From an optimization exercise on the open Yosys and OpenROAD flow, aimed at small area; shortcuts taken in it are not production practice.
Where RTL was checked, it was by simulation tests only, not by an equivalence proof against the original.
Some runs may be left out. An edit can pass the tests and still lose a function that they never use.
Function not checked in runs 4 to 7: the RTL went through the layout flow alone.
The clock port is modelled as an ideal driver; clocking choices that lean on that would not hold on a real chip.
Power figures rest on the tool's default switching activity, not on a simulated workload.

**Run 1: cells by drive strength**

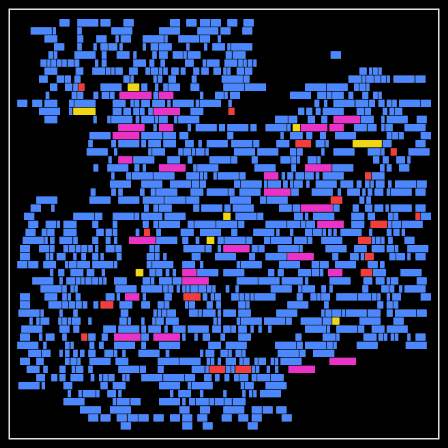
**Run 1: cell area per tile**

The bar under the picture is 50 um long. 14 x 14 tiles, from white (low) to dark blue (high), 0 to 100% covered.
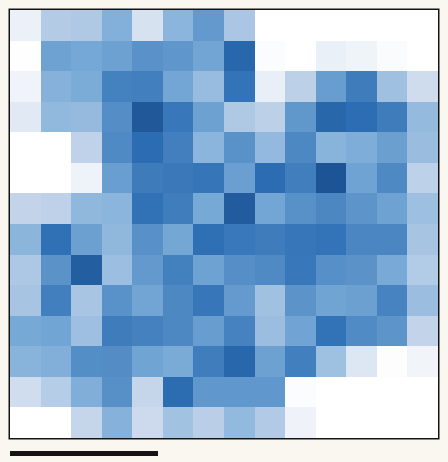
**Run 1: cell placement**

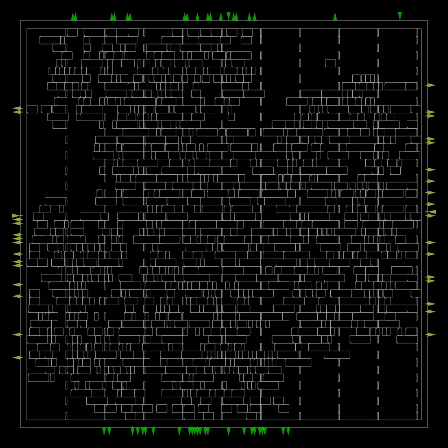
**Run 1: I/O nets highlighted**

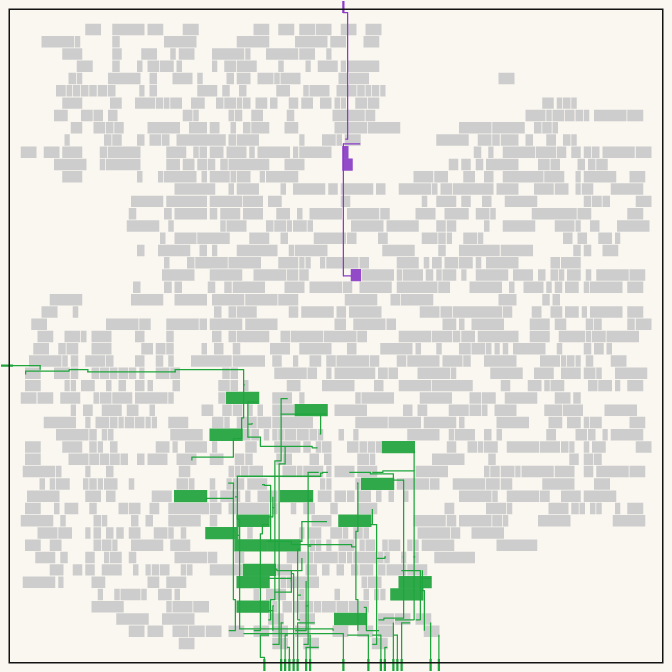
**design/flow/config.mk**
```make
export PLATFORM = sky130hd
export DESIGN_NAME = BCM
export DESIGN_NICKNAME = BCM
export VERILOG_FILES = /design/flow/design.v
export SDC_FILE = /design/flow/constraint.sdc
export NUM_CORES = 4
export LEC_CHECK = 0
export CAP_MARGIN = 20
export CORE_MARGIN = 2
export CORE_UTILIZATION = 40
export SLEW_MARGIN = 20
```
**design/flow/design.v**
```verilog
`timescale 1ns / 1ps
module BCM(input clk,rst, input pre,post,output reg signed [17:0]w,r1,r2,o1);
parameter T_plus = 4;  
parameter T_minus = 5;  
parameter Ty = 5;
parameter A3_plus = 4;    
parameter A2_minus = 7;  
reg  signed [17:0] dw;
reg  signed [17:0] dw1,dw2,dw_mux1,dw_mux2;  
reg  [3:0] r2xo1_mux1;            
reg  [4:0] r2xo1_mux2;            
reg  [5:0] r2xo1_mux3;            
reg  [6:0] r2xo1_mux4;            
reg  [7:0] r2xo1_4;                  
wire signed [17:0] r1_mux,r2_mux,o1_mux;
wire signed [17:0] r2xo1;
wire [5:0] r2xo1_add1;
wire [6:0] r2xo1_add2;
wire [7:0] r2xo1_add3;
wire  [3:0] wire_r2xo1_mux1;            
wire  [4:0] wire_r2xo1_mux2;            
wire  [5:0] wire_r2xo1_mux3;            
wire  [6:0] wire_r2xo1_mux4;            
always@(posedge clk) begin 
if(rst) begin
 w <= 18'sh0_0000;
 r1 <= 18'sh1_0000;
 r2 <= 18'sh1_0000;
 o1 <= 18'sh1_0000; 
 dw1 <= 18'sh0_0000;
 dw2 <= 18'sh0_0000;
 dw_mux1 <= 18'sh0_0000;
 dw_mux2 <= 18'sh0_0000;
 dw <= 18'sh0_0000; 
 r2xo1_mux1 <= 0;
 r2xo1_mux2 <= 0;
 r2xo1_mux3 <= 0;
 r2xo1_mux4 <= 0;
 r2xo1_4 <= 0;
 end
else begin 
r1 <= r1_mux;
r2 <= r2_mux;
o1 <= o1_mux;
r2xo1_mux1 <= wire_r2xo1_mux1;
r2xo1_mux2 <= wire_r2xo1_mux2;
r2xo1_mux3 <= wire_r2xo1_mux3;
r2xo1_mux4 <= wire_r2xo1_mux4;
r2xo1_4 <= r2xo1_add3;
dw1 <= (r2xo1>>>A3_plus);
dw2 <= (r1>>>A2_minus);
dw_mux1 <= (post)?dw1:18'sh0_0000;
dw_mux2 <= (pre)?dw2:18'sh0_0000;
dw <= dw_mux1 - dw_mux2;
w <= w + dw;
     end
end 
assign r1_mux = (post)? 18'sh1_0000:(r1 - (r1>>>T_minus));
assign r2_mux = (pre)? 18'sh1_0000:(r2 - (r2>>>T_plus));
assign o1_mux = (post)? 18'sh1_0000:(o1 - (o1>>>Ty));
assign wire_r2xo1_mux1 = r2[15:12]&{o1[12],o1[12],o1[12],o1[12]};
assign wire_r2xo1_mux2 = ({1'b0,r2[15:12]}<<1)&{o1[13],o1[13],o1[13],o1[13],o1[13]};  
assign wire_r2xo1_mux3 = ({2'b0,r2[15:12]}<<2)&{o1[14],o1[14],o1[14],o1[14],o1[14],o1[14]};
assign wire_r2xo1_mux4 = ({3'b0,r2[15:12]}<<3)&{o1[15],o1[15],o1[15],o1[15],o1[15],o1[15],o1[15]};
assign r2xo1_add1 = {1'b0,r2xo1_mux1} + r2xo1_mux2;
assign r2xo1_add2 = r2xo1_add1 + r2xo1_mux3;
assign r2xo1_add3 = r2xo1_add2 + r2xo1_mux4;
assign r2xo1 = {2'b00,r2xo1_4,8'b0};
endmodule
```
**design/flow/constraint.sdc**
```tcl
create_clock -name core_clock -period 5.0 [get_ports {clk}]
set_input_delay 1.0000 -clock core_clock [delete_from_list [all_inputs] [get_ports {clk}]]
set_output_delay 1.0000 -clock core_clock [all_outputs]
set_load 0.01 [all_outputs]
```
**design/flow/run.sh**
```bash
#!/bin/bash
# synth_recipe.tcl (not shown) runs the flow's synth.tcl, then flattens the netlist and writes it again
# the make line also repeats each setting of config.mk as NAME=value (left out here)
make -C /OpenROAD-flow-scripts/flow DESIGN_CONFIG=/design/flow/config.mk WORK_HOME=/design/flow/orfs CLKGATE_MAP_FILE= SYNTH_SCRIPT=/design/flow/synth_recipe.tcl finish
```
==> results.cfg, run 1 <==
[outcome]
status = no timing/DRC/antenna violations

[logic_synthesis]
synth.avg_cell_area_um2 = 8.95
synth_ff_type = dfxtp_1
synth-async-reset-ratio_pct = 0
ys_types = 59
syn_inst = 881

[timing]
fin_skew_ns = 0.00512
post-route-period-util_pct = 51.7
whs_ns = 0.424
final.setup.tns_ns = 0
timing.fmax_ghz = 0.387
slew_headroom_pct = 54.5

[clock_network]
postCtsHoldBufs = 0
post_cts_buffers = 0
cts_buffers = 17
cts-root-buf = clkbuf_16
h-tree-depth = 4
cts.sinks = 152
clk_latency_ns = 0.41
path_clk_slew_ns = 0.06
cts_tree = built

[drt]
met1Wirelength_um = 7700
highest_layer = met4
wl_um = 15400
met2_length_um = 7190
num_vias = 5967
antenna_left = 0
drt_iter0_markers = 256
vias_per_cell = 4.82

[min_path]
min_path_type = flop to flop

[critical_path]
cp_max_fo = 3
critPathLaunchType = flop
r2r_cells = 10
worstSetupPathType = flop to flop
arrival_ns = 2.86
cp.required_ns = 5.28

[floorplanning]
io_pins = 76
start_util_pct = 40.6
fp.dieW_um = 144

[job]
drv_cap = 0

[layout]
num-fill-cells = 1868
area_delta_synth_final_pct = 20.9
nets = 1061
fin_util_pct = 49.1

[placement]
placed_cells = 1206
routabilityCongestion = 0.809
dp_worst_setup_slack_ns = 2.35

[global_route]
grt_util_all_layers_pct = 15.9
grt_pass1_wl_um = 26700
grt_pass1_vias = 5842

[power_and_ir_drop]
powerDensity_nw_per_um2 = 665
max-vdd-ir-drop_v = 0.000394
power_leakage_nw = 4.04
Back to the opening pictures, 'cells by drive strength':
Key: magenta = drive 6 and up [cells 27, share 2.8%]; blue = drive 1 or less [cells 920, share 95%]; yellow = drive 3 to 4 [cells 8, share 0.82%]; red = drive 2 [cells 17, share 1.7%]

Back to the opening pictures, 'cell area per tile':
13% of the tiles are nearly empty. The fullest tile reaches 86%. The emptiest ninth of the die: lower right.

Back to the opening pictures, 'cell placement':
Non-Filler Instances: 1,237
# rows: 51
Core ar.: 19,400 um2
Tap Count: 265

Back to the opening pictures, 'I/O nets highlighted':
Key: purple = pre [bits 1, direction input, end cells 3, wire 64.5 um]; green = r1 [bits 18, direction output, end cells 18, wire 901 um]

## run 1: metal layers
metal  global-route usage [%]  vias to the layer above
li1                         -                     3204
met2                     26.6                       72
met4                     5.72                        0
met1                     20.5                     2681
met3                     3.11                       10
met5                        0                        -
## run 1: synth_stat cells (2+ instances only)
library cell | count | area [um2]
a211oi_1 | 5 | 37.5
nand2_1 | 27 | 101
inv_1 | 85 | 319
a211oi_2 | 2 | 25.0
or3_1 | 5 | 31.3
a21o_1 | 22 | 165
a2111oi_2 | 2 | 30.0
a21oi_1 | 51 | 255
a31oi_1 | 14 | 87.6
xnor2_1 | 29 | 254
fa_1 | 9 | 180
nand4_1 | 5 | 31.3
o31ai_1 | 3 | 22.5
nor2_1 | 108 | 405
ha_1 | 88 | 1100
a2111o_1 | 2 | 22.5
nor3_1 | 41 | 205
nor3b_1 | 3 | 22.5
xor2_1 | 22 | 193
o211ai_1 | 5 | 37.5
or4_1 | 3 | 22.5
nand3_1 | 15 | 75.1
and3_1 | 11 | 68.8
o21ai_1 | 5 | 25.0
nand2b_1 | 7 | 43.8
o21bai_1 | 5 | 37.5
o21a_1 | 13 | 97.6
nor2b_1 | 28 | 175
or2_2 | 6 | 37.5
clkbuf_1 | 16 | 60.1
o31a_1 | 5 | 43.8
dfxtp_1 | 152 | 3040
nor4_1 | 9 | 56.3
o21ai_0 | 28 | 140
and2_1 | 26 | 163
## run 1: report_power, final
part           internal (mW)  switching, mW
clock network          0.840          0.482
registers               1.47          0.178
logic                   1.58           1.79
## run 1: worst max-delay path: stages, from the launching register on
cell and delay (ns):
dfxtp_1 0.36, ha_1 0.18, inv_1 0.05, fa_1 0.41, a21o_1 0.23, a221oi_2 0.33
a221oi_1 0.19, o41ai_2 0.32, a31oi_1 0.16, xnor2_1 0.16, nand2_1 0.06
## run 1: stage by stage
step | cell area, um2 | power, mW
final | 9530 | 6.34
after floorplan | 7880 | 4.16
after CTS | 9530 | 6.39
after global routing | 9530 | 6.92
after detailed placement | 8910 | 5.03
after global placement | 8910 | 5.04
## run 1: flip-flops by register name, indices dropped and copies added (netlist names)
register    flops
dw             18
o1             18
r1             18
r2             18
w              18
dw2            11
dw_mux2        11
dw1             8
dw_mux1         8
r2xo1_4         8
r2xo1_mux1      4
r2xo1_mux2      4
r2xo1_mux3      4
r2xo1_mux4      4
## run 1: cells by family after synthesis
group / synth area share (%)
fa+ha+maj: 16.3
simple gates: 19.0
xor+xnor: 5.67
compound gates: 15.5
flops: 38.6
buf+inv: 4.86
mux: 0.143
## run 1: cell type report
class | instances | area [um2] | share of cell area (%)
clock inverters | 5 | 82.6 | 0.866
multi-input cells | 627 | 4460 | 46.8
well taps | 265 | 332 | 3.48
clock buffers | 26 | 539 | 5.66
inverters | 85 | 319 | 3.35
repair buffers | 77 | 761 | 7.98
flip-flops and latches | 152 | 3040 | 31.9
## run 1: worst paths after layout
check,start,slack [ns],end
max reg2reg,r1[5],2.41,r1[16]
max,r1[5],2.41,r1[16]
min,dw1[10],0.42,dw_mux1[10]
min reg2reg,dw1[10],0.42,dw_mux1[10]
## run 1: layout by cell type (no fill, tap or decap), types with 5 or more instances in the layout
master             n
a211oi_1           5
inv_1             85
or2_2              6
nor2b_1           28
and2_1            26
nor2_1           108
o21ai_0           28
fa_1               9
o21bai_1           5
nand2_1           27
nor4_1             9
clkbuf_16         17
a31oi_1           14
o21a_1            13
o211ai_1           5
or3_1              5
nand4_1            5
nand3_1           15
dfxtp_1          152
o21ai_1            5
xor2_1            22
nand2b_1           7
clkbuf_8           8
a21oi_1           51
and3_1            11
ha_1              88
xnor2_1           29
a21o_1            22
clkdlybuf4s50_1   74
nor3_1            41
o31a_1             5
==> run 2, diff against run 1 <==
==> design/flow/design.v (replaced) <==
module BCM(input clk, rst, input pre, post,
           output signed [17:0] w, r1, r2, o1);
reg  [16:0] tr1;           
reg  [16:0] tr2;           
reg  signed [17:0] wq;
reg  [3:0]  r2d;           
reg  [9:0]  d2;            
reg  [7:0]  q;             
reg  [7:0]  d1;            
reg  signed [12:0] m;      
reg  signed [12:0] dw;
reg  [2:0]  h;             
wire post_ok = ~(rst | h[0] | h[1] | h[2]);
wire pre_ok  = ~(rst | h[0]);
wire [16:0] tr1_dec = tr1 - {5'b0, tr1[16:5]};
wire [16:0] tr2_dec = tr2 - {4'b0, tr2[16:4]};
always @(posedge clk) begin
  h   <= {h[1:0], rst};
  r2d <= tr2[15:12];
  d2  <= tr1[16:7];
  q   <= d2[8:5] * r2d;
  d1  <= q;
  m   <= {1'b0, (post & post_ok) ? d1 : 8'd0, 4'b0}
       - {3'b0, (pre & pre_ok) ? d2 : 10'd0};
  if (rst) begin
    tr1 <= 17'h10000;
    tr2 <= 17'h10000;
    dw  <= 13'sd0;
    wq  <= 18'sd0;
  end else begin
    tr1 <= post ? 17'h10000 : tr1_dec;
    tr2 <= pre  ? 17'h10000 : tr2_dec;
    dw  <= m;
    wq  <= wq + {{5{dw[12]}}, dw};
  end
end
assign w  = wq;
assign r1 = {1'b0, tr1};
assign o1 = {1'b0, tr1};
assign r2 = {1'b0, tr2};
endmodule
--- a/design/flow/config.mk
+++ b/design/flow/config.mk
@@ -7,2 +7,3 @@
 export LEC_CHECK = 0
+export ABC_AREA = 1
 export CAP_MARGIN = 20
**Run 2: cell area per tile**

The bar under the picture is 50 um long. 13 x 13 tiles, from white (low) to dark blue (high), 0 to 100% covered.
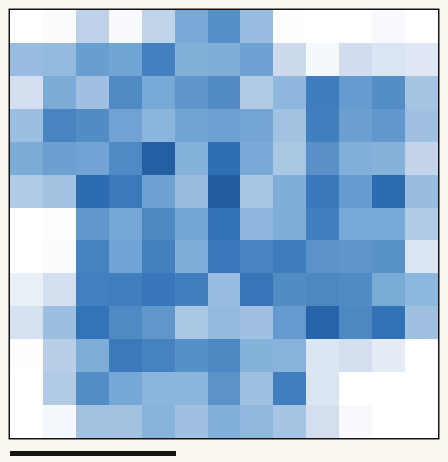
The mean over all tiles is 43%. The emptiest ninth of the die: lower right. The densest ninth of the die: center. 3.0% of the tiles are over 75% full.

**Run 2: I/O nets highlighted**

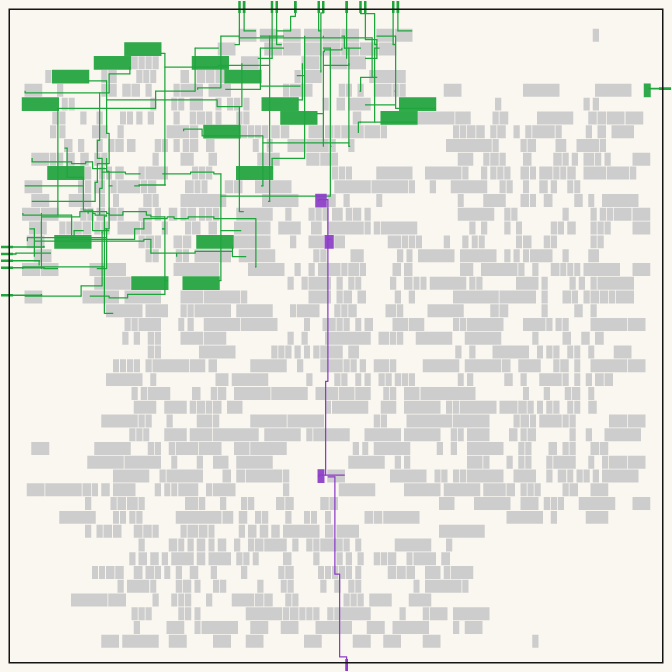
Key: purple = pre [bits 1, direction input, end cells 3, wire 103 um]; green = r1 [bits 18, direction output, end cells 18, wire 1,200 um]

==> run 2 against run 1 <==
Effect of this change: synthesized area shrank 21%; utilization shrank 0.96 points; worst setup slack lost 0.37 ns; worst hold slack lost 0.096 ns; die area shrank 20%; sequential power shrank 19%; first-iteration DRC count grew 0.39%; critical path type is now primary input to flop; highest routed layer unchanged.
==> results.cfg, run 2 <==
[logic_synthesis]
synth_top_area_share_pct = 35.7
synthTopCellsByArea = dfxtp_1 36%, nand2_1 14%, ha_1 12%, inv_1 8.9%, nor2_1 6.6%
synthTopCellsByCount = 233 x nand2_1, 147 x inv_1, 111 x dfxtp_1
synth_top_cell_by_area = dfxtp_1
synth.avg_cell_area_um2 = 7.03
synth_ff_type = dfxtp_1
synth-async-reset-ratio_pct = 0
syn_inst = 885

[critical_path]
critPathLaunchType = primary input
cp_max_fo = 21
r2r-end = q[7]
endpoint = m[11]
critPathLaunch = rst
worstSetupPathType = primary input to flop
r2r_cells = 10
arrival_ns = 3.20
r2r_start = d2[5]
r2r_setup_slack_ns = 2.38

[clock_network]
clk_latency_ns = 0.35
h-tree-depth = 3
cts.sinks = 111
post_cts_buffers = 0
cts_buffers = 9
cts-root-buf = clkbuf_16

[outcome]
status = no timing/DRC/antenna violations

[job]
drv_cap = 0

[layout]
fin_util_pct = 48.2
postLayoutCellArea_um2 = 7320
largest_reg_flops = 18
top_register = wq
reg.largest.list = wq (18), tr1 (17), tr2 (17)

[timing]
final.setup.tns_ns = 0
post-route-period-util_pct = 59.1
fin_skew_ns = 0.0101

[floorplanning]
start_util_pct = 40.9
fp.dieW_um = 129
rows = 45

[drt]
vias_per_cell = 4.60
num_vias = 5234

[global_route]
grt_util_all_layers_pct = 16.3
grt_pass1_vias = 4711

[power_and_ir_drop]
powerDensity_nw_per_um2 = 571
fin_total_pwr_mw = 4.19

[min_path]
min_path_type = flop to flop
==> run 2: layout make-up <==
type,instances,area [um2]
Fill cell,1572,7880
Clock inverter,7,82.6
Tap cell,188,235
Multi-Input combinational cell,603,3270
Timing Repair Buffer,73,728
Clock buffer,9,225
Inverter,148,558
Sequential cell,111,2220
==> run 2: kinds of logic after synthesis <==
group	after synthesis	share of synthesized area, %
DFF	111	35.7
other	1	0.0602
adders and majority gates	68	14.5
buffers and inverters	173	11.8
AOI/OAI and AO/OA	111	9.55
xor gates and xnor gates	14	1.97
and+or+nand+nor	407	26.4
==> run 2: routing by layer <==
layer / up-vias / part of all wire [%] / global-route usage (%)
met4: 0 / 2.5 / 6.71
met1: 2252 / 50 / 22.1
li1: 2877 / - / -
met5: - / 0 / 0
met2: 83 / 44 / 26.2
met3: 22 / 3.2 / 2.54
==> run 2: metrics by stage <==
stage / worst slack, ns / hold slack, ns
after CTS: 2.04 / 0.329
after detailed placement: 1.68 / 0.312
final: 2.05 / 0.327
after global routing: 1.78 / 0.331
after global placement: 1.72 / 0.310
after floorplan: 2.54 / 0.310
==> run 2: critical path: stages <==
cell and delay, ns:
clkdlybuf4s50_1 0.40, buf_4 0.21, nor2_2 0.17, nand3_1 0.23
nor2_1 0.18, ha_1 0.31, a21o_1 0.23, a31oi_1 0.14
nand2_1 0.11, nand2_1 0.09, nand2_1 0.05, nand2_1 0.05
nand2_1 0.04
==> run 2: where the power goes <==
group,internal [mW],switching [mW]
clock network,0.395,0.339
registers,1.13,0.203
logic,0.876,1.25
==> run 2: worst min path at each step <==
stage               from    end  slack (ns)  cells past startpoint
floorplan           q[0]  d1[0]        0.31                      0
global placement    q[5]  d1[5]        0.31                      0
detailed placement  q[2]  d1[2]        0.31                      0
CTS                 q[5]  d1[5]        0.33                      0
global route        q[5]  d1[5]        0.33                      0
finish              q[5]  d1[5]        0.33                      0
==> run 3, diff against run 2 <==
--- a/design/flow/config.mk
+++ b/design/flow/config.mk
@@ -7,3 +7,2 @@
 export LEC_CHECK = 0
-export ABC_AREA = 1
 export CAP_MARGIN = 20
**Run 3: cell placement**

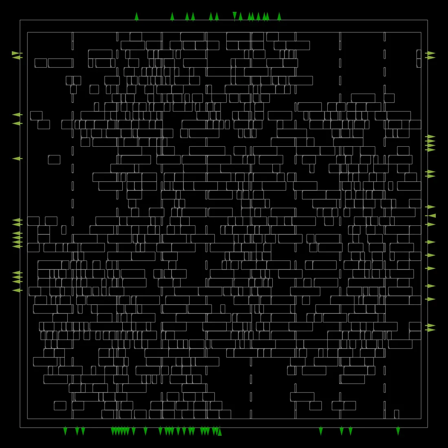
Non-Filler Instances: 901
# fillers: 1,364
Seq/total area: 31.5%

**Run 3: clock wires, drivers and flops**

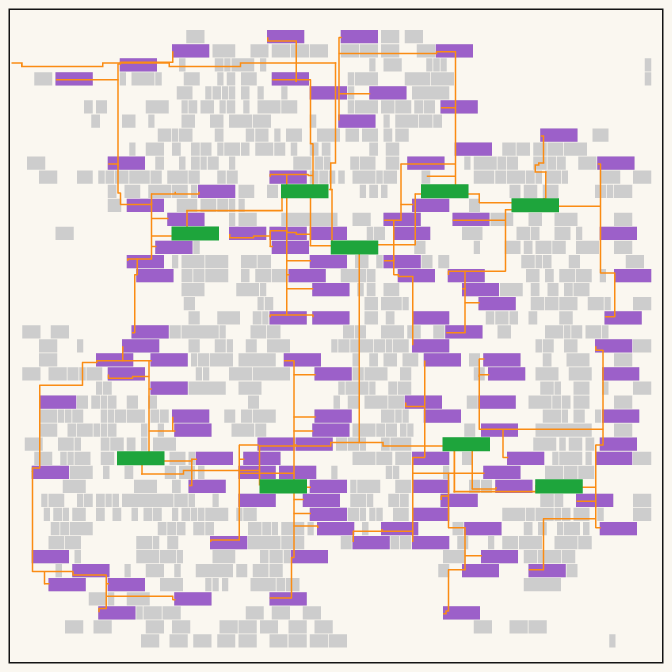
Key: purple = flip-flops [count 111]; orange = clock wires [length 1,350 um]; green = cells driving clock nets [count 9]
There are 10 routed clock nets. Position of the flops: widely spread.

==> run 3 against run 2 <==
Effect of this change: still clean on timing, DRC and antenna; register-to-register slack worse by 0.24 ns; flip-flop and latch count unchanged; combinational power up about 10%; clock-buffer cell count rose by 1; sequential power about the same; final cell count down 21%.
==> results.cfg, run 3 <==
[logic_synthesis]
synthTopCellsByCount = 111 x dfxtp_1, 69 x nor2_1, 61 x ha_1
yosys.cell_count.top_type = dfxtp_1
synth_compound_area_share_pct = 17.8
synth_top_family_by_area = simple AND/OR/NAND/NOR gates
synthTopCellsByArea = dfxtp_1 37%, ha_1 13%, nor2_1 4.3%, xnor2_1 3.5%, a21oi_1 2.9%

[power_and_ir_drop]
power_leakage_nw = 3.09
powerDensity_nw_per_um2 = 628

[timing]
timing.fmax_ghz = 0.277
post-route-period-util_pct = 72.3
slew_headroom_pct = 44.7

[critical_path]
cp_max_fo = 7

[layout]
top_register = wq
area_delta_synth_final_pct = 18.2
largest_reg_flops = 18
layout_common_cells = 111 x dfxtp_1, 72 x clkdlybuf4s50_1, 69 x nor2_1
multiInputGateArea_um2 = 3420

[global_route]
grt_util_all_layers_pct = 15.5
grt_pass1_vias = 4366
grt_pass1_wl_um = 20200

[drt]
vias_per_cell = 5.21
antenna_left = 0
wl_um = 12200

[clock_network]
cts-root-buf = clkbuf_16
path_clk_slew_ns = 0.07
postCtsHoldBufs = 0
cts_buffers = 9

[outcome]
status = no timing/DRC/antenna violations

[placement]
routabilityCongestion = 0.877

[job]
drv_cap = 0
-- run 3: stage by stage --
stage	hold slack (ns)	worst slack [ns]	power, mW	util, %	instance area (um2)
floorplan	0.310	1.69	3.04	-	5980
global placement	0.311	1.20	3.65	46.3	6750
detailed placement	0.312	1.07	3.68	46.3	6750
CTS	0.329	1.44	4.46	48.4	7060
global route	0.333	1.22	4.78	48.4	7060
finish	0.328	1.38	4.43	48.4	7060
-- run 3: path summary, 6_finish.rpt --
| path | start | endpoint | slack [ns] | depth (start not counted) |
|---|---|---|---|---|
| max | rst | m[11] | 1.38 | 10 |
| min | q[5] | d1[5] | 0.33 | 0 |
| max reg2reg | h[0] | m[11] | 2.14 | 9 |
| min reg2reg | q[5] | d1[5] | 0.33 | 0 |
-- run 3: metal layers --
layer / vias to the layer above / routed length, um / GRT usage (%) / part of all wire, %
met2: 124 / 5800 / 25.7 / 47
met3: 18 / 523 / 4.55 / 4.3
met5: - / 0 / 0 / 0
met4: 0 / 190 / 5.11 / 1.6
li1: 2394 / - / - / -
met1: 2155 / 5730 / 19.3 / 47
-- run 3: layout make-up --
class	instances	share of cell area (%)
clock inverters	5	1.17
inverters	37	1.97
clock buffers	10	3.24
flip-flops and latches	111	31.5
multi-input cells	480	48.5
repair buffers	74	10.4
well taps	184	3.26
-- run 3: kinds of logic (layout without fill, tap and decap cells) --
| kind of cell | Yosys count | in the layout |
|---|---|---|
| compound gates | 153 | 153 |
| xor+xnor | 36 | 36 |
| fa+ha+maj | 68 | 68 |
| buf+inv | 70 | 126 |
| flops | 111 | 111 |
| mux | 5 | 5 |
| other cells | 1 | 3 |
| simple gates | 215 | 215 |
-- run 3: power breakdown --
part | switching (mW) | internal [mW] | total, mW | leakage [nW]
sequential | 0.204 | 1.13 | 1.34 | 0.909
clock | 0.316 | 0.438 | 0.754 | 0.153
combinational | 1.22 | 1.12 | 2.34 | 2.02
total | 1.74 | 2.69 | 4.43 | 3.09
-- run 3: critical path, cell delays in order --
cell             delay, ns
clkdlybuf4s50_1       0.44
nor4_1                0.73
and3_1                0.26
ha_1                  0.29
a21oi_1               0.29
nor2b_1               0.09
o31a_1                0.33
o22ai_2               0.15
and4b_1               0.22
nor3_1                0.06
==> run 4, diff against run 3 <==
==> design/flow/design.v (replaced) <==
module BCM(input clk, rst, input pre, post,
           output signed [17:0] w, r1, r2, o1);
reg  [16:0] pr1;           
reg  [16:0] pr2;           
reg         sp1, sp2;      
reg  signed [17:0] wq;
reg  [7:0]  q;             
reg  [7:0]  d1;            
reg  [12:0] m;             
reg  [12:0] dw;
reg  [2:0]  h;             
wire [16:0] tr1 = sp1 ? 17'h10000 : pr1 - {5'b0, pr1[16:5]};
wire [16:0] tr2 = sp2 ? 17'h10000 : pr2 - {4'b0, pr2[16:4]};
wire post_ok = ~(h[0] | h[1] | h[2]);
wire pre_ok  = ~h[0];
always @(posedge clk) begin
  h   <= {h[1:0], rst};
  sp1 <= rst | post;
  sp2 <= rst | pre;
  pr1 <= tr1;
  pr2 <= tr2;
  q   <= pr1[15:12] * pr2[15:12];
  d1  <= q;
  m   <= {1'b0, (post & post_ok) ? d1 : 8'd0, 4'b0}
       - {3'b0, (pre & pre_ok) ? pr1[16:7] : 10'd0};
  dw  <= m;
  if (rst | h[0] | h[1])
    wq <= 18'sd0;
  else
    wq <= wq + {{5{dw[12]}}, dw};
end
assign w  = wq;
assign r1 = {1'b0, tr1};
assign o1 = {1'b0, tr1};
assign r2 = {1'b0, tr2};
endmodule
**Run 4: cell area per tile**

The bar under the picture is 20 um long. 12 x 12 tiles, from white (low) to dark blue (high), 0 to 100% covered.
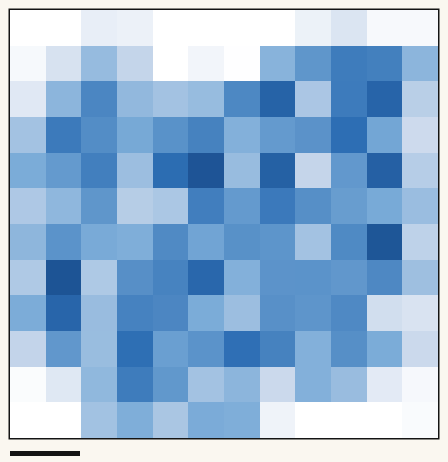
6.9% of the tiles are over 75% full. The mean over all tiles is 43%. The fullest tile reaches 86%. The densest ninth of the die: center.

**Run 4: cells by drive strength**

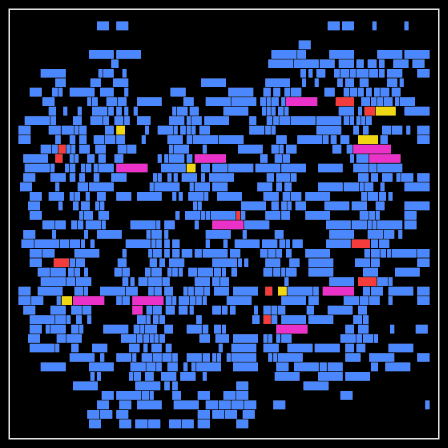
Key: blue = drive 1 or less [cells 666, share 96%]; magenta = drive 6 and up [cells 11, share 1.6%]; red = drive 2 [cells 10, share 1.4%]; yellow = drive 3 to 4 [cells 6, share 0.87%]

==> run 4 against run 3 <==
Effect of this change: still clean; clock power shrank 7.8%; non-clock buffer count down 1; via count is 2.2% lower; register-to-register slack got worse by 0.03 ns; worst hold slack worse by 0.0067 ns; critical path depth stayed put; synthesized area shrank 5.4%; synthesized cell count down 3.0%; fmax is 17% lower; sequential power down 16%; final cell count fell by 3.1%; critical endpoint is now r1[14]; largest cell class unchanged.
==> results.cfg, run 4 <==
[outcome]
status = no timing/DRC/antenna violations

[logic_synthesis]
synth-async-reset-ratio_pct = 0
muxShareOfSynthArea_pct = 0.775
synth_xor_area_share_pct = 6.66
synth_ff_type = dfxtp_1
synthTopCellsByCount = 99 x dfxtp_1, 77 x nor2_1, 61 x ha_1
synth_top_area_share_pct = 35.1

[clock_network]
post_cts_buffers = 0
path_clk_slew_ns = 0.07
cts.sinks = 99
clk_latency_ns = 0.35
h-tree-depth = 3

[layout]
area_delta_synth_final_pct = 18.4
reg.largest.list = wq (18), pr1 (17), pr2 (17)
layout_commonest_cell = dfxtp_1
largest_reg_flops = 18
nets = 761

[timing]
final.setup.tns_ns = 0
slew_headroom_pct = 46.1
post-route-period-util_pct = 87.4

[critical_path]
path_cells = ha_1 -> inv_1 -> fa_1 -> a21o_1 -> a311oi_1 -> or4_1 -> nand3_1 -> xnor2_1 -> nor2_1 -> clkdlybuf4s50_1
max_stage_delay_ns = 0.60
critPathLaunchType = flop
r2r-end = q[7]
r2r_cells = 10
cp_max_fo = 4
cp.required_ns = 4.00

[global_route]
grt_pass1_wl_um = 20800
grt_pass1_vias = 4579

[job]
drv_cap = 0

[min_path]
hold_depth = 0

[floorplanning]
design.core.area_um2 = 13800
run 4: layout make-up:
class / count / area [um2] / share of cell area [%]
clock inverter: 5 / 62.6 / 0.935
multi-input combinational: 472 / 3340 / 49.9
sequential: 99 / 1980 / 29.6
tap: 180 / 225 / 3.37
inverter: 34 / 128 / 1.91
timing repair buffer: 73 / 728 / 10.9
clock buffer: 10 / 229 / 3.42
run 4: worst max path at each step:
stage,endpoint,depth (start not counted),start
global route,o1[12],10,pr1[5]
floorplan,r1[14],11,pr1[0]
finish,r1[14],10,pr1[5]
CTS,r1[14],10,pr1[5]
global placement,m[10],9,pre
detailed placement,r1[14],10,pr1[5]
run 4: metal layers:
layer / track usage (%) / vias to the layer above
met5: 0 / -
met1: 20.2 / 2115
met3: 5.25 / 19
met4: 6.03 / 0
li1: - / 2331
met2: 29.5 / 121
run 4: worst max-delay path: cells and delay by family, from the launching register on:
kind | cells | cell delay [ns]
buffers and inverters | 2 | 0.66
adders and majority gates | 2 | 0.59
DFF | 1 | 0.34
and+or+nand+nor | 3 | 0.56
AOI/OAI and AO/OA | 2 | 0.71
xor gates and xnor gates | 1 | 0.16
run 4: cells by family after synthesis:
logic type / Yosys count
buffers and inverters: 70
flip-flops: 99
AO/OA/AOI/OAI: 162
other: 1
XOR/XNOR: 43
adder cells (fa/ha/maj): 68
AND/OR/NAND/NOR: 192
multiplexers: 4
run 4: per-stage QoR:
step | util (%) | setup WS [ns] | cells | instance area [um2] | power (mW)
5_1_grt | 48.4 | 0.397 | 873 | 6690 | 4.82
4_1_cts | 48.4 | 0.630 | 873 | 6690 | 4.45
3_3_place_gp | 46.3 | 1.12 | 858 | 6400 | 3.71
2_1_floorplan | - | 1.70 | 641 | 5660 | 3.03
3_5_place_dp | 46.3 | 1.05 | 858 | 6400 | 3.73
6_report | 48.4 | 0.628 | 873 | 6690 | 4.43
run 4: report_power, final:
part / switching (mW) / internal, mW / leakage [nW]
registers: 0.119 / 1.01 / 0.813
clock network: 0.307 / 0.388 / 0.135
logic: 1.42 / 1.19 / 1.91
total: 1.84 / 2.59 / 2.85
==> run 5, diff against run 4 <==
--- a/design/flow/config.mk
+++ b/design/flow/config.mk
@@ -10,2 +10,3 @@
 export CORE_UTILIZATION = 40
+export CTS_BUF_LIST = sky130_fd_sc_hd__clkbuf_8
 export SLEW_MARGIN = 20
**Run 5: cells by drive strength**

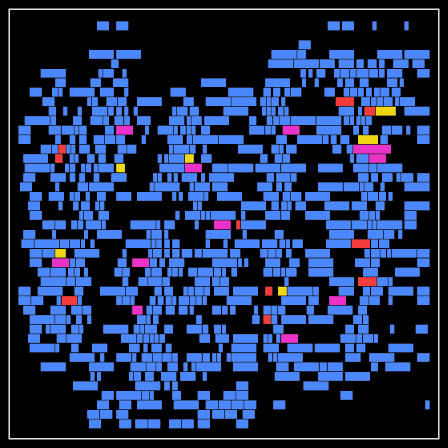
Key: blue = drive 1 or less [cells 666, share 96%]; red = drive 2 [cells 10, share 1.4%]; yellow = drive 3 to 4 [cells 6, share 0.87%]; magenta = drive 6 and up [cells 11, share 1.6%]

**Run 5: clock wires, drivers and flops**

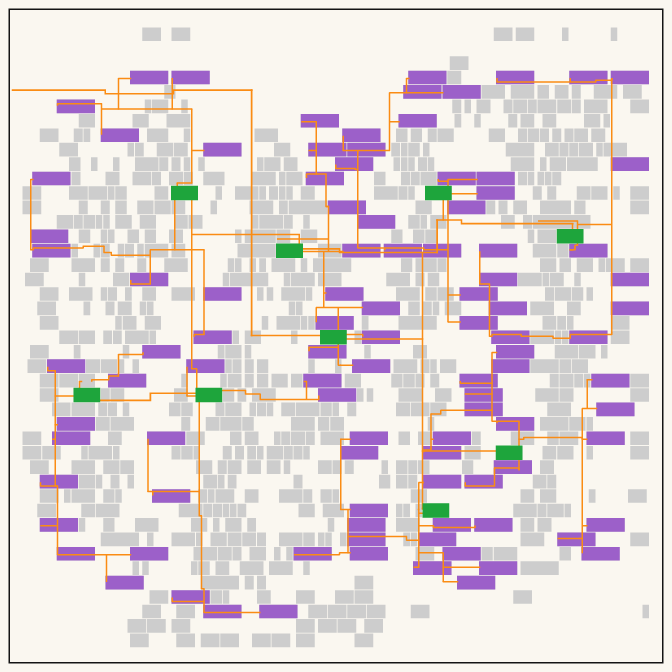
Key: orange = clock wires [length 1,310 um]; green = cells driving clock nets [count 9]; purple = flip-flops [count 99]
Position of the flops: widely spread. There are 10 routed clock nets.

==> run 5 against run 4 <==
Effect of this change: fmax is 1.3% lower; die area is the same; final cell count did not move; via count grew 0.50%; worst setup slack worse by 0.056 ns; synthesized area is the same; power down 4.1%; still clean on timing, DRC and antenna; critical endpoint is now o1[12].
==> results.cfg, run 5 <==
[critical_path]
cp.required_ns = 4.00
r2r_cells = 10
r2r-end = q[7]
worstSetupPathType = flop to primary output

[floorplanning]
design.core.area_um2 = 13800
rows = 43

[clock_network]
h-tree-depth = 3
clk_latency_ns = 0.38
postCtsHoldBufs = 0
post_cts_buffers = 0

[logic_synthesis]
synth-async-reset-ratio_pct = 0
ys_types = 57
synthTopCellsByCount = 99 x dfxtp_1, 77 x nor2_1, 61 x ha_1
synthTopCellsByArea = dfxtp_1 35%, ha_1 14%, nor2_1 5.1%, xnor2_1 3.7%, a21oi_1 3.3%
synth.avg_cell_area_um2 = 8.85

[timing]
slew_headroom_pct = 44.9
timing.fmax_ghz = 0.226
post-route-period-util_pct = 88.5
fin_skew_ns = 0.0156

[min_path]
min_path_type = flop to flop

[layout]
layout_commonest_cell = dfxtp_1
top_register = wq

[global_route]
grt_util_all_layers_pct = 17.0

[drt]
drt_iter0_markers = 206

[power_and_ir_drop]
powerDensity_nw_per_um2 = 644
power_leakage_nw = 2.81
max-vdd-ir-drop_v = 0.000419

[outcome]
status = no timing/DRC/antenna violations

[job]
drv_cap = 0
-- run 5: cell counts after synthesis --
No cell type changed its count.
-- run 5: kinds of logic (layout without fill, tap and decap cells) --
group | Yosys count | count (layout) | synth area share, %
multiplexers | 4 | 4 | 0.775
buffers and inverters | 70 | 122 | 6.02
AND/OR/NAND/NOR | 192 | 192 | 15.8
other | 1 | 3 | 0.0663
XOR/XNOR | 43 | 43 | 6.66
AO/OA/AOI/OAI | 162 | 162 | 19.6
adder cells (fa/ha/maj) | 68 | 68 | 16.0
flip-flops | 99 | 99 | 35.1
-- run 5: final cells by class --
cell class / count / area [um2] / area share, %
clock buffer: 9 / 124 / 1.88
clock inverter: 6 / 66.3 / 1.01
inverter: 34 / 128 / 1.94
multi-input combinational: 472 / 3340 / 50.6
sequential: 99 / 1980 / 30.1
tap: 180 / 225 / 3.42
timing repair buffer: 73 / 728 / 11.0
-- run 5: per-stage QoR --
step	hold slack (ns)	instance area [um2]	instances	setup WS (ns)
floorplan	0.310	5660	641	1.70
global placement	0.310	6400	858	1.12
detailed placement	0.312	6400	858	1.05
CTS	0.326	6590	873	0.587
global route	0.330	6590	873	0.354
finish	0.328	6590	873	0.573
-- run 5: power by group --
| part | switching, mW | leakage, nW | total [mW] | internal [mW] |
|---|---|---|---|---|
| Clock | 0.285 | 0.0931 | 0.515 | 0.229 |
| Sequential | 0.118 | 0.813 | 1.13 | 1.01 |
| Combinational | 1.41 | 1.91 | 2.60 | 1.19 |
-- run 5: how the worst min path moves through the flow --
stage          endpoint  cells after the start  slack (ns)
3_5_place_dp      d1[7]                      0        0.31
3_3_place_gp      d1[5]                      0        0.31
6_report          d1[4]                      0        0.33
2_1_floorplan     d1[0]                      0        0.31
5_1_grt           d1[4]                      0        0.33
4_1_cts           d1[7]                      0        0.33
-- run 5: per-layer routing --
| layer | part of all wire [%] | vias to the layer above | global-route usage [%] |
|---|---|---|---|
| li1 | - | 2333 | - |
| met1 | 44 | 2134 | 19.9 |
| met2 | 49 | 120 | 29.4 |
| met3 | 5.0 | 22 | 4.60 |
| met4 | 1.6 | 0 | 6.47 |
| met5 | 0 | - | 0 |
-- run 5: critical path: cells and delay by family, from the launching register on --
| kind | cells | cell delay, ns |
|---|---|---|
| buffers and inverters | 2 | 0.67 |
| xor gates and xnor gates | 1 | 0.15 |
| AOI/OAI and AO/OA | 2 | 0.72 |
| DFF | 1 | 0.35 |
| and+or+nand+nor | 3 | 0.60 |
| adders and majority gates | 2 | 0.59 |
==> run 6, diff against run 5 <==
==> design/flow/design.v (replaced) <==
module BCM_rca #(parameter N = 8) (input [N-1:0] a, b, input ci,
                                   output [N-1:0] s, output co);
  wire [N:0] c;
  assign c[0] = ci;
  genvar i;
  generate for (i = 0; i < N; i = i + 1) begin : bit_
    assign s[i]   = a[i] ^ b[i] ^ c[i];
    assign c[i+1] = (a[i] & b[i]) | (c[i] & (a[i] ^ b[i]));
  end endgenerate
  assign co = c[N];
endmodule
module BCM(input clk, rst, input pre, post,
           output signed [17:0] w, r1, r2, o1);
reg  [16:0] pr1;           
reg  [16:0] pr2;           
reg         sp1, sp2;      
reg  [17:0] wq;
reg  [7:0]  q;             
reg  [7:0]  d1;            
reg  [12:0] m;             
reg  [12:0] dw;
reg  [2:0]  h;             
wire [16:0] dec1, dec2;
BCM_rca #(17) u_dec1 (.a(pr1), .b(~{5'b0, pr1[16:5]}), .ci(1'b1), .s(dec1), .co());
BCM_rca #(17) u_dec2 (.a(pr2), .b(~{4'b0, pr2[16:4]}), .ci(1'b1), .s(dec2), .co());
wire [16:0] tr1 = sp1 ? 17'h10000 : dec1;
wire [16:0] tr2 = sp2 ? 17'h10000 : dec2;
wire [3:0] fa = pr1[15:12];
wire [3:0] fb = pr2[15:12];
wire [3:0] t1, t2, t3;
wire       c1, c2, c3;
BCM_rca #(4) u_m1 (.a({1'b0, fa[3:1] & {3{fb[0]}}}), .b(fa & {4{fb[1]}}),
                   .ci(1'b0), .s(t1), .co(c1));
BCM_rca #(4) u_m2 (.a({c1, t1[3:1]}), .b(fa & {4{fb[2]}}),
                   .ci(1'b0), .s(t2), .co(c2));
BCM_rca #(4) u_m3 (.a({c2, t2[3:1]}), .b(fa & {4{fb[3]}}),
                   .ci(1'b0), .s(t3), .co(c3));
wire [7:0] prod = {c3, t3, t2[0], t1[0], fa[0] & fb[0]};
wire post_ok = ~(h[0] | h[1] | h[2]);
wire pre_ok  = ~h[0];
wire [7:0]  ga = (post & post_ok) ? d1 : 8'd0;
wire [9:0]  gb = (pre & pre_ok) ? pr1[16:7] : 10'd0;
wire [12:0] mdiff;
BCM_rca #(13) u_ms (.a({1'b0, ga, 4'b0}), .b(~{3'b0, gb}), .ci(1'b1),
                    .s(mdiff), .co());
wire [17:0] wsum;
BCM_rca #(18) u_wa (.a(wq), .b({{5{dw[12]}}, dw}), .ci(1'b0), .s(wsum), .co());
always @(posedge clk) begin
  h   <= {h[1:0], rst};
  sp1 <= rst | post;
  sp2 <= rst | pre;
  pr1 <= tr1;
  pr2 <= tr2;
  q   <= prod;
  d1  <= q;
  m   <= mdiff;
  dw  <= m;
  if (rst | h[0] | h[1])
    wq <= 18'd0;
  else
    wq <= wsum;
end
assign w  = wq;
assign r1 = {1'b0, tr1};
assign o1 = {1'b0, tr1};
assign r2 = {1'b0, tr2};
endmodule
**Run 6: cell placement**

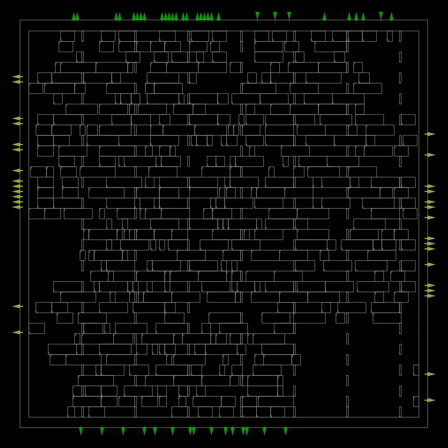
Seq/total area: 35.2%
Core ar.: 10,200 um2
final core utilization: 55.1%
Tap Count: 136
# fillers: 868

**Run 6: clock wires, drivers and flops**

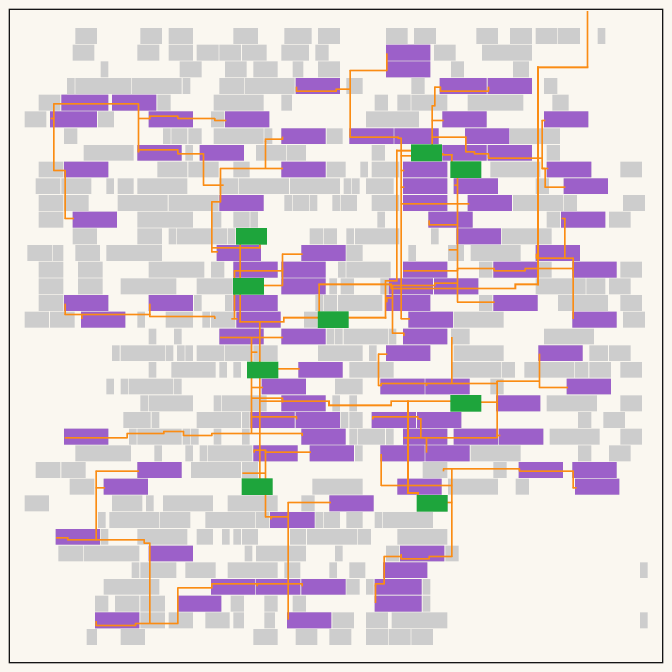
Key: purple = flip-flops [count 99]; green = cells driving clock nets [count 9]; orange = clock wires [length 1,110 um]
There are 10 routed clock nets.

==> run 6 against run 5 <==
Effect of this change: the layout now fails its checks (setup timing); highest routed layer unchanged; global-route usage shrank 4.2 points; largest cell class unchanged; non-clock buffer count rose by 22; worst setup slack got worse by 2.4 ns.
==> results.cfg, run 6 <==
[outcome]
status = complete, but fails checks
so.violations = setup timing

[layout]
nets = 497
layout_commonest_cell = dfxtp_1
top_register = wq
largest_reg_flops = 18
postLayoutCellArea_um2 = 5640
reg.largest.list = wq (18), pr1 (17), pr2 (17)

[timing]
timing.fmax_ghz = 0.147
slew_headroom_pct = 35.9
post-route-period-util_pct = 136
fin_ws_ns = -1.79
setup_viol = 42
fin_skew_ns = 0.0158
whs_ns = 0.327

[global_route]
grt_pass1_wl_um = 11200
grt_pass1_vias = 2452
grt_util_all_layers_pct = 12.8

[power_and_ir_drop]
power_leakage_nw = 2.37

[critical_path]
arrival_ns = 5.79
r2r_start = wq[0]
r2r-end = wq[17]
r2r_cells = 19
cp_max_fo = 2
critPathLaunchType = flop
r2r_setup_slack_ns = -1.58

[logic_synthesis]
synth.avg_cell_area_um2 = 12.4
ys_types = 17
synth_top_area_share_pct = 47.4
syn_inst = 337
synth_top_cell_by_area = dfxtp_1
synth-async-reset-ratio_pct = 0
synth_ff_type = dfxtp_1
yosys.cell_count.top_type = dfxtp_1

[drt]
drt_iter0_markers = 57
num_vias = 2284
antenna_left = 0
wl_um = 6640

[floorplanning]
io_pins = 76
rows = 37
fp.dieW_um = 106

[clock_network]
cts.sinks = 99
postCtsHoldBufs = 0
path_clk_slew_ns = 0.11
cts-root-buf = clkbuf_8
cts_buffers = 9
cts_tree = built

[min_path]
hold_end = dw[4]
hold_depth = 0
min_from = m[4]

[job]
drv_cap = 0

[placement]
dp_worst_setup_slack_ns = -1.81
dpl_cell_area_um2 = 5380
routabilityCongestion = 0.773
==> run 6: cell count changes after synthesis, sizes merged, moves of 16 or more <==
cell,delta
xnor2,-22
nor2b,+16
nand2,-20
ha,-42
o21ai,-32
a21o,-24
xor2,-19
fa,+46
a21oi,-39
nor2,-55
==> run 6: worst max-delay path by stage <==
stage / start / endpoint / slack, ns / depth (start not counted)
finish: pr2[0] / r2[16] / -1.79 / 22
global route: pr2[0] / r2[16] / -1.99 / 22
CTS: pr2[0] / r2[16] / -1.84 / 22
detailed placement: pr2[0] / r2[15] / -1.81 / 21
global placement: pr2[0] / r2[15] / -1.72 / 21
floorplan: wq[0] / wq[17] / -1.44 / 19
==> run 6: metrics by stage <==
step / utilization, % / total power, mW / setup TNS (ns) / std cells
floorplan: - / 2.25 / -22.49 / 339
global placement: 52.5 / 2.76 / -37.21 / 544
finish: 55.1 / 3.31 / -39.22 / 562
global route: 55.1 / 3.62 / -45.28 / 562
CTS: 54.6 / 3.36 / -40.47 / 561
detailed placement: 52.5 / 2.83 / -39.96 / 544
==> run 6: routing by layer <==
layer	wire length [um]	track usage (%)	part of all wire (%)
met1	3050	17.1	46
met4	79	5.64	1.2
met3	228	2.21	3.4
met2	3280	20.4	49
met5	0	0	0
==> run 6: area by class of cell <==
type / instances / area [um2]
fill: 868 / 4590
multi-input combinational: 170 / 2210
sequential: 99 / 1990
timing repair buffer: 95 / 907
inverter: 46 / 173
tap: 136 / 170
clock buffer: 9 / 124
clock inverter: 7 / 66.3
==> run 6: worst max-delay path, cell delays in order (launching register included) <==
cell and delay, ns:
dfxtp_2 0.32, inv_2 0.06, ha_4 0.12, inv_2 0.03, fa_2 0.33, fa_2 0.35, fa_2 0.35, fa_2 0.34
fa_2 0.35, fa_2 0.35, fa_2 0.35, fa_2 0.35, fa_2 0.34, fa_2 0.34, fa_2 0.34, fa_2 0.34
inv_2 0.07, ha_4 0.13, ha_4 0.12, ha_4 0.12, xnor2_2 0.11, nand2b_1 0.08, buf_2 0.14
==> run 6: power by group <==
group          leakage [nW]  switching [mW]  internal (mW)
clock network        0.0918           0.297          0.194
registers             0.814           0.128           1.01
logic                  1.46           0.702          0.988
total                  2.37            1.13           2.19
==> run 6: timing repair <==
item	4_1_cts	5_1_grt
hold endpoints to repair	0	0
setup buffers	1	1
setup endpoints to repair	47	46
gates resized for setup	141	17
pin swaps	2	0
cloned	0	0
==> run 6: cells by family after synthesis <==
group / after synthesis / share of synthesized area [%]
fa+ha+maj: 72 / 31.1
buf+inv: 70 / 8.26
flops: 99 / 47.4
xor+xnor: 3 / 0.958
simple gates: 92 / 12.2
other cells: 1 / 0.0897
==> run 7, diff against run 6 <==
==> design/flow/flow/run.sh (new file) <==
#!/bin/bash
# Standard layout, except that the port buffers use the smallest buffer
# (sky130_fd_sc_hd__buf_1) instead of the one buffer_ports picks by default.
set -euo pipefail
export BUFFER_PORTS_ARGS="-buffer_cell sky130_fd_sc_hd__buf_1"
bash standard.sh > standard.log 2>&1
==> design/flow/standard.sh (new file) <==
#!/bin/bash
# synth_recipe.tcl (not shown) runs the flow's synth.tcl, then flattens the netlist and writes it again
# the make line also repeats each setting of config.mk as NAME=value (left out here)
make -C /OpenROAD-flow-scripts/flow DESIGN_CONFIG=/design/flow/config.mk WORK_HOME=/design/flow/orfs CLKGATE_MAP_FILE= SYNTH_SCRIPT=/design/flow/synth_recipe.tcl "${@:-finish}"
removed: design/flow/run.sh
**Run 7: cell placement**

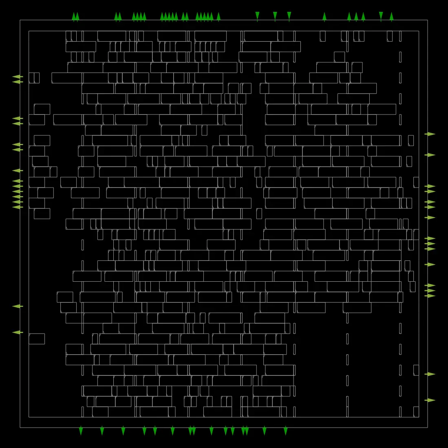
# fillers: 863
# rows: 37
final core utilization: 53.0%
seq_cells: 99
Seq/total area: 36.7%

**Run 7: cell area per tile**

The bar under the picture is 20 um long. 11 x 11 tiles, from white (low) to dark blue (high), 0 to 100% covered.
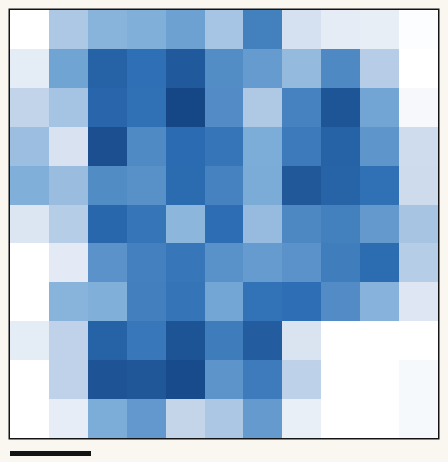
The fullest tile reaches 91%. The emptiest ninth of the die: lower right. 12% of the tiles are nearly empty. The mean over all tiles is 47%.

==> run 7 against run 6 <==
Effect of this change: the layout still fails its checks (setup timing); via count is 1.3% higher; die area stayed put; global-route usage increased by 0.42 points; sequential share of layout area up 1.5 points; design area down 3.9%; sequential power hardly changed; clock-buffer cell count is the same; power decreased by 2.5%; first-iteration DRC count is 33% lower.
==> results.cfg, run 7 <==
[clock_network]
path_clk_slew_ns = 0.09
cts-root-buf = clkbuf_8
clk_latency_ns = 0.37
cts_buffers = 9
h-tree-depth = 3

[critical_path]
cp_num_buf_inv = 4
cp_num_cells = 22
cp_common_cell = fa_2
cp_slowest_cell = fa_2
cp.required_ns = 4.00
max_stage_delay_ns = 0.35
r2r_cells = 19
critPathLaunchType = flop
arrival_ns = 5.80
cp_max_fo = 2
cp_top_family = adder cells

[outcome]
so.violations = setup timing
status = complete, but fails checks

[global_route]
grt_use_met3_pct = 2.76
grt_pass1_wl_um = 11400
grt_pass1_vias = 2448
grt_util_met1_pct = 16.6
grtUsageMet2_pct = 21.1
top_usage_layer = met2
grt_overflow = 0

[layout]
regArea_um2 = 1990
largest_reg_flops = 18
multiInputGateArea_um2 = 2210
reg.largest.list = wq (18), pr1 (17), pr2 (17)
layout_commonest_cell = dfxtp_1
top_register = wq
nets = 502

[logic_synthesis]
synthTopCellsByCount = 99 x dfxtp_1, 53 x fa_1, 46 x inv_1
synth_ff_type = dfxtp_1
synthTopCellsByArea = dfxtp_1 47%, fa_1 25%, ha_1 5.7%, inv_1 4.1%, buf_4 3.8%
synth-async-reset-ratio_pct = 0
yosys.cell_count.top_type = dfxtp_1
synth.avg_cell_area_um2 = 12.4
syn_inst = 337
ys_types = 17
synth_top_cell_by_area = dfxtp_1

[timing]
timing.fmax_ghz = 0.147
setup_viol = 40
fin_skew_ns = 0.0141
fin_ws_ns = -1.80
slew_headroom_pct = 34.6

[floorplanning]
design.core.area_um2 = 10200
io_pins = 76
fp.dieW_um = 106

[min_path]
min_path_type = flop to flop
hold_depth = 0

[drt]
vias_per_cell = 4.08
num_vias = 2313
drt_iter0_markers = 38

[power_and_ir_drop]
power_leakage_nw = 2.27
powerDensity_nw_per_um2 = 597
fin_total_pwr_mw = 3.23
max-vdd-ir-drop_v = 0.000279

[job]
drv_cap = 0
## run 7: cell counts after synthesis
Identical to the previous run, type by type.
## run 7: kinds of logic (layout without fill, tap and decap cells)
kind of cell	Yosys count	in the layout	share of synthesized area, %
flip-flops	99	99	47.4
AND/OR/NAND/NOR	92	92	12.2
adder cells (fa/ha/maj)	72	72	31.1
buffers and inverters	70	162	8.26
XOR/XNOR	3	3	0.958
other	1	3	0.0897
## run 7: metrics by stage
stage,std cells,utilization [%],TNS (ns),cell area [um2],setup slack (ns)
after floorplan,339,-,-22.49,4530,-1.44
after global placement,543,48.1,-27.79,4920,-1.52
after detailed placement,543,48.1,-29.26,4920,-1.55
after CTS,573,52.9,-41.19,5410,-1.85
after global routing,567,53.0,-44.87,5420,-1.98
final,567,53.0,-38.93,5420,-1.80
## run 7: power by group
group | internal [mW] | total, mW | leakage (nW) | switching [mW]
Clock | 0.198 | 0.499 | 0.101 | 0.301
Combinational | 0.905 | 1.59 | 1.36 | 0.687
Sequential | 1.01 | 1.14 | 0.814 | 0.137
Total | 2.11 | 3.23 | 2.27 | 1.12
## run 7: timing repair
item | CTS | global route
cloned | 0 | 0
setup buffers | 14 | 5
gates resized for setup | 53 | 15
endpoints found under the setup margin | 43 | 45
pin swaps | 3 | 3
endpoints found under the hold margin | 0 | 0
## run 7: path summary, 6_finish.rpt
check	startpoint	to	slack [ns]
worst max-delay path	pr2[0]	r2[16]	-1.80
worst max register to register	wq[0]	wq[17]	-1.52
worst min-delay path	m[10]	dw[10]	0.33
worst min register to register	m[10]	dw[10]	0.33
## run 7: area by class of cell
class	instances	area share, %
Clock buffer	9	2.29
Multi-Input combinational cell	170	40.8
Timing Repair Buffer	100	12.4
Sequential cell	99	36.7
Clock inverter	7	1.41
Inverter	46	3.23
Tap cell	136	3.14
## run 7: routing by layer
layer,vias to the layer above,wire (um)
met3,13,231
met4,0,194
met5,-,0
li1,1151,-
met2,44,3150
met1,1105,2940
==> run 8, diff against run 7 <==
==> design/flow/design.v (replaced) <==
module BCM_rca #(parameter N = 8) (input [N-1:0] a, b, input ci,
                                   output [N-1:0] s, output co);
  wire [N:0] c;
  assign c[0] = ci;
  genvar i;
  generate for (i = 0; i < N; i = i + 1) begin : bit_
    assign s[i]   = a[i] ^ b[i] ^ c[i];
    assign c[i+1] = (a[i] & b[i]) | (c[i] & (a[i] ^ b[i]));
  end endgenerate
  assign co = c[N];
endmodule
module BCM(input clk, rst, input pre, post,
           output signed [17:0] w, r1, r2, o1);
reg  [6:0]  l1;            
reg  [16:7] h1;            
reg         c1;            
reg         sp1;           
reg  [7:0]  l2;            
reg  [16:8] h2;            
reg         c2;
reg         sp2;
reg  [9:0]  wl;
reg  [17:10] wh;
reg         wc;
reg  [7:0]  q;             
reg  [7:0]  d1;            
reg  [12:0] m;             
reg  [12:0] dw;
reg  [2:0]  h;             
wire [15:7] r1h;
BCM_rca #(9) u_r1h (.a(h1[15:7]), .b(~{4'b0, h1[16:12]}), .ci(c1), .s(r1h), .co());
wire [16:0] t1 = {sp1, sp1 ? 9'd0 : r1h, l1};
wire [6:0]  l1n;
wire        c1n;
BCM_rca #(7) u_r1l (.a(t1[6:0]), .b(~t1[11:5]), .ci(1'b1), .s(l1n), .co(c1n));
wire [15:8] r2h;
BCM_rca #(8) u_r2h (.a(h2[15:8]), .b(~{3'b0, h2[16:12]}), .ci(c2), .s(r2h), .co());
wire [16:0] t2 = {sp2, sp2 ? 8'd0 : r2h, l2};
wire [7:0]  l2n;
wire        c2n;
BCM_rca #(8) u_r2l (.a(t2[7:0]), .b(~t2[11:4]), .ci(1'b1), .s(l2n), .co(c2n));
wire [3:0] fa = h1[15:12];
wire [3:0] fb = h2[15:12];
wire [3:0] p1, p2, p3;
wire       pc1, pc2, pc3;
BCM_rca #(4) u_m1 (.a({1'b0, fa[3:1] & {3{fb[0]}}}), .b(fa & {4{fb[1]}}),
                   .ci(1'b0), .s(p1), .co(pc1));
BCM_rca #(4) u_m2 (.a({pc1, p1[3:1]}), .b(fa & {4{fb[2]}}),
                   .ci(1'b0), .s(p2), .co(pc2));
BCM_rca #(4) u_m3 (.a({pc2, p2[3:1]}), .b(fa & {4{fb[3]}}),
                   .ci(1'b0), .s(p3), .co(pc3));
wire [7:0] prod = {pc3, p3, p2[0], p1[0], fa[0] & fb[0]};
wire post_ok = ~(h[0] | h[1] | h[2]);
wire pre_ok  = ~h[0];
wire [7:0]  ga = (post & post_ok) ? d1 : 8'd0;
wire [9:0]  gb = (pre & pre_ok) ? h1[16:7] : 10'd0;    
wire [12:0] mdiff;
BCM_rca #(13) u_ms (.a({1'b0, ga, 4'b0}), .b(~{3'b0, gb}), .ci(1'b1),
                    .s(mdiff), .co());
wire [9:0]  wln;
wire        wcn;
wire [17:10] whn, wout;
BCM_rca #(10) u_wl (.a(wl), .b(dw[9:0]), .ci(1'b0), .s(wln), .co(wcn));
BCM_rca #(8)  u_wh (.a(wh), .b({{5{dw[12]}}, dw[12:10]}), .ci(wc), .s(whn), .co());
BCM_rca #(8)  u_wo (.a(wh), .b(8'd0), .ci(wc), .s(wout), .co());
wire wclr = rst | h[0] | h[1];
always @(posedge clk) begin
  h   <= {h[1:0], rst};
  sp1 <= rst | post;
  sp2 <= rst | pre;
  l1  <= (rst | post) ? 7'd0 : l1n;
  l2  <= (rst | pre)  ? 8'd0 : l2n;
  h1  <= t1[16:7];
  h2  <= t2[16:8];
  c1  <= c1n;
  c2  <= c2n;
  q   <= prod;
  d1  <= q;
  m   <= mdiff;
  dw  <= m;
  if (wclr) begin
    wl <= 10'd0;
    wh <= 8'd0;
    wc <= 1'b0;
  end else begin
    wl <= wln;
    wh <= whn;
    wc <= wcn;
  end
end
assign w  = {wout, wl};
assign r1 = {1'b0, t1};
assign o1 = {1'b0, t1};
assign r2 = {1'b0, t2};
endmodule
**Run 8: finished layout with every layer on**

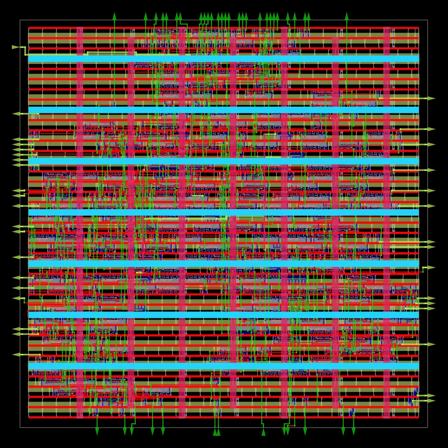
Non-Filler Instances: 566
Die Height: 108 um

**Run 8: cells by drive strength**

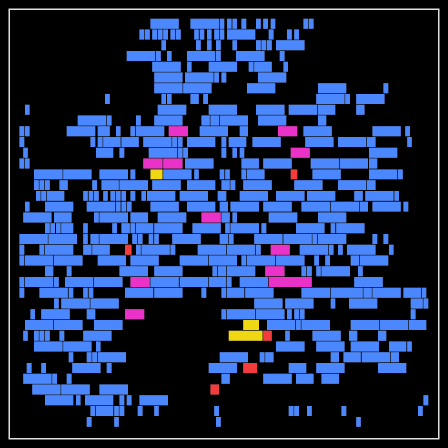
Key: red = drive 2 [cells 5, share 1.2%]; yellow = drive 3 to 4 [cells 3, share 0.70%]; blue = drive 1 or less [cells 407, share 96%]; magenta = drive 6 and up [cells 11, share 2.6%]

==> run 8 against run 7 <==
Effect of this change: the run now finishes clean; fmax up 53%; flip-flop and latch count grew 3; sequential share of layout area grew 5.9 points; via count shrank 1.9%; worst hold slack worse by 0.0067 ns; sequential power about the same; critical endpoint is now m[11]; clock skew grew 0.0028 ns; combinational power is 45% lower; clock power decreased by 1%.
==> results.cfg, run 8 <==
[global_route]
grt_pass1_vias = 2279
grt_overflow = 0

[min_path]
min_path_type = flop to flop

[clock_network]
postCtsHoldBufs = 0
cts_tree = built
h-tree-depth = 3
cts_resized = 0
path_clk_slew_ns = 0.10
cts_buffers = 9
cts-root-buf = clkbuf_8
cts.sinks = 102
post_cts_buffers = 0

[critical_path]
arrival_ns = 4.74
cp.required_ns = 5.28
cp_slowest_cell = nor2b_1
max_stage_delay_ns = 0.54
cp_max_fo = 11
critPathLaunchType = primary input
worstSetupPathType = primary input to flop
r2r_setup_slack_ns = 0.83
path_cells = buf_1 -> nor2b_1 -> nand2_1 -> ha_1 -> ha_1 -> ha_1 -> fa_1 -> fa_1 -> fa_1 -> inv_1 -> fa_1 -> fa_1 -> inv_1 -> fa_1 -> inv_1 -> ha_1 -> ha_1 -> inv_1

[floorplanning]
fp.dieW_um = 108
io_pins = 76
design.core.area_um2 = 10700

[layout]
num-fill-cells = 1004
reg.largest.list = dw (13), m (13)
postLayoutCellArea_um2 = 4790
nets = 504
layout_common_cells = 102 x dfxtp_1, 72 x buf_1, 62 x inv_1

[outcome]
status = no timing/DRC/antenna violations

[timing]
setup_viol = 0
fin_ws_ns = 0.547
fin_skew_ns = 0.0169
timing.fmax_ghz = 0.225

[power_and_ir_drop]
max-vdd-ir-drop_v = 0.000292
fin_total_pwr_mw = 2.53
power_frac_seq_pct = 45.9
powerDensity_nw_per_um2 = 529
power_leakage_nw = 2.11
intPower_mw = 1.65

[logic_synthesis]
syn_inst = 365
synthTopCellsByArea = dfxtp_1 47%, fa_1 24%, ha_1 6.9%, inv_1 5.4%, buf_4 4.0%
ys_types = 20
synth.avg_cell_area_um2 = 11.9
synthTopCellsByCount = 102 x dfxtp_1, 62 x inv_1, 53 x fa_1

[drt]
antenna_left = 0
run 8: changes by cell type in the layout (fill, tap and decap cells not counted), moves of 10 or more:
| cell | change |
|---|---|
| ha_1 | +15 |
| ha_4 | -10 |
| nor2_1 | +26 |
| fa_1 | +39 |
| buf_6 | -27 |
| buf_4 | -23 |
| inv_1 | +22 |
| nor2b_1 | -11 |
| buf_1 | +29 |
| fa_2 | -39 |
run 8: cell type report:
| cell class | count | area, um2 | share of cell area, % |
|---|---|---|---|
| sequential | 102 | 2040 | 42.6 |
| multi-input combinational | 176 | 1880 | 39.3 |
| timing repair buffer | 72 | 270 | 5.64 |
| inverter | 62 | 233 | 4.86 |
| tap | 140 | 175 | 3.66 |
| clock buffer | 10 | 138 | 2.87 |
| clock inverter | 4 | 48.8 | 1.02 |
run 8: power by group through the flow:
| stage | registers, mW | logic [mW] | clock network (mW) |
|---|---|---|---|
| 2_1_floorplan | 1.18 | 0.681 | 0 |
| 3_3_place_gp | 1.18 | 0.848 | 0 |
| 3_5_place_dp | 1.19 | 0.899 | 0 |
| 4_1_cts | 1.17 | 0.907 | 0.517 |
| 5_1_grt | 1.20 | 1.06 | 0.548 |
| 6_report | 1.16 | 0.877 | 0.494 |
run 8: stage by stage:
stage	hold slack [ns]	std cells
6_report	0.320	566
5_1_grt	0.329	566
4_1_cts	0.320	566
3_5_place_dp	0.312	552
3_3_place_gp	0.310	552
2_1_floorplan	0.310	367
run 8: logic make-up (layout without fill, tap and decap cells):
family                   count (synthesis)  after routing  share of synthesized area, %
flip-flops                             102            102                          47.0
AND/OR/NAND/NOR                         92             92                          10.6
buffers and inverters                   89            148                          9.77
other                                    1              3                        0.0864
adder cells (fa/ha/maj)                 77             77                          31.4
XOR/XNOR                                 4              4                          1.12
run 8: path summary, 6_finish.rpt:
kind,start,end,cells after the start
min reg2reg,q[6],d1[6],0
min,q[6],d1[6],0
max,pre,m[11],18
max reg2reg,wl[0],wl[9],14
run 8: layer usage:
layer | track usage, % | vias to the layer above | share of wire [%]
li1 | - | 1160 | -
met1 | 14.9 | 1059 | 47
met4 | 4.40 | 0 | 1.6
met2 | 18.4 | 41 | 48
met5 | 0 | - | 0
met3 | 2.65 | 9 | 4.1
run 8: worst max-delay path: cells and delay by family:
| family | cells | cell delay (ns) |
|---|---|---|
| fa+ha+maj | 11 | 2.77 |
| simple gates | 2 | 0.66 |
| buf+inv | 5 | 0.32 |
==> run 9, diff against run 8 <==
==> design/flow/flow/run.sh (replaced) <==
#!/bin/bash
set -euo pipefail
export BUFFER_PORTS_ARGS="-buffer_cell sky130_fd_sc_hd__buf_1"
export CTS_ARGS="-sink_clustering_enable -repair_clock_nets -dont_use_dummy_load -buf_list sky130_fd_sc_hd__clkbuf_8 -sink_clustering_size 30"
bash standard.sh > standard.log 2>&1
**Run 9: cell placement**

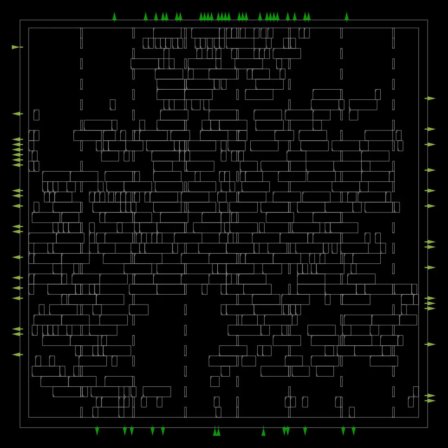
seq_cells: 102
final core utilization: 44.2%
Core ar.: 10,700 um2

**Run 9: finished layout with every layer on**

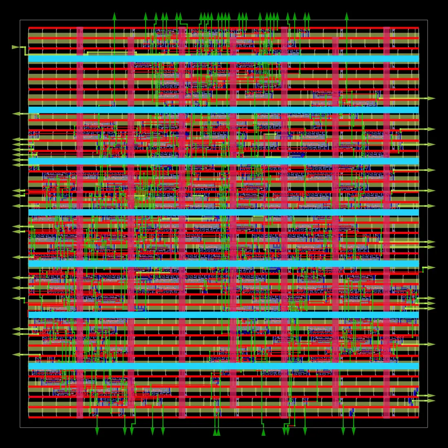
Final Instance Area: 4730 um2
Die Wd: 108 um
full die area: 11,700 um2
Non-Filler Instances: 561

==> run 9 against run 8 <==
Effect of this change: via count increased by 0.53%; critical path depth unchanged; synthesized cell count unchanged; clock power decreased by about 20%; final cell count decreased by 0.88%; non-clock buffer count unchanged; synthesized area unchanged; wire length decreased by 1.1%; first-iteration DRC count increased by 4.8%; worst setup slack got worse by 0.0096 ns; power decreased by 4.0%; combinational power about the same; largest power group unchanged; highest routed layer unchanged.
==> results.cfg, run 9 <==
[clock_network]
postCtsHoldBufs = 0
cts_resized = 0
h-tree-depth = 3
cts.sinks = 102
cts-root-buf = clkbuf_8
path_clk_slew_ns = 0.10
post_cts_buffers = 0
clk_latency_ns = 0.35
cts_tree = built

[layout]
num-fill-cells = 1013
layout_common_cells = 102 x dfxtp_1, 72 x buf_1, 62 x inv_1
area_delta_synth_final_pct = 8.88
layout_commonest_cell = dfxtp_1

[timing]
timing.fmax_ghz = 0.224
fin_skew_ns = 0.0289
whs_ns = 0.309
final.setup.tns_ns = 0
post-route-period-util_pct = 89.2
slew_headroom_pct = 56.6
setup_viol = 0
fin_ws_ns = 0.538

[critical_path]
cp_max_fo = 11
cp_common_cell = fa_1
cp_slowest_cell = nor2b_1
r2r_start = wl[0]
critPathLaunchType = primary input
r2r_cells = 14
r2r-end = wl[9]
cp.required_ns = 5.27
arrival_ns = 4.73
path_cells = buf_1 -> nor2b_1 -> nand2_1 -> ha_1 -> ha_1 -> ha_1 -> fa_1 -> fa_1 -> fa_1 -> inv_1 -> fa_1 -> fa_1 -> inv_1 -> fa_1 -> inv_1 -> ha_1 -> ha_1 -> inv_1
max_stage_delay_ns = 0.54

[drt]
wl_um = 6020
drt_iter0_markers = 22
antenna_left = 0
vias_per_cell = 4.07

[global_route]
grt_overflow = 0
grt_util_all_layers_pct = 11.3
grt_pass1_vias = 2271

[min_path]
hold_depth = 0
min_path_type = flop to flop

[logic_synthesis]
synth.avg_cell_area_um2 = 11.9
synth_ff_type = dfxtp_1
ys_ff_latch = 102
ys_types = 20
syn_inst = 365
yosys.cell_count.top_type = dfxtp_1
synthTopCellsByArea = dfxtp_1 47%, fa_1 24%, ha_1 6.9%, inv_1 5.4%, buf_4 4.0%
synth_top_area_share_pct = 47.0
synth_top_cell_by_area = dfxtp_1

[floorplanning]
rows = 38

[power_and_ir_drop]
max-vdd-ir-drop_v = 0.000284
powerDensity_nw_per_um2 = 514
power_leakage_nw = 2.07

[job]
drv_cap = 0

[placement]
dp_worst_setup_slack_ns = 0.132
routabilityCongestion = 0.747

[outcome]
status = no timing/DRC/antenna violations
[run 9: cell counts after synthesis]
Identical to the previous run, type by type.
[run 9: how the worst max path moves through the flow]
stage | start | end | slack, ns | cells after the start
global placement | pre | m[11] | 0.23 | 18
floorplan | pre | m[11] | 0.73 | 18
global route | pre | m[11] | 0.24 | 18
detailed placement | pre | m[11] | 0.13 | 18
CTS | pre | m[11] | 0.49 | 18
finish | pre | m[11] | 0.54 | 18
[run 9: area by class of cell]
class	count	area (um2)	share of cell area, %
Inverter	62	233	4.92
Sequential cell	102	2040	43.2
Multi-Input combinational cell	176	1880	39.8
Timing Repair Buffer	72	270	5.72
Tap cell	140	175	3.71
Clock buffer	9	124	2.62
[run 9: where the power goes]
group          switching [mW]  internal [mW]
Clock                   0.232          0.162
Sequential              0.132           1.03
Combinational           0.494          0.381
Total                   0.857           1.57
[run 9: logic make-up after synthesis]
family / Yosys count / synth area share (%)
DFF: 102 / 47.0
xor gates and xnor gates: 4 / 1.12
and+or+nand+nor: 92 / 10.6
adders and majority gates: 77 / 31.4
buffers and inverters: 89 / 9.77
other: 1 / 0.0864
[run 9: per-stage QoR]
| stage | power, mW | std cells | util [%] | cell area (um2) |
|---|---|---|---|---|
| final | 2.43 | 561 | 44.2 | 4730 |
| after floorplan | 1.86 | 367 | - | 4350 |
| after CTS | 2.49 | 561 | 44.2 | 4730 |
| after detailed placement | 2.09 | 552 | 43.0 | 4600 |
| after global routing | 2.70 | 561 | 44.2 | 4730 |
| after global placement | 2.03 | 552 | 43.0 | 4600 |
[run 9: metal layers]
metal / part of all wire [%] / GRT usage, % / up-vias
met5: 0 / 0 / -
met4: 1.4 / 5.13 / 0
met3: 4.3 / 2.47 / 8
met2: 48 / 17.9 / 44
met1: 47 / 15.0 / 1075
li1: - / - / 1154
[run 9: critical path: cells and delay by family]
family,cells,cell delay (ns)
fa+ha+maj,11,2.77
simple gates,2,0.66
buf+inv,5,0.32
==> run 10, diff against run 9 <==
==> design/flow/flow/run.sh (replaced) <==
#!/bin/bash
set -euo pipefail
export BUFFER_PORTS_ARGS="-buffer_cell sky130_fd_sc_hd__buf_1"
export CTS_ARGS="-sink_clustering_enable -repair_clock_nets -dont_use_dummy_load -buf_list sky130_fd_sc_hd__clkbuf_16 -sink_clustering_size 100 -sink_clustering_max_diameter 500"
bash standard.sh > standard.log 2>&1
**Run 10: cell placement**

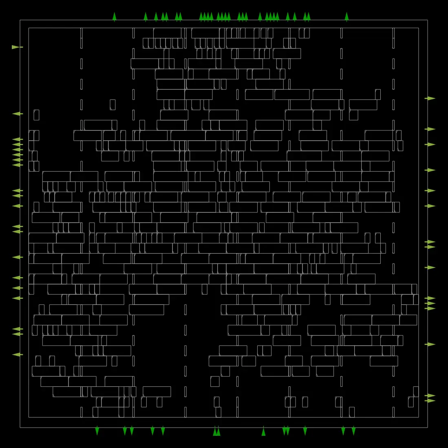
# fillers: 998
final core utilization: 45.1%
Seq/total area: 42.3%

**Run 10: clock wires, drivers and flops**

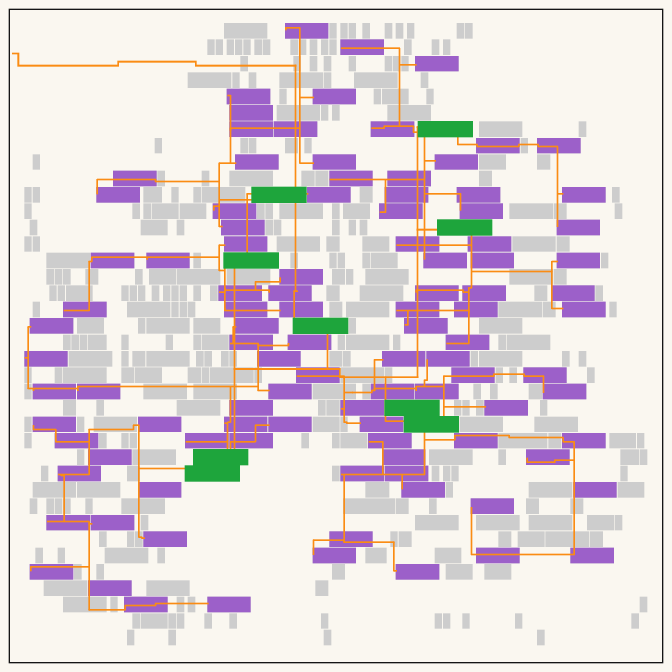
Key: green = cells driving clock nets [count 9]; purple = flip-flops [count 102]; orange = clock wires [length 1,110 um]
There are 10 routed clock nets.

==> run 10 against run 9 <==
Effect of this change: die area is the same; flip-flop and latch count is the same; clock skew shrank 0.011 ns; critical path depth is the same; clock-buffer cell count is the same; fmax shrank 0.61%; design area grew 2.1%; clock power grew 45%; worst setup slack lost 0.027 ns; synthesized area is the same; global-route usage grew 0.090 points; highest routed layer unchanged.
==> results.cfg, run 10 <==
[clock_network]
postCtsHoldBufs = 0
path_clk_slew_ns = 0.07
h-tree-depth = 3
cts.sinks = 102
cts_resized = 0
clk_latency_ns = 0.33

[floorplanning]
start_util_pct = 40.6
rows = 38
die_y_um = 108
design.core.area_um2 = 10700

[timing]
post-route-period-util_pct = 89.8
final.setup.tns_ns = 0
slew_headroom_pct = 54.8

[global_route]
grt_pass1_wl_um = 10200

[job]
drv_cap = 0

[critical_path]
r2r_start = wl[0]
endpoint = m[11]
critPathLaunchType = primary input
r2r-end = wl[9]
r2r_cells = 14
critPathLaunch = pre
max_stage_delay_ns = 0.56

[logic_synthesis]
synth_top_cell_by_area = dfxtp_1
synthTopCellsByCount = 102 x dfxtp_1, 62 x inv_1, 53 x fa_1
yosys.cell_count.top_type = dfxtp_1

[outcome]
status = no timing/DRC/antenna violations

[layout]
reg.largest.list = dw (13), m (13)
layout_commonest_cell = dfxtp_1
layout_common_cells = 102 x dfxtp_1, 72 x buf_1, 62 x inv_1

[power_and_ir_drop]
max-vdd-ir-drop_v = 0.000264
-- run 10: cell counts after synthesis --
No cell type changed its count.
-- run 10: area by class of cell --
type	count	area, um2	share of cell area (%)
sequential	102	2040	42.3
multi-input combinational	176	1880	39.0
timing repair buffer	72	270	5.60
inverter	62	233	4.82
clock buffer	9	225	4.66
tap	140	175	3.63
-- run 10: kinds of logic after synthesis --
family                     count (synthesis)  synth area share [%]
DFF                                      102                  47.0
adders and majority gates                 77                  31.4
xor gates and xnor gates                   4                  1.12
and+or+nand+nor                           92                  10.6
other                                      1                0.0864
buffers and inverters                     89                  9.77
-- run 10: metrics by stage --
| step | util (%) | area (um2) | worst slack, ns | total power [mW] | hold WS (ns) |
|---|---|---|---|---|---|
| after global routing | 45.1 | 4830 | 0.219 | 2.88 | 0.321 |
| after detailed placement | 43.0 | 4600 | 0.132 | 2.09 | 0.312 |
| after floorplan | - | 4350 | 0.729 | 1.86 | 0.310 |
| final | 45.1 | 4830 | 0.510 | 2.61 | 0.314 |
| after CTS | 45.1 | 4830 | 0.480 | 2.67 | 0.314 |
| after global placement | 43.0 | 4600 | 0.231 | 2.03 | 0.310 |
-- run 10: layer usage --
metal	up-vias	global-route usage [%]	wire [um]
met3	8	2.29	251
li1	1153	-	-
met2	43	18.1	2860
met1	1062	15.0	2840
met5	-	0	0
met4	0	5.68	111
-- run 10: worst min path at each step --
stage          start  endpoint  slack [ns]  cells past startpoint
2_1_floorplan   q[0]     d1[0]        0.31                      0
3_3_place_gp    q[4]     d1[4]        0.31                      0
3_5_place_dp    q[6]     d1[6]        0.31                      0
4_1_cts         q[6]     d1[6]        0.31                      0
5_1_grt        m[11]    dw[11]        0.32                      0
6_report        q[6]     d1[6]        0.31                      0
-- run 10: report_power, final --
group	total (mW)	internal (mW)	switching, mW
logic	0.876	0.382	0.494
registers	1.16	1.03	0.132
clock network	0.573	0.317	0.256
total	2.61	1.73	0.882
-- run 10: critical path: cells and delay by family --
family | cells | cell delay (ns)
adders and majority gates | 11 | 2.77
and+or+nand+nor | 2 | 0.68
buffers and inverters | 5 | 0.32
==> run 11, diff against run 10 <==
==> design/flow/flow/run.sh (replaced) <==
#!/bin/bash
set -euo pipefail
export BUFFER_PORTS_ARGS="-buffer_cell sky130_fd_sc_hd__buf_1"
export CTS_ARGS="-sink_clustering_enable -repair_clock_nets -dont_use_dummy_load -root_buf sky130_fd_sc_hd__clkbuf_8 -buf_list sky130_fd_sc_hd__clkbuf_4"
bash standard.sh > standard.log 2>&1
**Run 11: cells by drive strength**

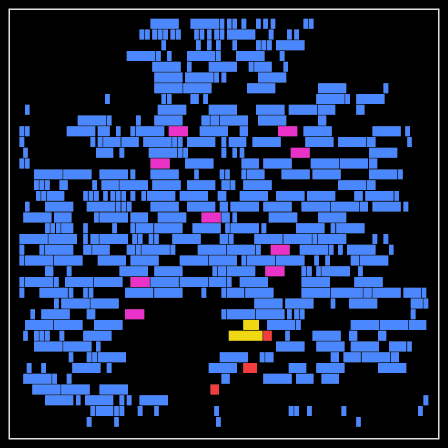
Key: blue = drive 1 or less [cells 407, share 97%]; magenta = drive 6 and up [cells 9, share 2.1%]; red = drive 2 [cells 3, share 0.71%]; yellow = drive 3 to 4 [cells 2, share 0.48%]

**Run 11: cell area per tile**

The bar under the picture is 20 um long. 11 x 11 tiles, from white (low) to dark blue (high), 0 to 100% covered.
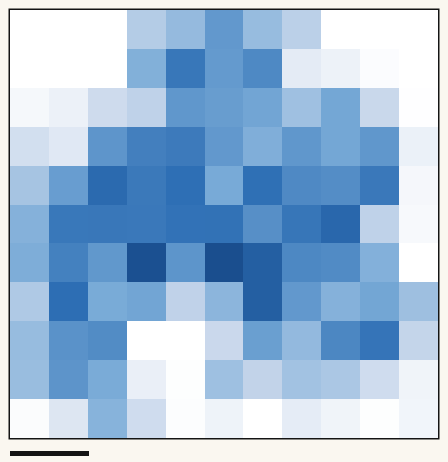
The emptiest ninth of the die: upper left. 17% of the tiles are nearly empty. The mean over all tiles is 39%. The fullest tile reaches 88%. 5.0% of the tiles are over 75% full.

==> run 11 against run 10 <==
Effect of this change: final cell count stayed put; global-route usage is 0.090 points lower; clock skew is 0.011 ns higher; clock-buffer cell count stayed put; sequential power hardly changed; non-clock buffer count stayed put; wire length is 0.68% lower; largest power group unchanged.
==> results.cfg, run 11 <==
[floorplanning]
start_util_pct = 40.6
fp.dieW_um = 108
io_pins = 76
die_y_um = 108
die-area_um2 = 11700

[drt]
drt_iter0_markers = 22
num_vias = 2281
vias_per_cell = 4.07

[min_path]
min_from = q[6]
min_path_type = flop to flop

[timing]
fin_skew_ns = 0.0289

[critical_path]
r2r-end = wl[9]
cp_common_cell = fa_1
path_cells = buf_1 -> nor2b_1 -> nand2_1 -> ha_1 -> ha_1 -> ha_1 -> fa_1 -> fa_1 -> fa_1 -> inv_1 -> fa_1 -> fa_1 -> inv_1 -> fa_1 -> inv_1 -> ha_1 -> ha_1 -> inv_1
cp.required_ns = 5.27
max_stage_delay_ns = 0.54

[clock_network]
clk_latency_ns = 0.35
cts-root-buf = clkbuf_8
postCtsHoldBufs = 0
cts_tree = built

[logic_synthesis]
synth-async-reset-ratio_pct = 0
yosys.cell_count.top_type = dfxtp_1
synth.avg_cell_area_um2 = 11.9

[global_route]
grt_pass1_wl_um = 10200
grt_pass1_vias = 2271

[layout]
layout_common_cells = 102 x dfxtp_1, 72 x buf_1, 62 x inv_1
postLayoutCellArea_um2 = 4730

[outcome]
status = no timing/DRC/antenna violations

[placement]
dpl_cell_area_um2 = 4600
==> run 11: through the flow <==
| stage | setup WS, ns | total power [mW] | std cells |
|---|---|---|---|
| floorplan | 0.729 | 1.86 | 367 |
| global placement | 0.231 | 2.03 | 552 |
| detailed placement | 0.132 | 2.09 | 552 |
| CTS | 0.494 | 2.49 | 561 |
| global route | 0.236 | 2.70 | 561 |
| finish | 0.538 | 2.43 | 561 |
==> run 11: layer usage <==
layer	GRT usage, %	wire length (um)
met5	0	0
met4	5.13	82
met3	2.47	256
met2	17.9	2870
met1	15.0	2810
==> run 11: worst max path at each step <==
stage	start	end	slack, ns	cells past startpoint
global route	pre	m[11]	0.24	18
global placement	pre	m[11]	0.23	18
finish	pre	m[11]	0.54	18
CTS	pre	m[11]	0.49	18
detailed placement	pre	m[11]	0.13	18
floorplan	pre	m[11]	0.73	18
==> run 11: kinds of logic after synthesis <==
logic type    share of synthesized area, %
flops                                 47.0
simple gates                          10.6
buf+inv                               9.77
fa+ha+maj                             31.4
xor+xnor                              1.12
other cells                         0.0864
==> run 11: worst max-delay path: cells and delay by family <==
kind / cells / cell delay [ns]
AND/OR/NAND/NOR: 2 / 0.66
buffers and inverters: 5 / 0.32
adder cells (fa/ha/maj): 11 / 2.77
==> run 11: final cells by class <==
type / instances / area [um2]
fillers: 1013 / 5970
flip-flops and latches: 102 / 2040
multi-input cells: 176 / 1880
inverters: 62 / 233
repair buffers: 72 / 270
well taps: 140 / 175
clock buffers: 9 / 124
==> run 11: where the power goes <==
group / internal [mW] / switching, mW
sequential: 1.03 / 0.132
combinational: 0.381 / 0.494
clock: 0.162 / 0.232
total: 1.57 / 0.857
==> run 12, diff against run 11 <==
==> design/flow/run.sh (new file) <==
#!/bin/bash
# synth_recipe.tcl (not shown) runs the flow's synth.tcl, then flattens the netlist and writes it again
# the make line also repeats each setting of config.mk as NAME=value (left out here)
make -C /OpenROAD-flow-scripts/flow DESIGN_CONFIG=/design/flow/config.mk WORK_HOME=/design/flow/orfs CLKGATE_MAP_FILE= SYNTH_SCRIPT=/design/flow/synth_recipe.tcl finish
removed: design/flow/flow/run.sh
removed: design/flow/standard.sh
**Run 12: cell placement**

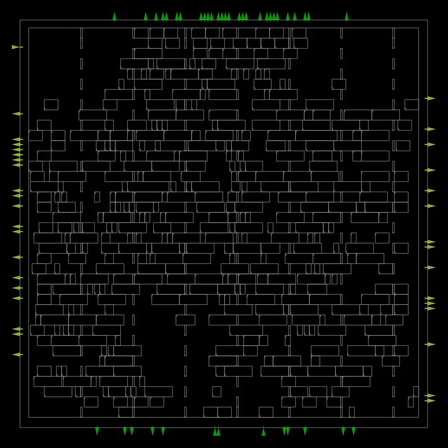
final core utilization: 49.6%
# rows: 38
Seq/total area: 38.5%
Non-Filler Instances: 568
Tap Count: 140

**Run 12: cells by drive strength**

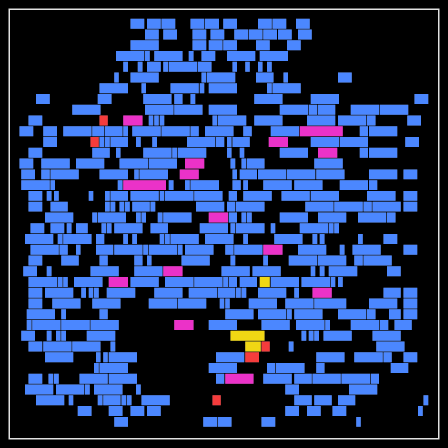
Key: magenta = drive 6 and up [cells 14, share 3.3%]; blue = drive 1 or less [cells 406, share 95%]; red = drive 2 [cells 5, share 1.2%]; yellow = drive 3 to 4 [cells 3, share 0.70%]

==> run 12 against run 11 <==
Effect of this change: utilization grew 5.4 points; still clean; combinational power is 19% higher; synthesized cell count unchanged; largest cell class unchanged; via count increased by 3.4%; fmax fell by 4.9%; die area is the same; largest power group unchanged; sequential share of layout area down 4.7 points.
==> results.cfg, run 12 <==
[floorplanning]
start_util_pct = 40.6

[clock_network]
path_clk_slew_ns = 0.09
postCtsHoldBufs = 0
h-tree-depth = 3

[critical_path]
r2r-end = wl[9]
critPathLaunchType = flop
cp.required_ns = 4.00
worstSetupPathType = flop to primary output
max_stage_delay_ns = 0.56
path_cells = inv_1 -> fa_1 -> fa_1 -> inv_1 -> fa_1 -> fa_1 -> inv_1 -> fa_1 -> inv_1 -> ha_1 -> ha_1 -> ha_1 -> xnor2_1 -> nor2_2 -> clkdlybuf4s50_1

[drt]
wl_um = 6230
num_vias = 2358

[logic_synthesis]
synthTopCellsByArea = dfxtp_1 47%, fa_1 24%, ha_1 6.9%, inv_1 5.4%, buf_4 4.0%
ys_types = 20
synth-async-reset-ratio_pct = 0

[global_route]
grt_pass1_vias = 2327
grt_pass1_wl_um = 10600
grt_util_all_layers_pct = 11.9

[placement]
routabilityCongestion = 0.786

[min_path]
min_path_type = flop to flop

[timing]
final.setup.tns_ns = 0
setup_viol = 0
fin_skew_ns = 0.00989

[power_and_ir_drop]
powerDensity_nw_per_um2 = 522

[outcome]
status = no timing/DRC/antenna violations
[run 12: cell counts after synthesis]
No cell type changed its count.
[run 12: logic make-up after synthesis]
kind of cell | count (synthesis) | share of synthesized area (%)
xor gates and xnor gates | 4 | 1.12
buffers and inverters | 89 | 9.77
other | 1 | 0.0864
adders and majority gates | 77 | 31.4
DFF | 102 | 47.0
and+or+nand+nor | 92 | 10.6
[run 12: where the power goes]
group | total [mW] | internal [mW] | switching, mW
registers | 1.17 | 1.03 | 0.136
logic | 1.04 | 0.547 | 0.495
clock network | 0.560 | 0.305 | 0.255
total | 2.77 | 1.88 | 0.886
[run 12: final cells by class]
type,instances,area [um2],share of cell area [%]
flip-flops and latches,102,2040,38.5
multi-input cells,176,1890,35.6
repair buffers,73,741,14.0
inverters,62,233,4.39
well taps,140,175,3.30
clock buffers,11,151,2.86
clock inverters,4,71.3,1.35
[run 12: stage by stage]
| stage | instance area (um2) | setup slack [ns] | utilization (%) | cells |
|---|---|---|---|---|
| 2_1_floorplan | 4350 | 0.729 | - | 367 |
| 3_3_place_gp | 5070 | 0.119 | 47.4 | 553 |
| 3_5_place_dp | 5070 | 0.0670 | 47.4 | 553 |
| 4_1_cts | 5300 | 0.175 | 49.5 | 568 |
| 5_1_grt | 5300 | 0.0293 | 49.6 | 568 |
| 6_report | 5300 | 0.307 | 49.6 | 568 |
[run 12: worst max-delay path: cells and delay by family (launching register included)]
family | cells | cell delay [ns]
buf+inv | 5 | 0.89
xor+xnor | 1 | 0.07
flops | 1 | 0.35
simple gates | 1 | 0.13
fa+ha+maj | 8 | 1.91
[run 12: how the worst min path moves through the flow]
stage and end:
3_5_place_dp d1[5], 6_report dw[7], 5_1_grt dw[7], 3_3_place_gp d1[4], 4_1_cts dw[7], 2_1_floorplan d1[0]
[run 12: layer usage]
layer	GRT usage (%)	wire length [um]
met1	15.5	2830
met2	18.5	3040
met3	4.64	304
met4	3.66	55
met5	0	0
==> run 13, diff against run 12 <==
==> design/flow/flow/run.sh (new file) <==
#!/bin/bash
# Standard layout with three changes:
#  - the port buffers use the smallest buffer (sky130_fd_sc_hd__buf_1)
#    instead of the one buffer_ports picks by default;
#  - clock tree synthesis does not add dummy loads;
#  - Yosys's synth runs without its generic abc pass (-noabc), so the
#    full-adder extraction sees the adders as the RTL writes them.
# Each tool's output goes to the ORFS logs under orfs/logs, and the whole
# make output to standard.log.
set -euo pipefail
export BUFFER_PORTS_ARGS="-buffer_cell sky130_fd_sc_hd__buf_1"
export CTS_ARGS="-sink_clustering_enable -repair_clock_nets -dont_use_dummy_load -buf_list sky130_fd_sc_hd__clkbuf_8 -sink_clustering_size 30"
export SYNTH_ARGS="-noabc"
bash standard.sh > standard.log 2>&1
==> design/flow/standard.sh (new file) <==
#!/bin/bash
# synth_recipe.tcl (not shown) runs the flow's synth.tcl, then flattens the netlist and writes it again
# the make line also repeats each setting of config.mk as NAME=value (left out here)
make -C /OpenROAD-flow-scripts/flow DESIGN_CONFIG=/design/flow/config.mk WORK_HOME=/design/flow/orfs CLKGATE_MAP_FILE= SYNTH_SCRIPT=/design/flow/synth_recipe.tcl "${@:-finish}"
removed: design/flow/run.sh
**Run 13: I/O nets highlighted**

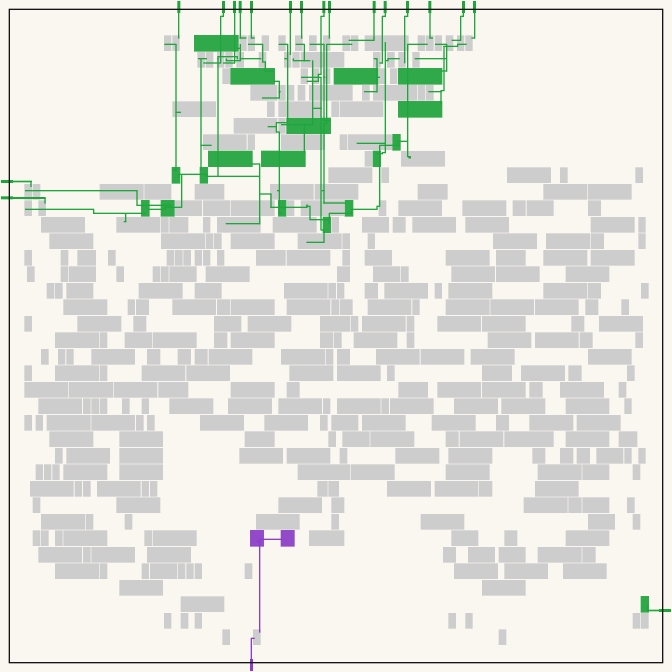
Key: green = r1 [bits 18, direction output, end cells 18, wire 581 um]; purple = pre [bits 1, direction input, end cells 2, wire 23.5 um]

**Run 13: cells by drive strength**

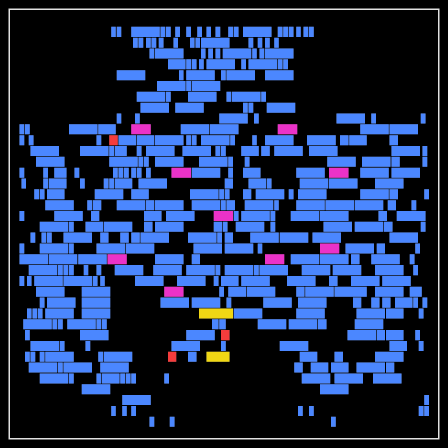
Key: red = drive 2 [cells 3, share 0.75%]; yellow = drive 3 to 4 [cells 2, share 0.50%]; magenta = drive 6 and up [cells 9, share 2.2%]; blue = drive 1 or less [cells 388, share 97%]

==> run 13 against run 12 <==
Effect of this change: clock skew increased by 0.015 ns; critical path depth is 3 lower; clock power is about 30% lower; non-clock buffer count is 1 lower; wire length decreased by 6.3%; synthesized area decreased by 1.3%; via count shrank 6.1%; first-iteration DRC count rose by 50%; critical path type unchanged; critical endpoint is now o1[15]; largest power group unchanged; highest routed layer unchanged.
==> results.cfg, run 13 <==
[layout]
nets = 485
area_delta_synth_final_pct = 8.82
num-fill-cells = 995
reg.largest.list = dw (13), m (13)

[timing]
timing.fmax_ghz = 0.212
post-route-period-util_pct = 94.4
slew_headroom_pct = 60.8
fin_skew_ns = 0.0249

[critical_path]
r2r-end = wl[9]
critPathLaunch = h1[7]
r2r_start = wl[0]
r2r_setup_slack_ns = 0.71
arrival_ns = 3.72
cp.required_ns = 4.00
r2r_cells = 11

[floorplanning]
die-area_um2 = 11600
io_pins = 76
fp.dieW_um = 107
die_y_um = 107

[global_route]
grt_pass1_vias = 2207
grt_overflow = 0
grt_pass1_wl_um = 10100

[clock_network]
path_clk_slew_ns = 0.08
cts.sinks = 102
clk_latency_ns = 0.35
h-tree-depth = 3

[logic_synthesis]
synth_top_area_share_pct = 47.7
ys_ff_latch = 102
yosys.cell_count.top_type = dfxtp_1
ys_types = 21
synth-async-reset-ratio_pct = 0
synthTopCellsByCount = 102 x dfxtp_1, 53 x fa_1, 43 x inv_1

[drt]
num_vias = 2214
antenna_left = 0
drt_iter0_markers = 51
wl_um = 5840

[min_path]
min_path_type = flop to flop

[outcome]
status = no timing/DRC/antenna violations

[power_and_ir_drop]
max-vdd-ir-drop_v = 0.000327
run 13: cell count changes after synthesis, moves of 2 or more:
cell and delta:
and2_1 +8, buf_2 -2, clkbuf_1 +3, inv_1 -19
nand2_1 -4, nor2b_1 -4
run 13: through the flow:
step	util, %	total power, mW	instances	worst slack, ns	instance area, um2
after detailed placement	43.7	2.06	529	0.187	4540
after global placement	43.7	2.02	529	0.246	4540
after CTS	44.9	2.47	538	0.161	4660
after global routing	45.0	2.68	538	0.0200	4660
after floorplan	-	1.85	349	0.406	4290
final	45.0	2.42	538	0.278	4660
run 13: layer usage:
layer	routed length (um)	global-route usage [%]	vias to the layer above
met1	2610	14.0	1049
met4	90	4.67	0
li1	-	-	1111
met2	2880	18.6	45
met5	0	0	-
met3	257	3.33	9
run 13: layout make-up:
| class | instances | area (um2) | share of cell area (%) |
|---|---|---|---|
| clock buffer | 9 | 124 | 2.66 |
| timing repair buffer | 72 | 270 | 5.80 |
| sequential | 102 | 2040 | 43.8 |
| tap | 136 | 170 | 3.65 |
| multi-input combinational | 176 | 1890 | 40.6 |
| inverter | 43 | 161 | 3.46 |
run 13: worst min path at each step:
stage	startpoint	endpoint	slack [ns]	cells after the start
after global placement	q[4]	d1[4]	0.31	0
after CTS	m[7]	dw[7]	0.31	0
after detailed placement	m[3]	dw[3]	0.31	0
final	m[7]	dw[7]	0.31	0
after floorplan	q[0]	d1[0]	0.31	0
after global routing	m[7]	dw[7]	0.33	0
run 13: worst max-delay path, stage by stage (launching register included):
cell,delay (ns)
dfxtp_1,0.36
inv_1,0.07
fa_1,0.44
fa_1,0.39
fa_1,0.38
fa_1,0.39
fa_1,0.37
ha_1,0.19
ha_1,0.18
ha_1,0.19
xnor2_1,0.13
nor2_2,0.13
buf_1,0.17
run 13: kinds of logic (layout without fill, tap and decap cells):
logic type	count (synthesis)	count (layout)	share of synthesized area [%]
other cells	1	3	0.0875
buf+inv	71	124	8.35
fa+ha+maj	77	77	31.8
simple gates	92	92	11.0
flops	102	102	47.7
xor+xnor	4	4	1.14
run 13: what timing repair did:
item,4_1_cts,5_1_grt
endpoints found under the setup margin,0,2
resized for setup,0,1
buffers inserted,0,0
run 13: power by group:
part / leakage [nW] / internal [mW] / switching (mW)
clock: 0.0647 / 0.162 / 0.228
combinational: 1.13 / 0.377 / 0.486
sequential: 0.837 / 1.03 / 0.134
==> run 14, diff against run 13 <==
--- a/design/flow/design.v
+++ b/design/flow/design.v
@@ -15,3 +15,3 @@
 reg  [16:7] h1;            
-reg         c1;            
+reg         b1;            
 reg         sp1;           
@@ -19,3 +19,3 @@
 reg  [16:8] h2;            
-reg         c2;
+reg         b2;
 reg         sp2;
@@ -30,3 +30,3 @@
 wire [15:7] r1h;
-BCM_rca #(9) u_r1h (.a(h1[15:7]), .b(~{4'b0, h1[16:12]}), .ci(c1), .s(r1h), .co());
+BCM_rca #(9) u_r1h (.a(h1[15:7]), .b(~{4'b0, h1[16:12]}), .ci(~b1), .s(r1h), .co());
 wire [16:0] t1 = {sp1, sp1 ? 9'd0 : r1h, l1};
@@ -36,3 +36,3 @@
 wire [15:8] r2h;
-BCM_rca #(8) u_r2h (.a(h2[15:8]), .b(~{3'b0, h2[16:12]}), .ci(c2), .s(r2h), .co());
+BCM_rca #(8) u_r2h (.a(h2[15:8]), .b(~{3'b0, h2[16:12]}), .ci(~b2), .s(r2h), .co());
 wire [16:0] t2 = {sp2, sp2 ? 8'd0 : r2h, l2};
@@ -57,4 +57,11 @@
 wire [12:0] mdiff;
-BCM_rca #(13) u_ms (.a({1'b0, ga, 4'b0}), .b(~{3'b0, gb}), .ci(1'b1),
-                    .s(mdiff), .co());
+assign mdiff[0] = gb[0];
+assign mdiff[1] = gb[1] ^ gb[0];
+assign mdiff[2] = gb[2] ^ (gb[1] | gb[0]);
+assign mdiff[3] = gb[3] ^ (gb[2] | gb[1] | gb[0]);
+wire        mbor = |gb[3:0];
+wire [12:4] nmh;
+BCM_rca #(9) u_ms (.a(~{1'b0, ga}), .b({3'b0, gb[9:4]}), .ci(mbor),
+                   .s(nmh), .co());
+assign mdiff[12:4] = ~nmh;
 wire [9:0]  wln;
@@ -74,4 +81,4 @@
   h2  <= t2[16:8];
-  c1  <= c1n;
-  c2  <= c2n;
+  b1  <= ~c1n;
+  b2  <= ~c2n;
   q   <= prod;
**Run 14: cell placement**

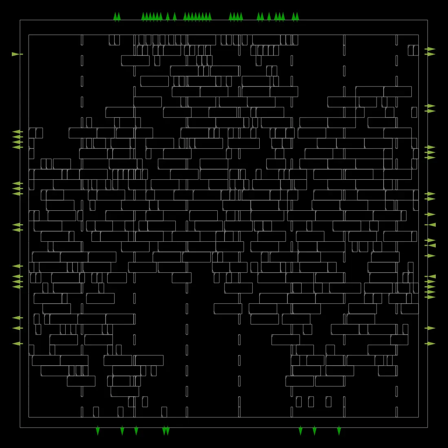
# fillers: 981
# rows: 37
Core ar.: 10,300 um2
Non-Filler Instances: 532
Tap Count: 136

**Run 14: finished layout with every layer on**

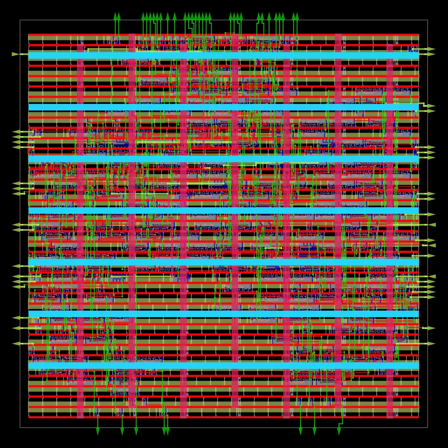
final core utilization: 45.1%
Final Instance Area: 4650 um2
Die Wd: 107 um

==> run 14 against run 13 <==
Effect of this change: still clean on timing, DRC and antenna; critical path depth stayed put; worst setup slack worse by 0.016 ns; sequential share of layout area is 0.098 points higher; global-route usage is 0.41 points higher; critical endpoint is now r1[15]; largest cell class unchanged; highest routed layer unchanged.
==> results.cfg, run 14 <==
[logic_synthesis]
syn_inst = 340
synthTopCellsByCount = 102 x dfxtp_1, 53 x fa_1, 41 x nor2_1
yosys.cell_count.top_type = dfxtp_1
ys_types = 26
synth-async-reset-ratio_pct = 0
synth_top_area_share_pct = 47.9

[layout]
layout_common_cells = 101 x dfxtp_1, 70 x buf_1, 52 x fa_1
nets = 477
area_delta_synth_final_pct = 9.12
layout_commonest_cell = dfxtp_1

[global_route]
grt_pass1_wl_um = 10500
grt_overflow = 0
grt_pass1_vias = 2283

[floorplanning]
start_util_pct = 41.3
io_pins = 76

[power_and_ir_drop]
max-vdd-ir-drop_v = 0.000276
powerDensity_nw_per_um2 = 516

[clock_network]
cts.sinks = 102
path_clk_slew_ns = 0.09
cts_tree = built
h-tree-depth = 3
cts-root-buf = clkbuf_8

[critical_path]
worstSetupPathType = flop to primary output
critPathLaunchType = flop
cp_num_buf_inv = 2
cp_common_cell = fa_1

[timing]
setup_viol = 0
post-route-period-util_pct = 94.8
slew_headroom_pct = 64.7

[drt]
met1Wirelength_um = 2690
vias_per_cell = 4.22
antenna_left = 0
num_vias = 2247

[outcome]
status = no timing/DRC/antenna violations
[run 14: cell count changes in the layout (fill, tap and decap cells not counted), moves of 2 or more]
cell	previous run	this run
buf_1	72	70
ha_1	24	22
inv_1	43	33
nand2_1	11	9
[run 14: where the power goes]
part	internal [mW]	switching [mW]
clock network	0.162	0.228
registers	1.03	0.139
logic	0.376	0.466
[run 14: cell type report]
class                      count  area [um2]
clock buffer                   9         124
inverter                      33         124
multi-input combinational    179        1910
sequential                   102        2040
fill                         981        5670
timing repair buffer          73         280
tap                          136         170
[run 14: path summary, 6_finish.rpt]
path                            startpoint     end  cells after the start
worst max-delay path                 h1[7]  r1[15]                     12
worst min register to register        m[3]   dw[3]                      0
worst max register to register       wl[0]   wl[9]                     11
worst min-delay path                  m[3]   dw[3]                      0
[run 14: cell families after synthesis]
family                   Yosys count  synth area share [%]
AO/OA/AOI/OAI                      2                 0.352
XOR/XNOR                           5                  1.35
adder cells (fa/ha/maj)           75                  31.3
buffers and inverters             61                  7.51
flip-flops                       102                  47.9
other                              1                0.0879
AND/OR/NAND/NOR                   94                  11.5
[run 14: through the flow]
stage,setup slack [ns],hold slack [ns],area [um2],util [%],cells
after floorplan,0.556,0.310,4270,-,342
after global placement,0.461,0.311,4520,43.8,523
after detailed placement,0.390,0.312,4520,43.8,523
after CTS,0.125,0.311,4650,45.0,532
after global routing,0.0293,0.315,4650,45.1,532
final,0.262,0.315,4650,45.1,532
[run 14: repair_timing]
action	4_1_cts	5_1_grt
endpoints found under the hold margin	0	0
endpoints found under the setup margin	0	2
resized for setup	0	5
[run 14: per-layer routing]
layer	vias up	GRT usage (%)
met4	0	3.90
li1	1107	-
met3	6	3.33
met2	52	19.3
met5	-	0
met1	1082	15.0
==> run 15, diff against run 14 <==
--- a/design/flow/flow/run.sh
+++ b/design/flow/flow/run.sh
@@ -13,2 +13,3 @@
 export SYNTH_ARGS="-noabc"
+export PRE_CTS_TCL="$PWD/flow/prects.tcl"
 bash standard.sh > standard.log 2>&1
==> design/flow/flow/prects.tcl (new file) <==
set_max_fanout 32 [current_design]
**Run 15: cell area per tile**

The bar under the picture is 20 um long. 11 x 11 tiles, from white (low) to dark blue (high), 0 to 100% covered.
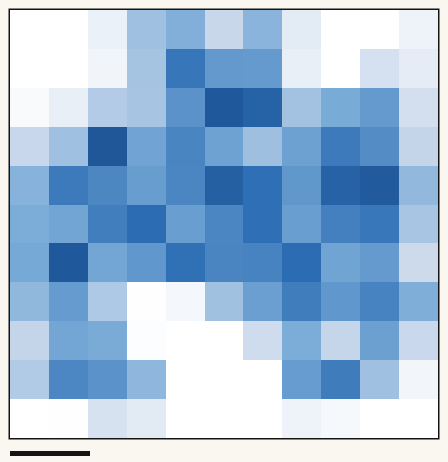
The emptiest ninth of the die: bottom center. The fullest tile reaches 84%. 17% of the tiles are nearly empty. 7.4% of the tiles are over 75% full. The mean over all tiles is 39%.

**Run 15: cells by drive strength**

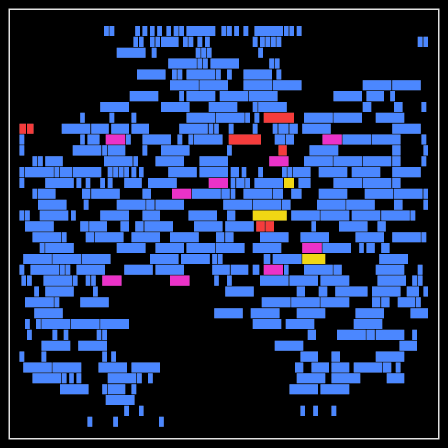
Key: red = drive 2 [cells 7, share 1.8%]; blue = drive 1 or less [cells 377, share 95%]; yellow = drive 3 to 4 [cells 3, share 0.76%]; magenta = drive 6 and up [cells 9, share 2.3%]

==> run 15 against run 14 <==
Effect of this change: still clean; wire length stayed put; final cell count stayed put; sequential power hardly changed; clock power hardly changed; sequential share of layout area stayed put; utilization stayed put; power stayed put; non-clock buffer count stayed put; highest routed layer unchanged; synthesized area stayed put; flip-flop and latch count stayed put; fmax stayed put; clock skew stayed put.
==> results.cfg, run 15 <==
[outcome]
status = no timing/DRC/antenna violations

[drt]
met2_length_um = 2910
highest_layer = met4
antenna_left = 0

[placement]
dpl_cell_area_um2 = 4520

[logic_synthesis]
synth_ff_type = dfxtp_1
ys_ff_latch = 102
synthTopCellsByCount = 102 x dfxtp_1, 53 x fa_1, 41 x nor2_1
synthTopCellsByArea = dfxtp_1 48%, fa_1 25%, ha_1 6.5%, and2_1 4.7%, buf_4 3.9%

[clock_network]
cts_buffers = 9
path_clk_slew_ns = 0.09
cts.sinks = 102

[critical_path]
critPathLaunchType = flop
cp_slowest_cell = fa_1
cp_num_buf_inv = 2
cp_max_fo = 5

[layout]
finalNonFillerCells = 532
nets = 477
postLayoutCellArea_um2 = 4650

[timing]
setup_viol = 0
timing.fmax_ghz = 0.211
fin_ws_ns = 0.262
fin_skew_ns = 0.0229

[floorplanning]
design.core.area_um2 = 10300
start_util_pct = 41.3

[power_and_ir_drop]
power_leakage_nw = 1.99
## run 15: report_power, final
group | internal, mW | switching, mW | total (mW)
clock network | 0.162 | 0.228 | 0.390
registers | 1.03 | 0.139 | 1.17
logic | 0.376 | 0.466 | 0.842
## run 15: logic make-up (layout without fill, tap and decap cells)
family	count (synthesis)	in the layout	synth area share (%)
flops	102	102	47.9
compound gates	2	2	0.352
buf+inv	61	115	7.51
xor+xnor	5	5	1.35
other cells	1	3	0.0879
simple gates	94	94	11.5
fa+ha+maj	75	75	31.3
## run 15: worst reg2reg max path: cells and delay by family, from the launching register on
| kind | cells | cell delay (ns) |
|---|---|---|
| adders and majority gates | 10 | 3.77 |
| DFF | 1 | 0.32 |
| and+or+nand+nor | 1 | 0.15 |
## run 15: how the worst max path moves through the flow
stage | startpoint | end | slack, ns | depth (start not counted)
global placement | pre | m[11] | 0.46 | 15
CTS | h1[7] | r1[15] | 0.13 | 12
finish | h1[7] | r1[15] | 0.26 | 12
floorplan | pre | m[11] | 0.56 | 15
detailed placement | pre | m[11] | 0.39 | 15
global route | h1[7] | r1[15] | 0.03 | 12
## run 15: layout make-up
cell class                      instances  area share, %
Sequential cell                       102           43.9
Multi-Input combinational cell        179           41.1
Timing Repair Buffer                   73           6.02
Tap cell                              136           3.66
Clock buffer                            9           2.66
Inverter                               33           2.66
## run 15: metal layers
layer / vias up / global-route usage (%)
met5: - / 0
met4: 0 / 3.90
met3: 6 / 3.33
met2: 52 / 19.3
met1: 1082 / 15.0
li1: 1107 / -
==> run 16, diff against run 15 <==
--- a/design/flow/flow/run.sh
+++ b/design/flow/flow/run.sh
@@ -13,3 +13,2 @@
 export SYNTH_ARGS="-noabc"
-export PRE_CTS_TCL="$PWD/flow/prects.tcl"
 bash standard.sh > standard.log 2>&1
--- a/design/flow/config.mk
+++ b/design/flow/config.mk
@@ -9,3 +9,3 @@
 export CORE_MARGIN = 2
-export CORE_UTILIZATION = 40
+export CORE_UTILIZATION = 75
 export CTS_BUF_LIST = sky130_fd_sc_hd__clkbuf_8
removed: design/flow/flow/prects.tcl
**Run 16: cell placement**

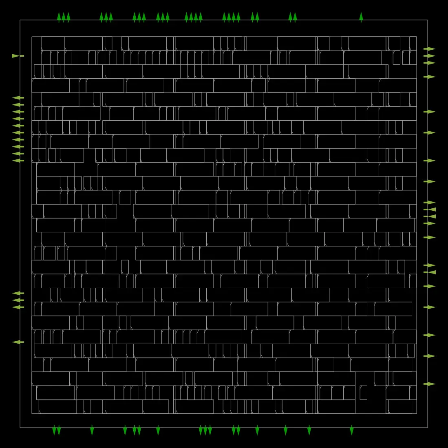
# rows: 27
Tap Count: 72
Seq/total area: 44.7%
# fillers: 302

**Run 16: I/O nets highlighted**

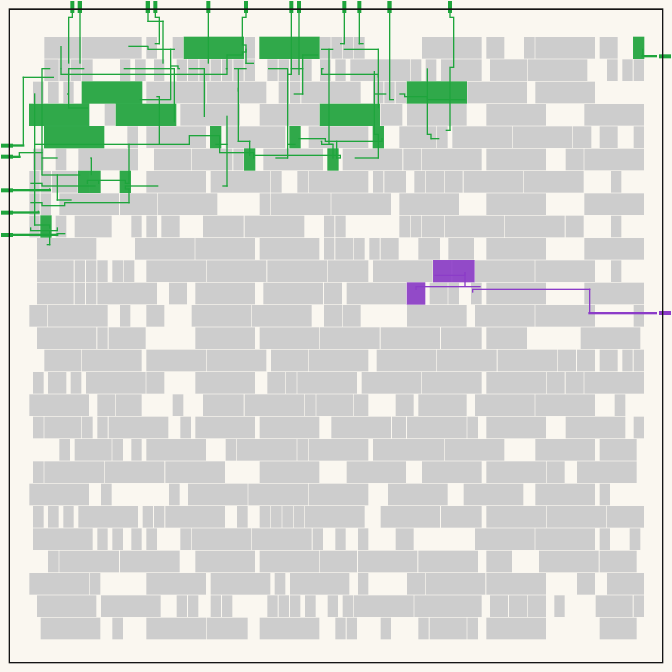
Key: green = r1 [bits 18, direction output, end cells 18, wire 469 um]; purple = pre [bits 1, direction input, end cells 3, wire 39.4 um]

==> run 16 against run 15 <==
Effect of this change: worst hold slack improved by 0.0061 ns; largest cell class unchanged; synthesized area unchanged; clock power is essentially flat; via count grew 2.4%; critical path type unchanged; non-clock buffer count is the same.
==> results.cfg, run 16 <==
[outcome]
status = no timing/DRC/antenna violations

[floorplanning]
die_y_um = 79.4
io_pins = 76
design.core.area_um2 = 5510
start_util_pct = 77.5
die-area_um2 = 6310
fp.dieW_um = 79.4

[layout]
regArea_um2 = 2040
nets = 477
multiInputGateArea_um2 = 1910
layout_commonest_cell = dfxtp_1

[drt]
wl_met3_um = 221
wl_um = 6590
highest_layer = met4
antenna_left = 0
num_vias = 2301
drt_iter0_markers = 67
met1Wirelength_um = 2730

[power_and_ir_drop]
p_switching_mw = 0.869
p_sw_share_pct = 35.4
intPower_mw = 1.59
power_frac_seq_pct = 47.9
p_comb_share_pct = 36.2
pwr-share-clk_pct = 15.9
powerDensity_nw_per_um2 = 537

[timing]
timing.fmax_ghz = 0.206
whs_ns = 0.321
post-route-period-util_pct = 97.0
slew_headroom_pct = 61.1
setup_viol = 0
fin_skew_ns = 0.0168

[clock_network]
path_clk_slew_ns = 0.09
postCtsHoldBufs = 0
cts_buffers = 9
h-tree-depth = 3
clk_latency_ns = 0.35

[logic_synthesis]
yosys.cell_count.top_type = dfxtp_1
synthTopCellsByArea = dfxtp_1 48%, fa_1 25%, ha_1 6.5%, and2_1 4.7%, buf_4 3.9%
synth_top_cell_by_area = dfxtp_1
syn_inst = 340
synth_top_area_share_pct = 47.9
synth_ff_type = dfxtp_1
synth-async-reset-ratio_pct = 0

[critical_path]
cp_max_fo = 5

[placement]
routabilityCongestion = 0.824

[global_route]
grt_pass1_wl_um = 11000
grt_util_all_layers_pct = 24.1
grt_overflow = 0
## run 16: cell counts after synthesis
Identical to the previous run, type by type.
## run 16: worst paths after layout
check,start,endpoint,slack [ns],depth (start not counted)
hold / removal,m[4],dw[4],0.32,0
setup reg to reg,wl[0],wl[9],0.51,11
hold reg to reg,m[4],dw[4],0.32,0
setup / recovery,h1[7],o1[15],0.15,12
## run 16: per-stage QoR
step	setup TNS (ns)	total power [mW]	cells	setup WS [ns]	area [um2]
after global routing	-0.0410	2.69	468	-0.0219	4570
after global placement	0	1.98	459	0.475	4440
final	0	2.45	468	0.152	4570
after detailed placement	0	2.07	459	0.343	4440
after CTS	0	2.49	468	0.145	4570
after floorplan	0	1.84	342	0.556	4270
## run 16: routing by layer
layer	GRT usage (%)	vias up
li1	-	1114
met1	29.0	1130
met2	42.8	46
met3	4.07	11
met4	10.3	0
met5	0	-
## run 16: repair_timing
action	in CTS	in global routing
endpoints found under the setup margin	0	1
setup buffers	0	0
resized for setup	0	1
## run 16: cell type report
cell class,instances,area share (%)
clock buffers,9,2.71
inverters,33,2.71
multi-input cells,179,41.8
flip-flops and latches,102,44.7
well taps,72,1.97
repair buffers,73,6.11
## run 16: worst max-delay path, stage by stage (launching register included)
cell,delay (ns)
dfxtp_1,0.38
inv_1,0.08
fa_1,0.43
fa_1,0.38
fa_1,0.40
fa_1,0.40
fa_1,0.37
ha_1,0.20
ha_1,0.19
ha_1,0.19
xnor2_1,0.12
nor2_1,0.18
buf_1,0.18
## run 16: logic make-up after synthesis
kind of cell / count (synthesis) / synth area share (%)
compound gates: 2 / 0.352
other cells: 1 / 0.0879
xor+xnor: 5 / 1.35
fa+ha+maj: 75 / 31.3
flops: 102 / 47.9
simple gates: 94 / 11.5
buf+inv: 61 / 7.51
## run 16: power by group through the flow
stage,combinational [mW],sequential [mW],clock [mW]
floorplan,0.662,1.18,0
global placement,0.797,1.19,0
detailed placement,0.877,1.20,0
CTS,0.912,1.18,0.399
global route,1.06,1.20,0.429
finish,0.889,1.18,0.390
==> run 17, diff against run 16 <==
--- a/design/flow/config.mk
+++ b/design/flow/config.mk
@@ -9,3 +9,3 @@
 export CORE_MARGIN = 2
-export CORE_UTILIZATION = 75
+export CORE_UTILIZATION = 60
 export CTS_BUF_LIST = sky130_fd_sc_hd__clkbuf_8
**Run 17: finished layout with every layer on**

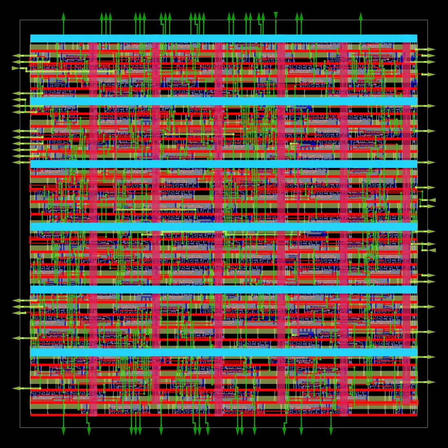
Non-Filler Instances: 492
Post-Route WL: 5930 um
full die area: 7800 um2
Final Instance Area: 4600 um2
# rows: 30

**Run 17: cell area per tile**

The bar under the picture is 20 um long. 9 x 9 tiles, from white (low) to dark blue (high), 0 to 100% covered.
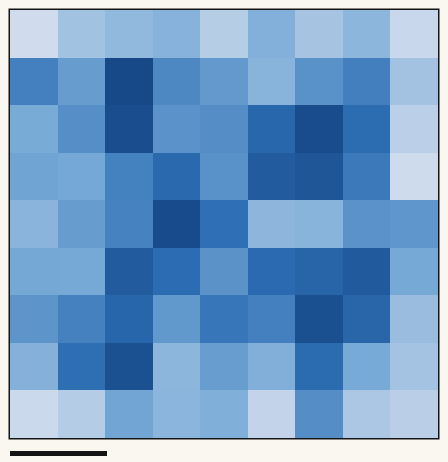
The mean over all tiles is 57%. 24% of the tiles are over 75% full. The fullest tile reaches 90%.

==> run 17 against run 16 <==
Effect of this change: register-to-register slack better by 0.11 ns; worst setup slack improved by 0.063 ns; wire length decreased by 10%; clock-buffer cell count did not move; sequential share of layout area fell by 0.28 points; global-route usage fell by 7.2 points; sequential power is essentially flat; critical endpoint unchanged.
==> results.cfg, run 17 <==
[power_and_ir_drop]
pwr-share-clk_pct = 16.4
power_leakage_nw = 1.98
power_frac_seq_pct = 48.7
powerDensity_nw_per_um2 = 523
max-vdd-ir-drop_v = 0.000313
intPower_mw = 1.57
p_sw_share_pct = 34.9

[layout]
layout_common_cells = 102 x dfxtp_1, 72 x buf_1, 53 x fa_1
num-fill-cells = 562
reg.largest.list = dw (13), m (13)
area_delta_synth_final_pct = 7.80
layout_commonest_cell = dfxtp_1
fin_util_pct = 67.3

[critical_path]
worstSetupPathType = flop to primary output
r2r_cells = 11
cp_common_cell = fa_1
cp.required_ns = 4.00
r2r-end = wl[9]
cp_max_fo = 5
r2r_setup_slack_ns = 0.62
cp_slowest_cell = fa_1
r2r_start = wl[0]
arrival_ns = 3.78

[logic_synthesis]
ys_ff_latch = 102
yosys.cell_count.top_type = dfxtp_1
synth.avg_cell_area_um2 = 12.5
ys_types = 26
synthTopCellsByCount = 102 x dfxtp_1, 53 x fa_1, 41 x nor2_1
syn_inst = 340
synth-async-reset-ratio_pct = 0
synth_ff_type = dfxtp_1
synthTopCellsByArea = dfxtp_1 48%, fa_1 25%, ha_1 6.5%, and2_1 4.7%, buf_4 3.9%

[clock_network]
cts_tree = built
cts_resized = 0
clk_latency_ns = 0.34
h-tree-depth = 3
post_cts_buffers = 0
cts.sinks = 102
postCtsHoldBufs = 0

[min_path]
min_path_type = flop to flop
hold_depth = 0
hold_end = dw[8]

[global_route]
grt_util_all_layers_pct = 16.9
grt_pass1_wl_um = 9890
grt_pass1_vias = 2180
grt_overflow = 0

[timing]
timing.fmax_ghz = 0.209
final.setup.tns_ns = 0
post-route-period-util_pct = 95.7

[outcome]
status = no timing/DRC/antenna violations

[drt]
num_vias = 2205
vias_per_cell = 4.48
antenna_left = 0
drt_iter0_markers = 51

[floorplanning]
die_y_um = 88.3
start_util_pct = 62.4
fp.dieW_um = 88.3

[job]
drv_cap = 0

[placement]
routabilityCongestion = 0.807
[run 17: cell counts after synthesis]
No cell type changed its count.
[run 17: critical path: cells and delay by family, from the launching register on]
kind / cells / cell delay, ns
buffers and inverters: 2 / 0.25
and+or+nand+nor: 1 / 0.15
adders and majority gates: 8 / 2.52
xor gates and xnor gates: 1 / 0.12
DFF: 1 / 0.40
[run 17: worst max path at each step]
stage / start / endpoint
final: h1[7] / o1[15]
after global routing: h1[7] / r1[15]
after CTS: h1[7] / o1[15]
after detailed placement: pre / m[11]
after global placement: pre / m[11]
after floorplan: pre / m[11]
[run 17: final cells by class]
class                   instances  area, um2  area share [%]
clock buffers                   9        124            2.69
inverters                      33        124            2.69
multi-input cells             179       1910            41.6
flip-flops and latches        102       2040            44.4
well taps                      96        120            2.61
repair buffers                 73        278            6.04
[run 17: per-layer routing]
layer	wire, um	track usage (%)	up-vias
li1	-	-	1104
met1	2850	24.3	1052
met2	2810	25.9	44
met3	199	2.80	5
met4	71	7.02	0
met5	0	0	-
[run 17: stage by stage]
step	worst slack [ns]	hold WS [ns]	area, um2	cells	power (mW)
floorplan	0.556	0.310	4270	342	1.84
global placement	0.440	0.310	4470	483	2.00
detailed placement	0.368	0.312	4470	483	2.06
CTS	0.174	0.327	4600	492	2.45
global route	0.00339	0.328	4600	492	2.66
finish	0.215	0.323	4600	492	2.40
[run 17: power by group through the flow]
stage,registers [mW],logic [mW],clock network (mW)
5_1_grt,1.20,1.01,0.446
6_report,1.17,0.839,0.394
4_1_cts,1.18,0.866,0.407
3_5_place_dp,1.20,0.859,0
2_1_floorplan,1.18,0.662,0
3_3_place_gp,1.19,0.806,0
[run 17: kinds of logic (layout without fill, tap and decap cells)]
| group | after synthesis | after routing | synth area share [%] |
|---|---|---|---|
| buffers and inverters | 61 | 115 | 7.51 |
| other | 1 | 3 | 0.0879 |
| XOR/XNOR | 5 | 5 | 1.35 |
| adder cells (fa/ha/maj) | 75 | 75 | 31.3 |
| AO/OA/AOI/OAI | 2 | 2 | 0.352 |
| flip-flops | 102 | 102 | 47.9 |
| AND/OR/NAND/NOR | 94 | 94 | 11.5 |

## Gallery

Cell area per tile.
image #1
The bar under the picture is 20 um long. 12 x 12 tiles, from white (low) to dark blue (high), 0 to 100% covered.
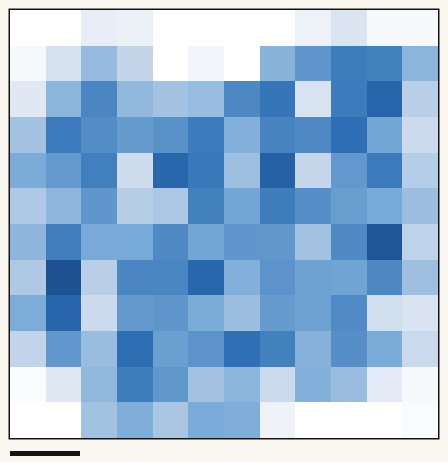
image #2
The bar under the picture is 20 um long. 11 x 11 tiles, from white (low) to dark blue (high), 0 to 100% covered.
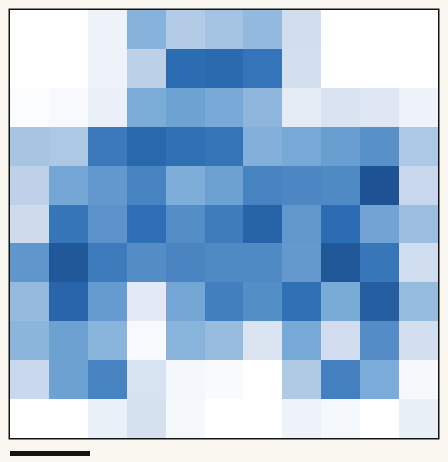
image #3
The bar under the picture is 20 um long. 11 x 11 tiles, from white (low) to dark blue (high), 0 to 100% covered.
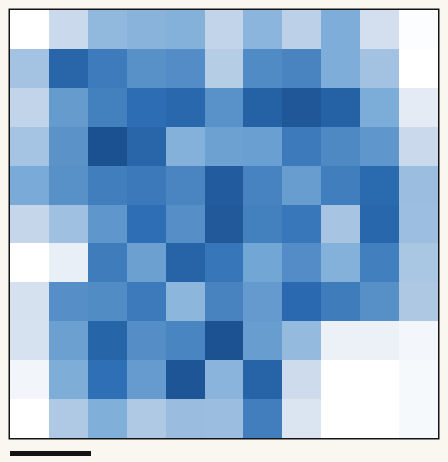
image #4
The bar under the picture is 20 um long. 11 x 11 tiles, from white (low) to dark blue (high), 0 to 100% covered.
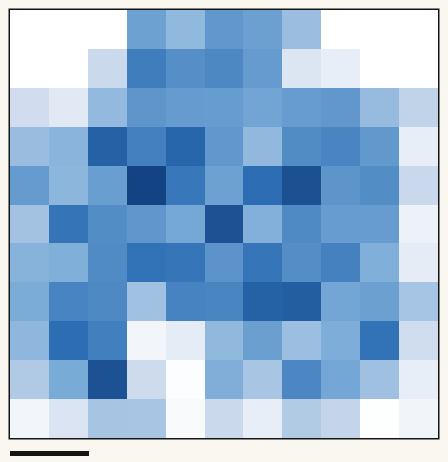
image #5
The bar under the picture is 20 um long. 8 x 8 tiles, from white (low) to dark blue (high), 0 to 100% covered.
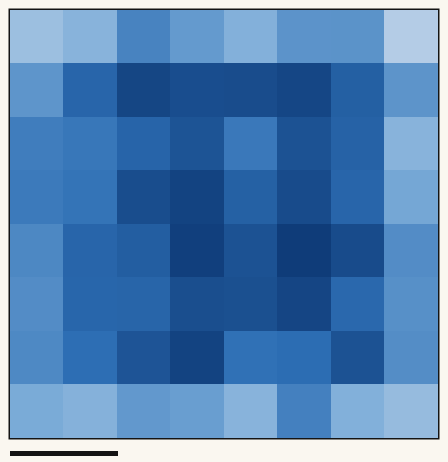
image #6
The bar under the picture is 50 um long. 13 x 13 tiles, from white (low) to dark blue (high), 0 to 100% covered.
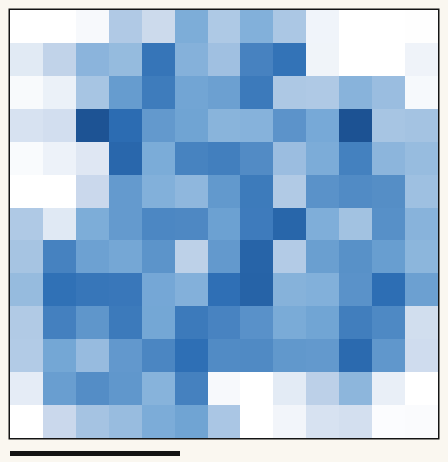
Run 16 is image #5.
Run 5 is image #1.
Run 12 is image #4.
Run 13 is image #2.
Run 6 is image #3.
Run 3 is image #6.
The one with the highest utilization is image #5.
The one with the smallest die is image #5.

Key to image #5:
The mean over all tiles is 71%. The densest ninth of the die: center. 50% of the tiles are over 75% full. The fullest tile reaches 95%.


==> screenshots <==
Clock wires, drivers and flops.
Plate I
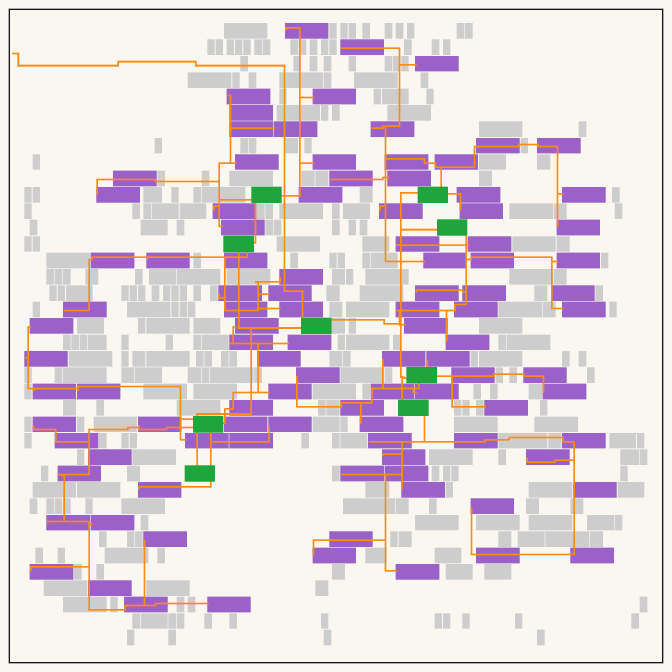
Plate II
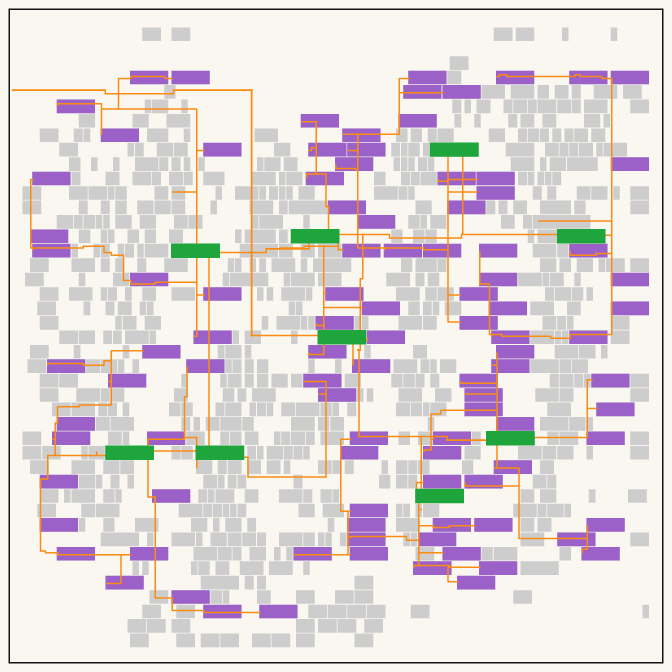
Plate III
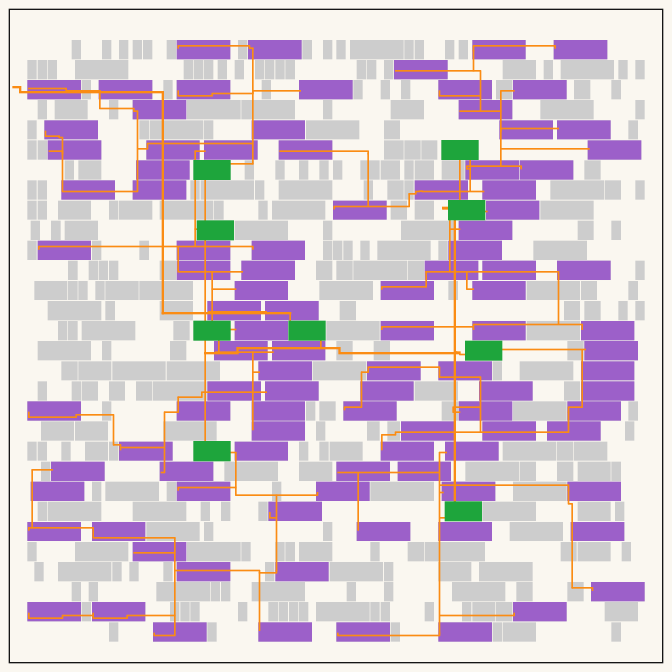
Plate IV
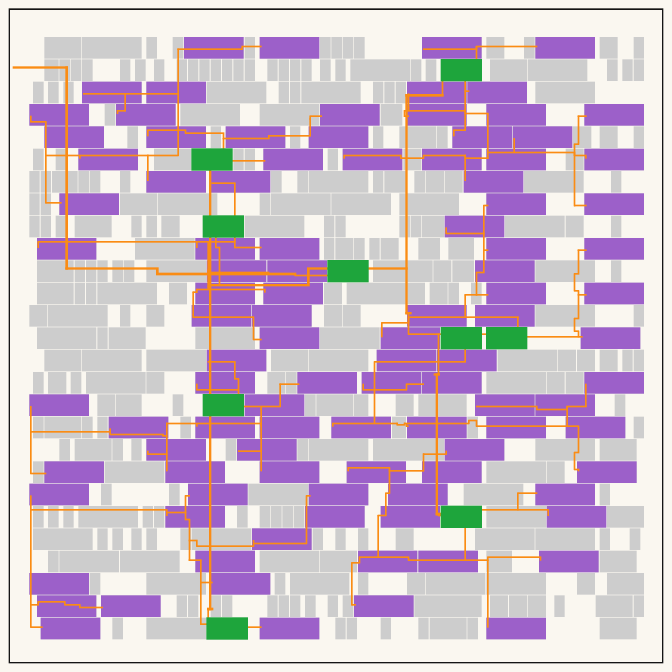
Plate V
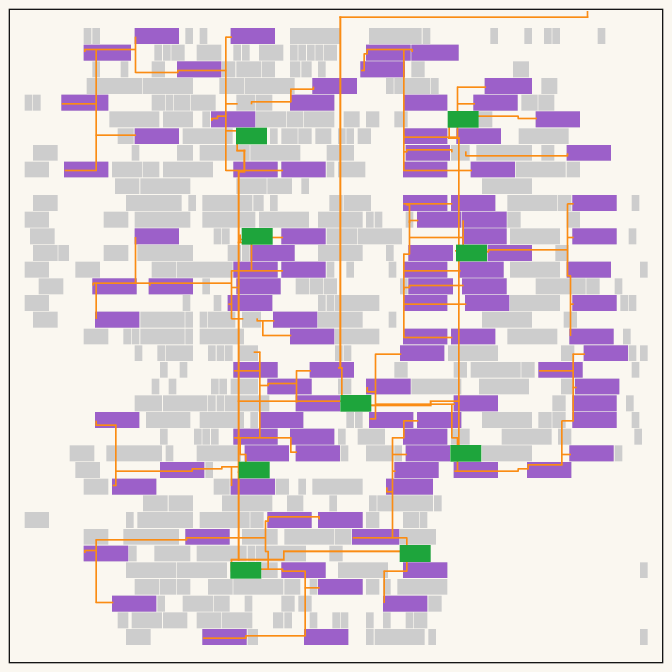
Plate VI
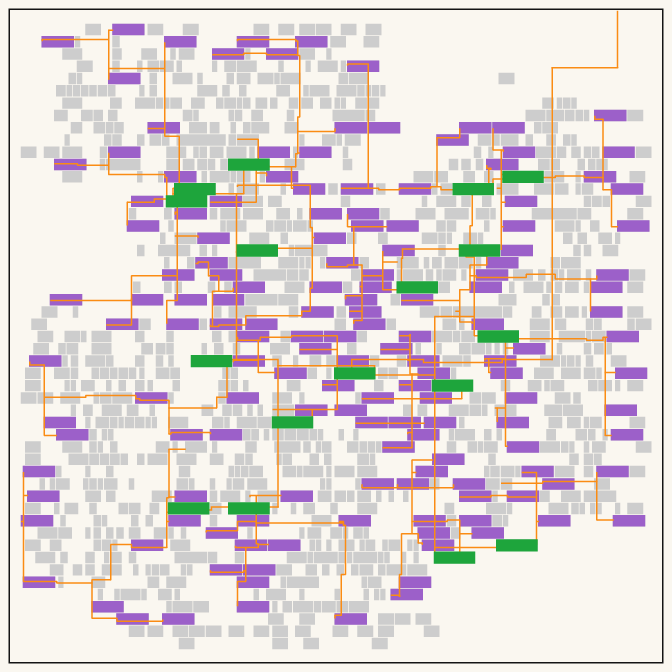
The one with the most sequential cells is Plate VI.
run 11 -> Plate I
run 17 -> Plate III
run 4 -> Plate II
run 7 -> Plate V
run 16 -> Plate IV
run 1 -> Plate VI

Re-timed with assumed drivers on the ports (clkbuf_16 on the clock, buf_2 on other inputs), run 17 has 0.186 ns of setup slack against 0.215 ns with ideal ports, and 0.370 ns once port delays also move by the mid clock arrival of 0.361 ns.
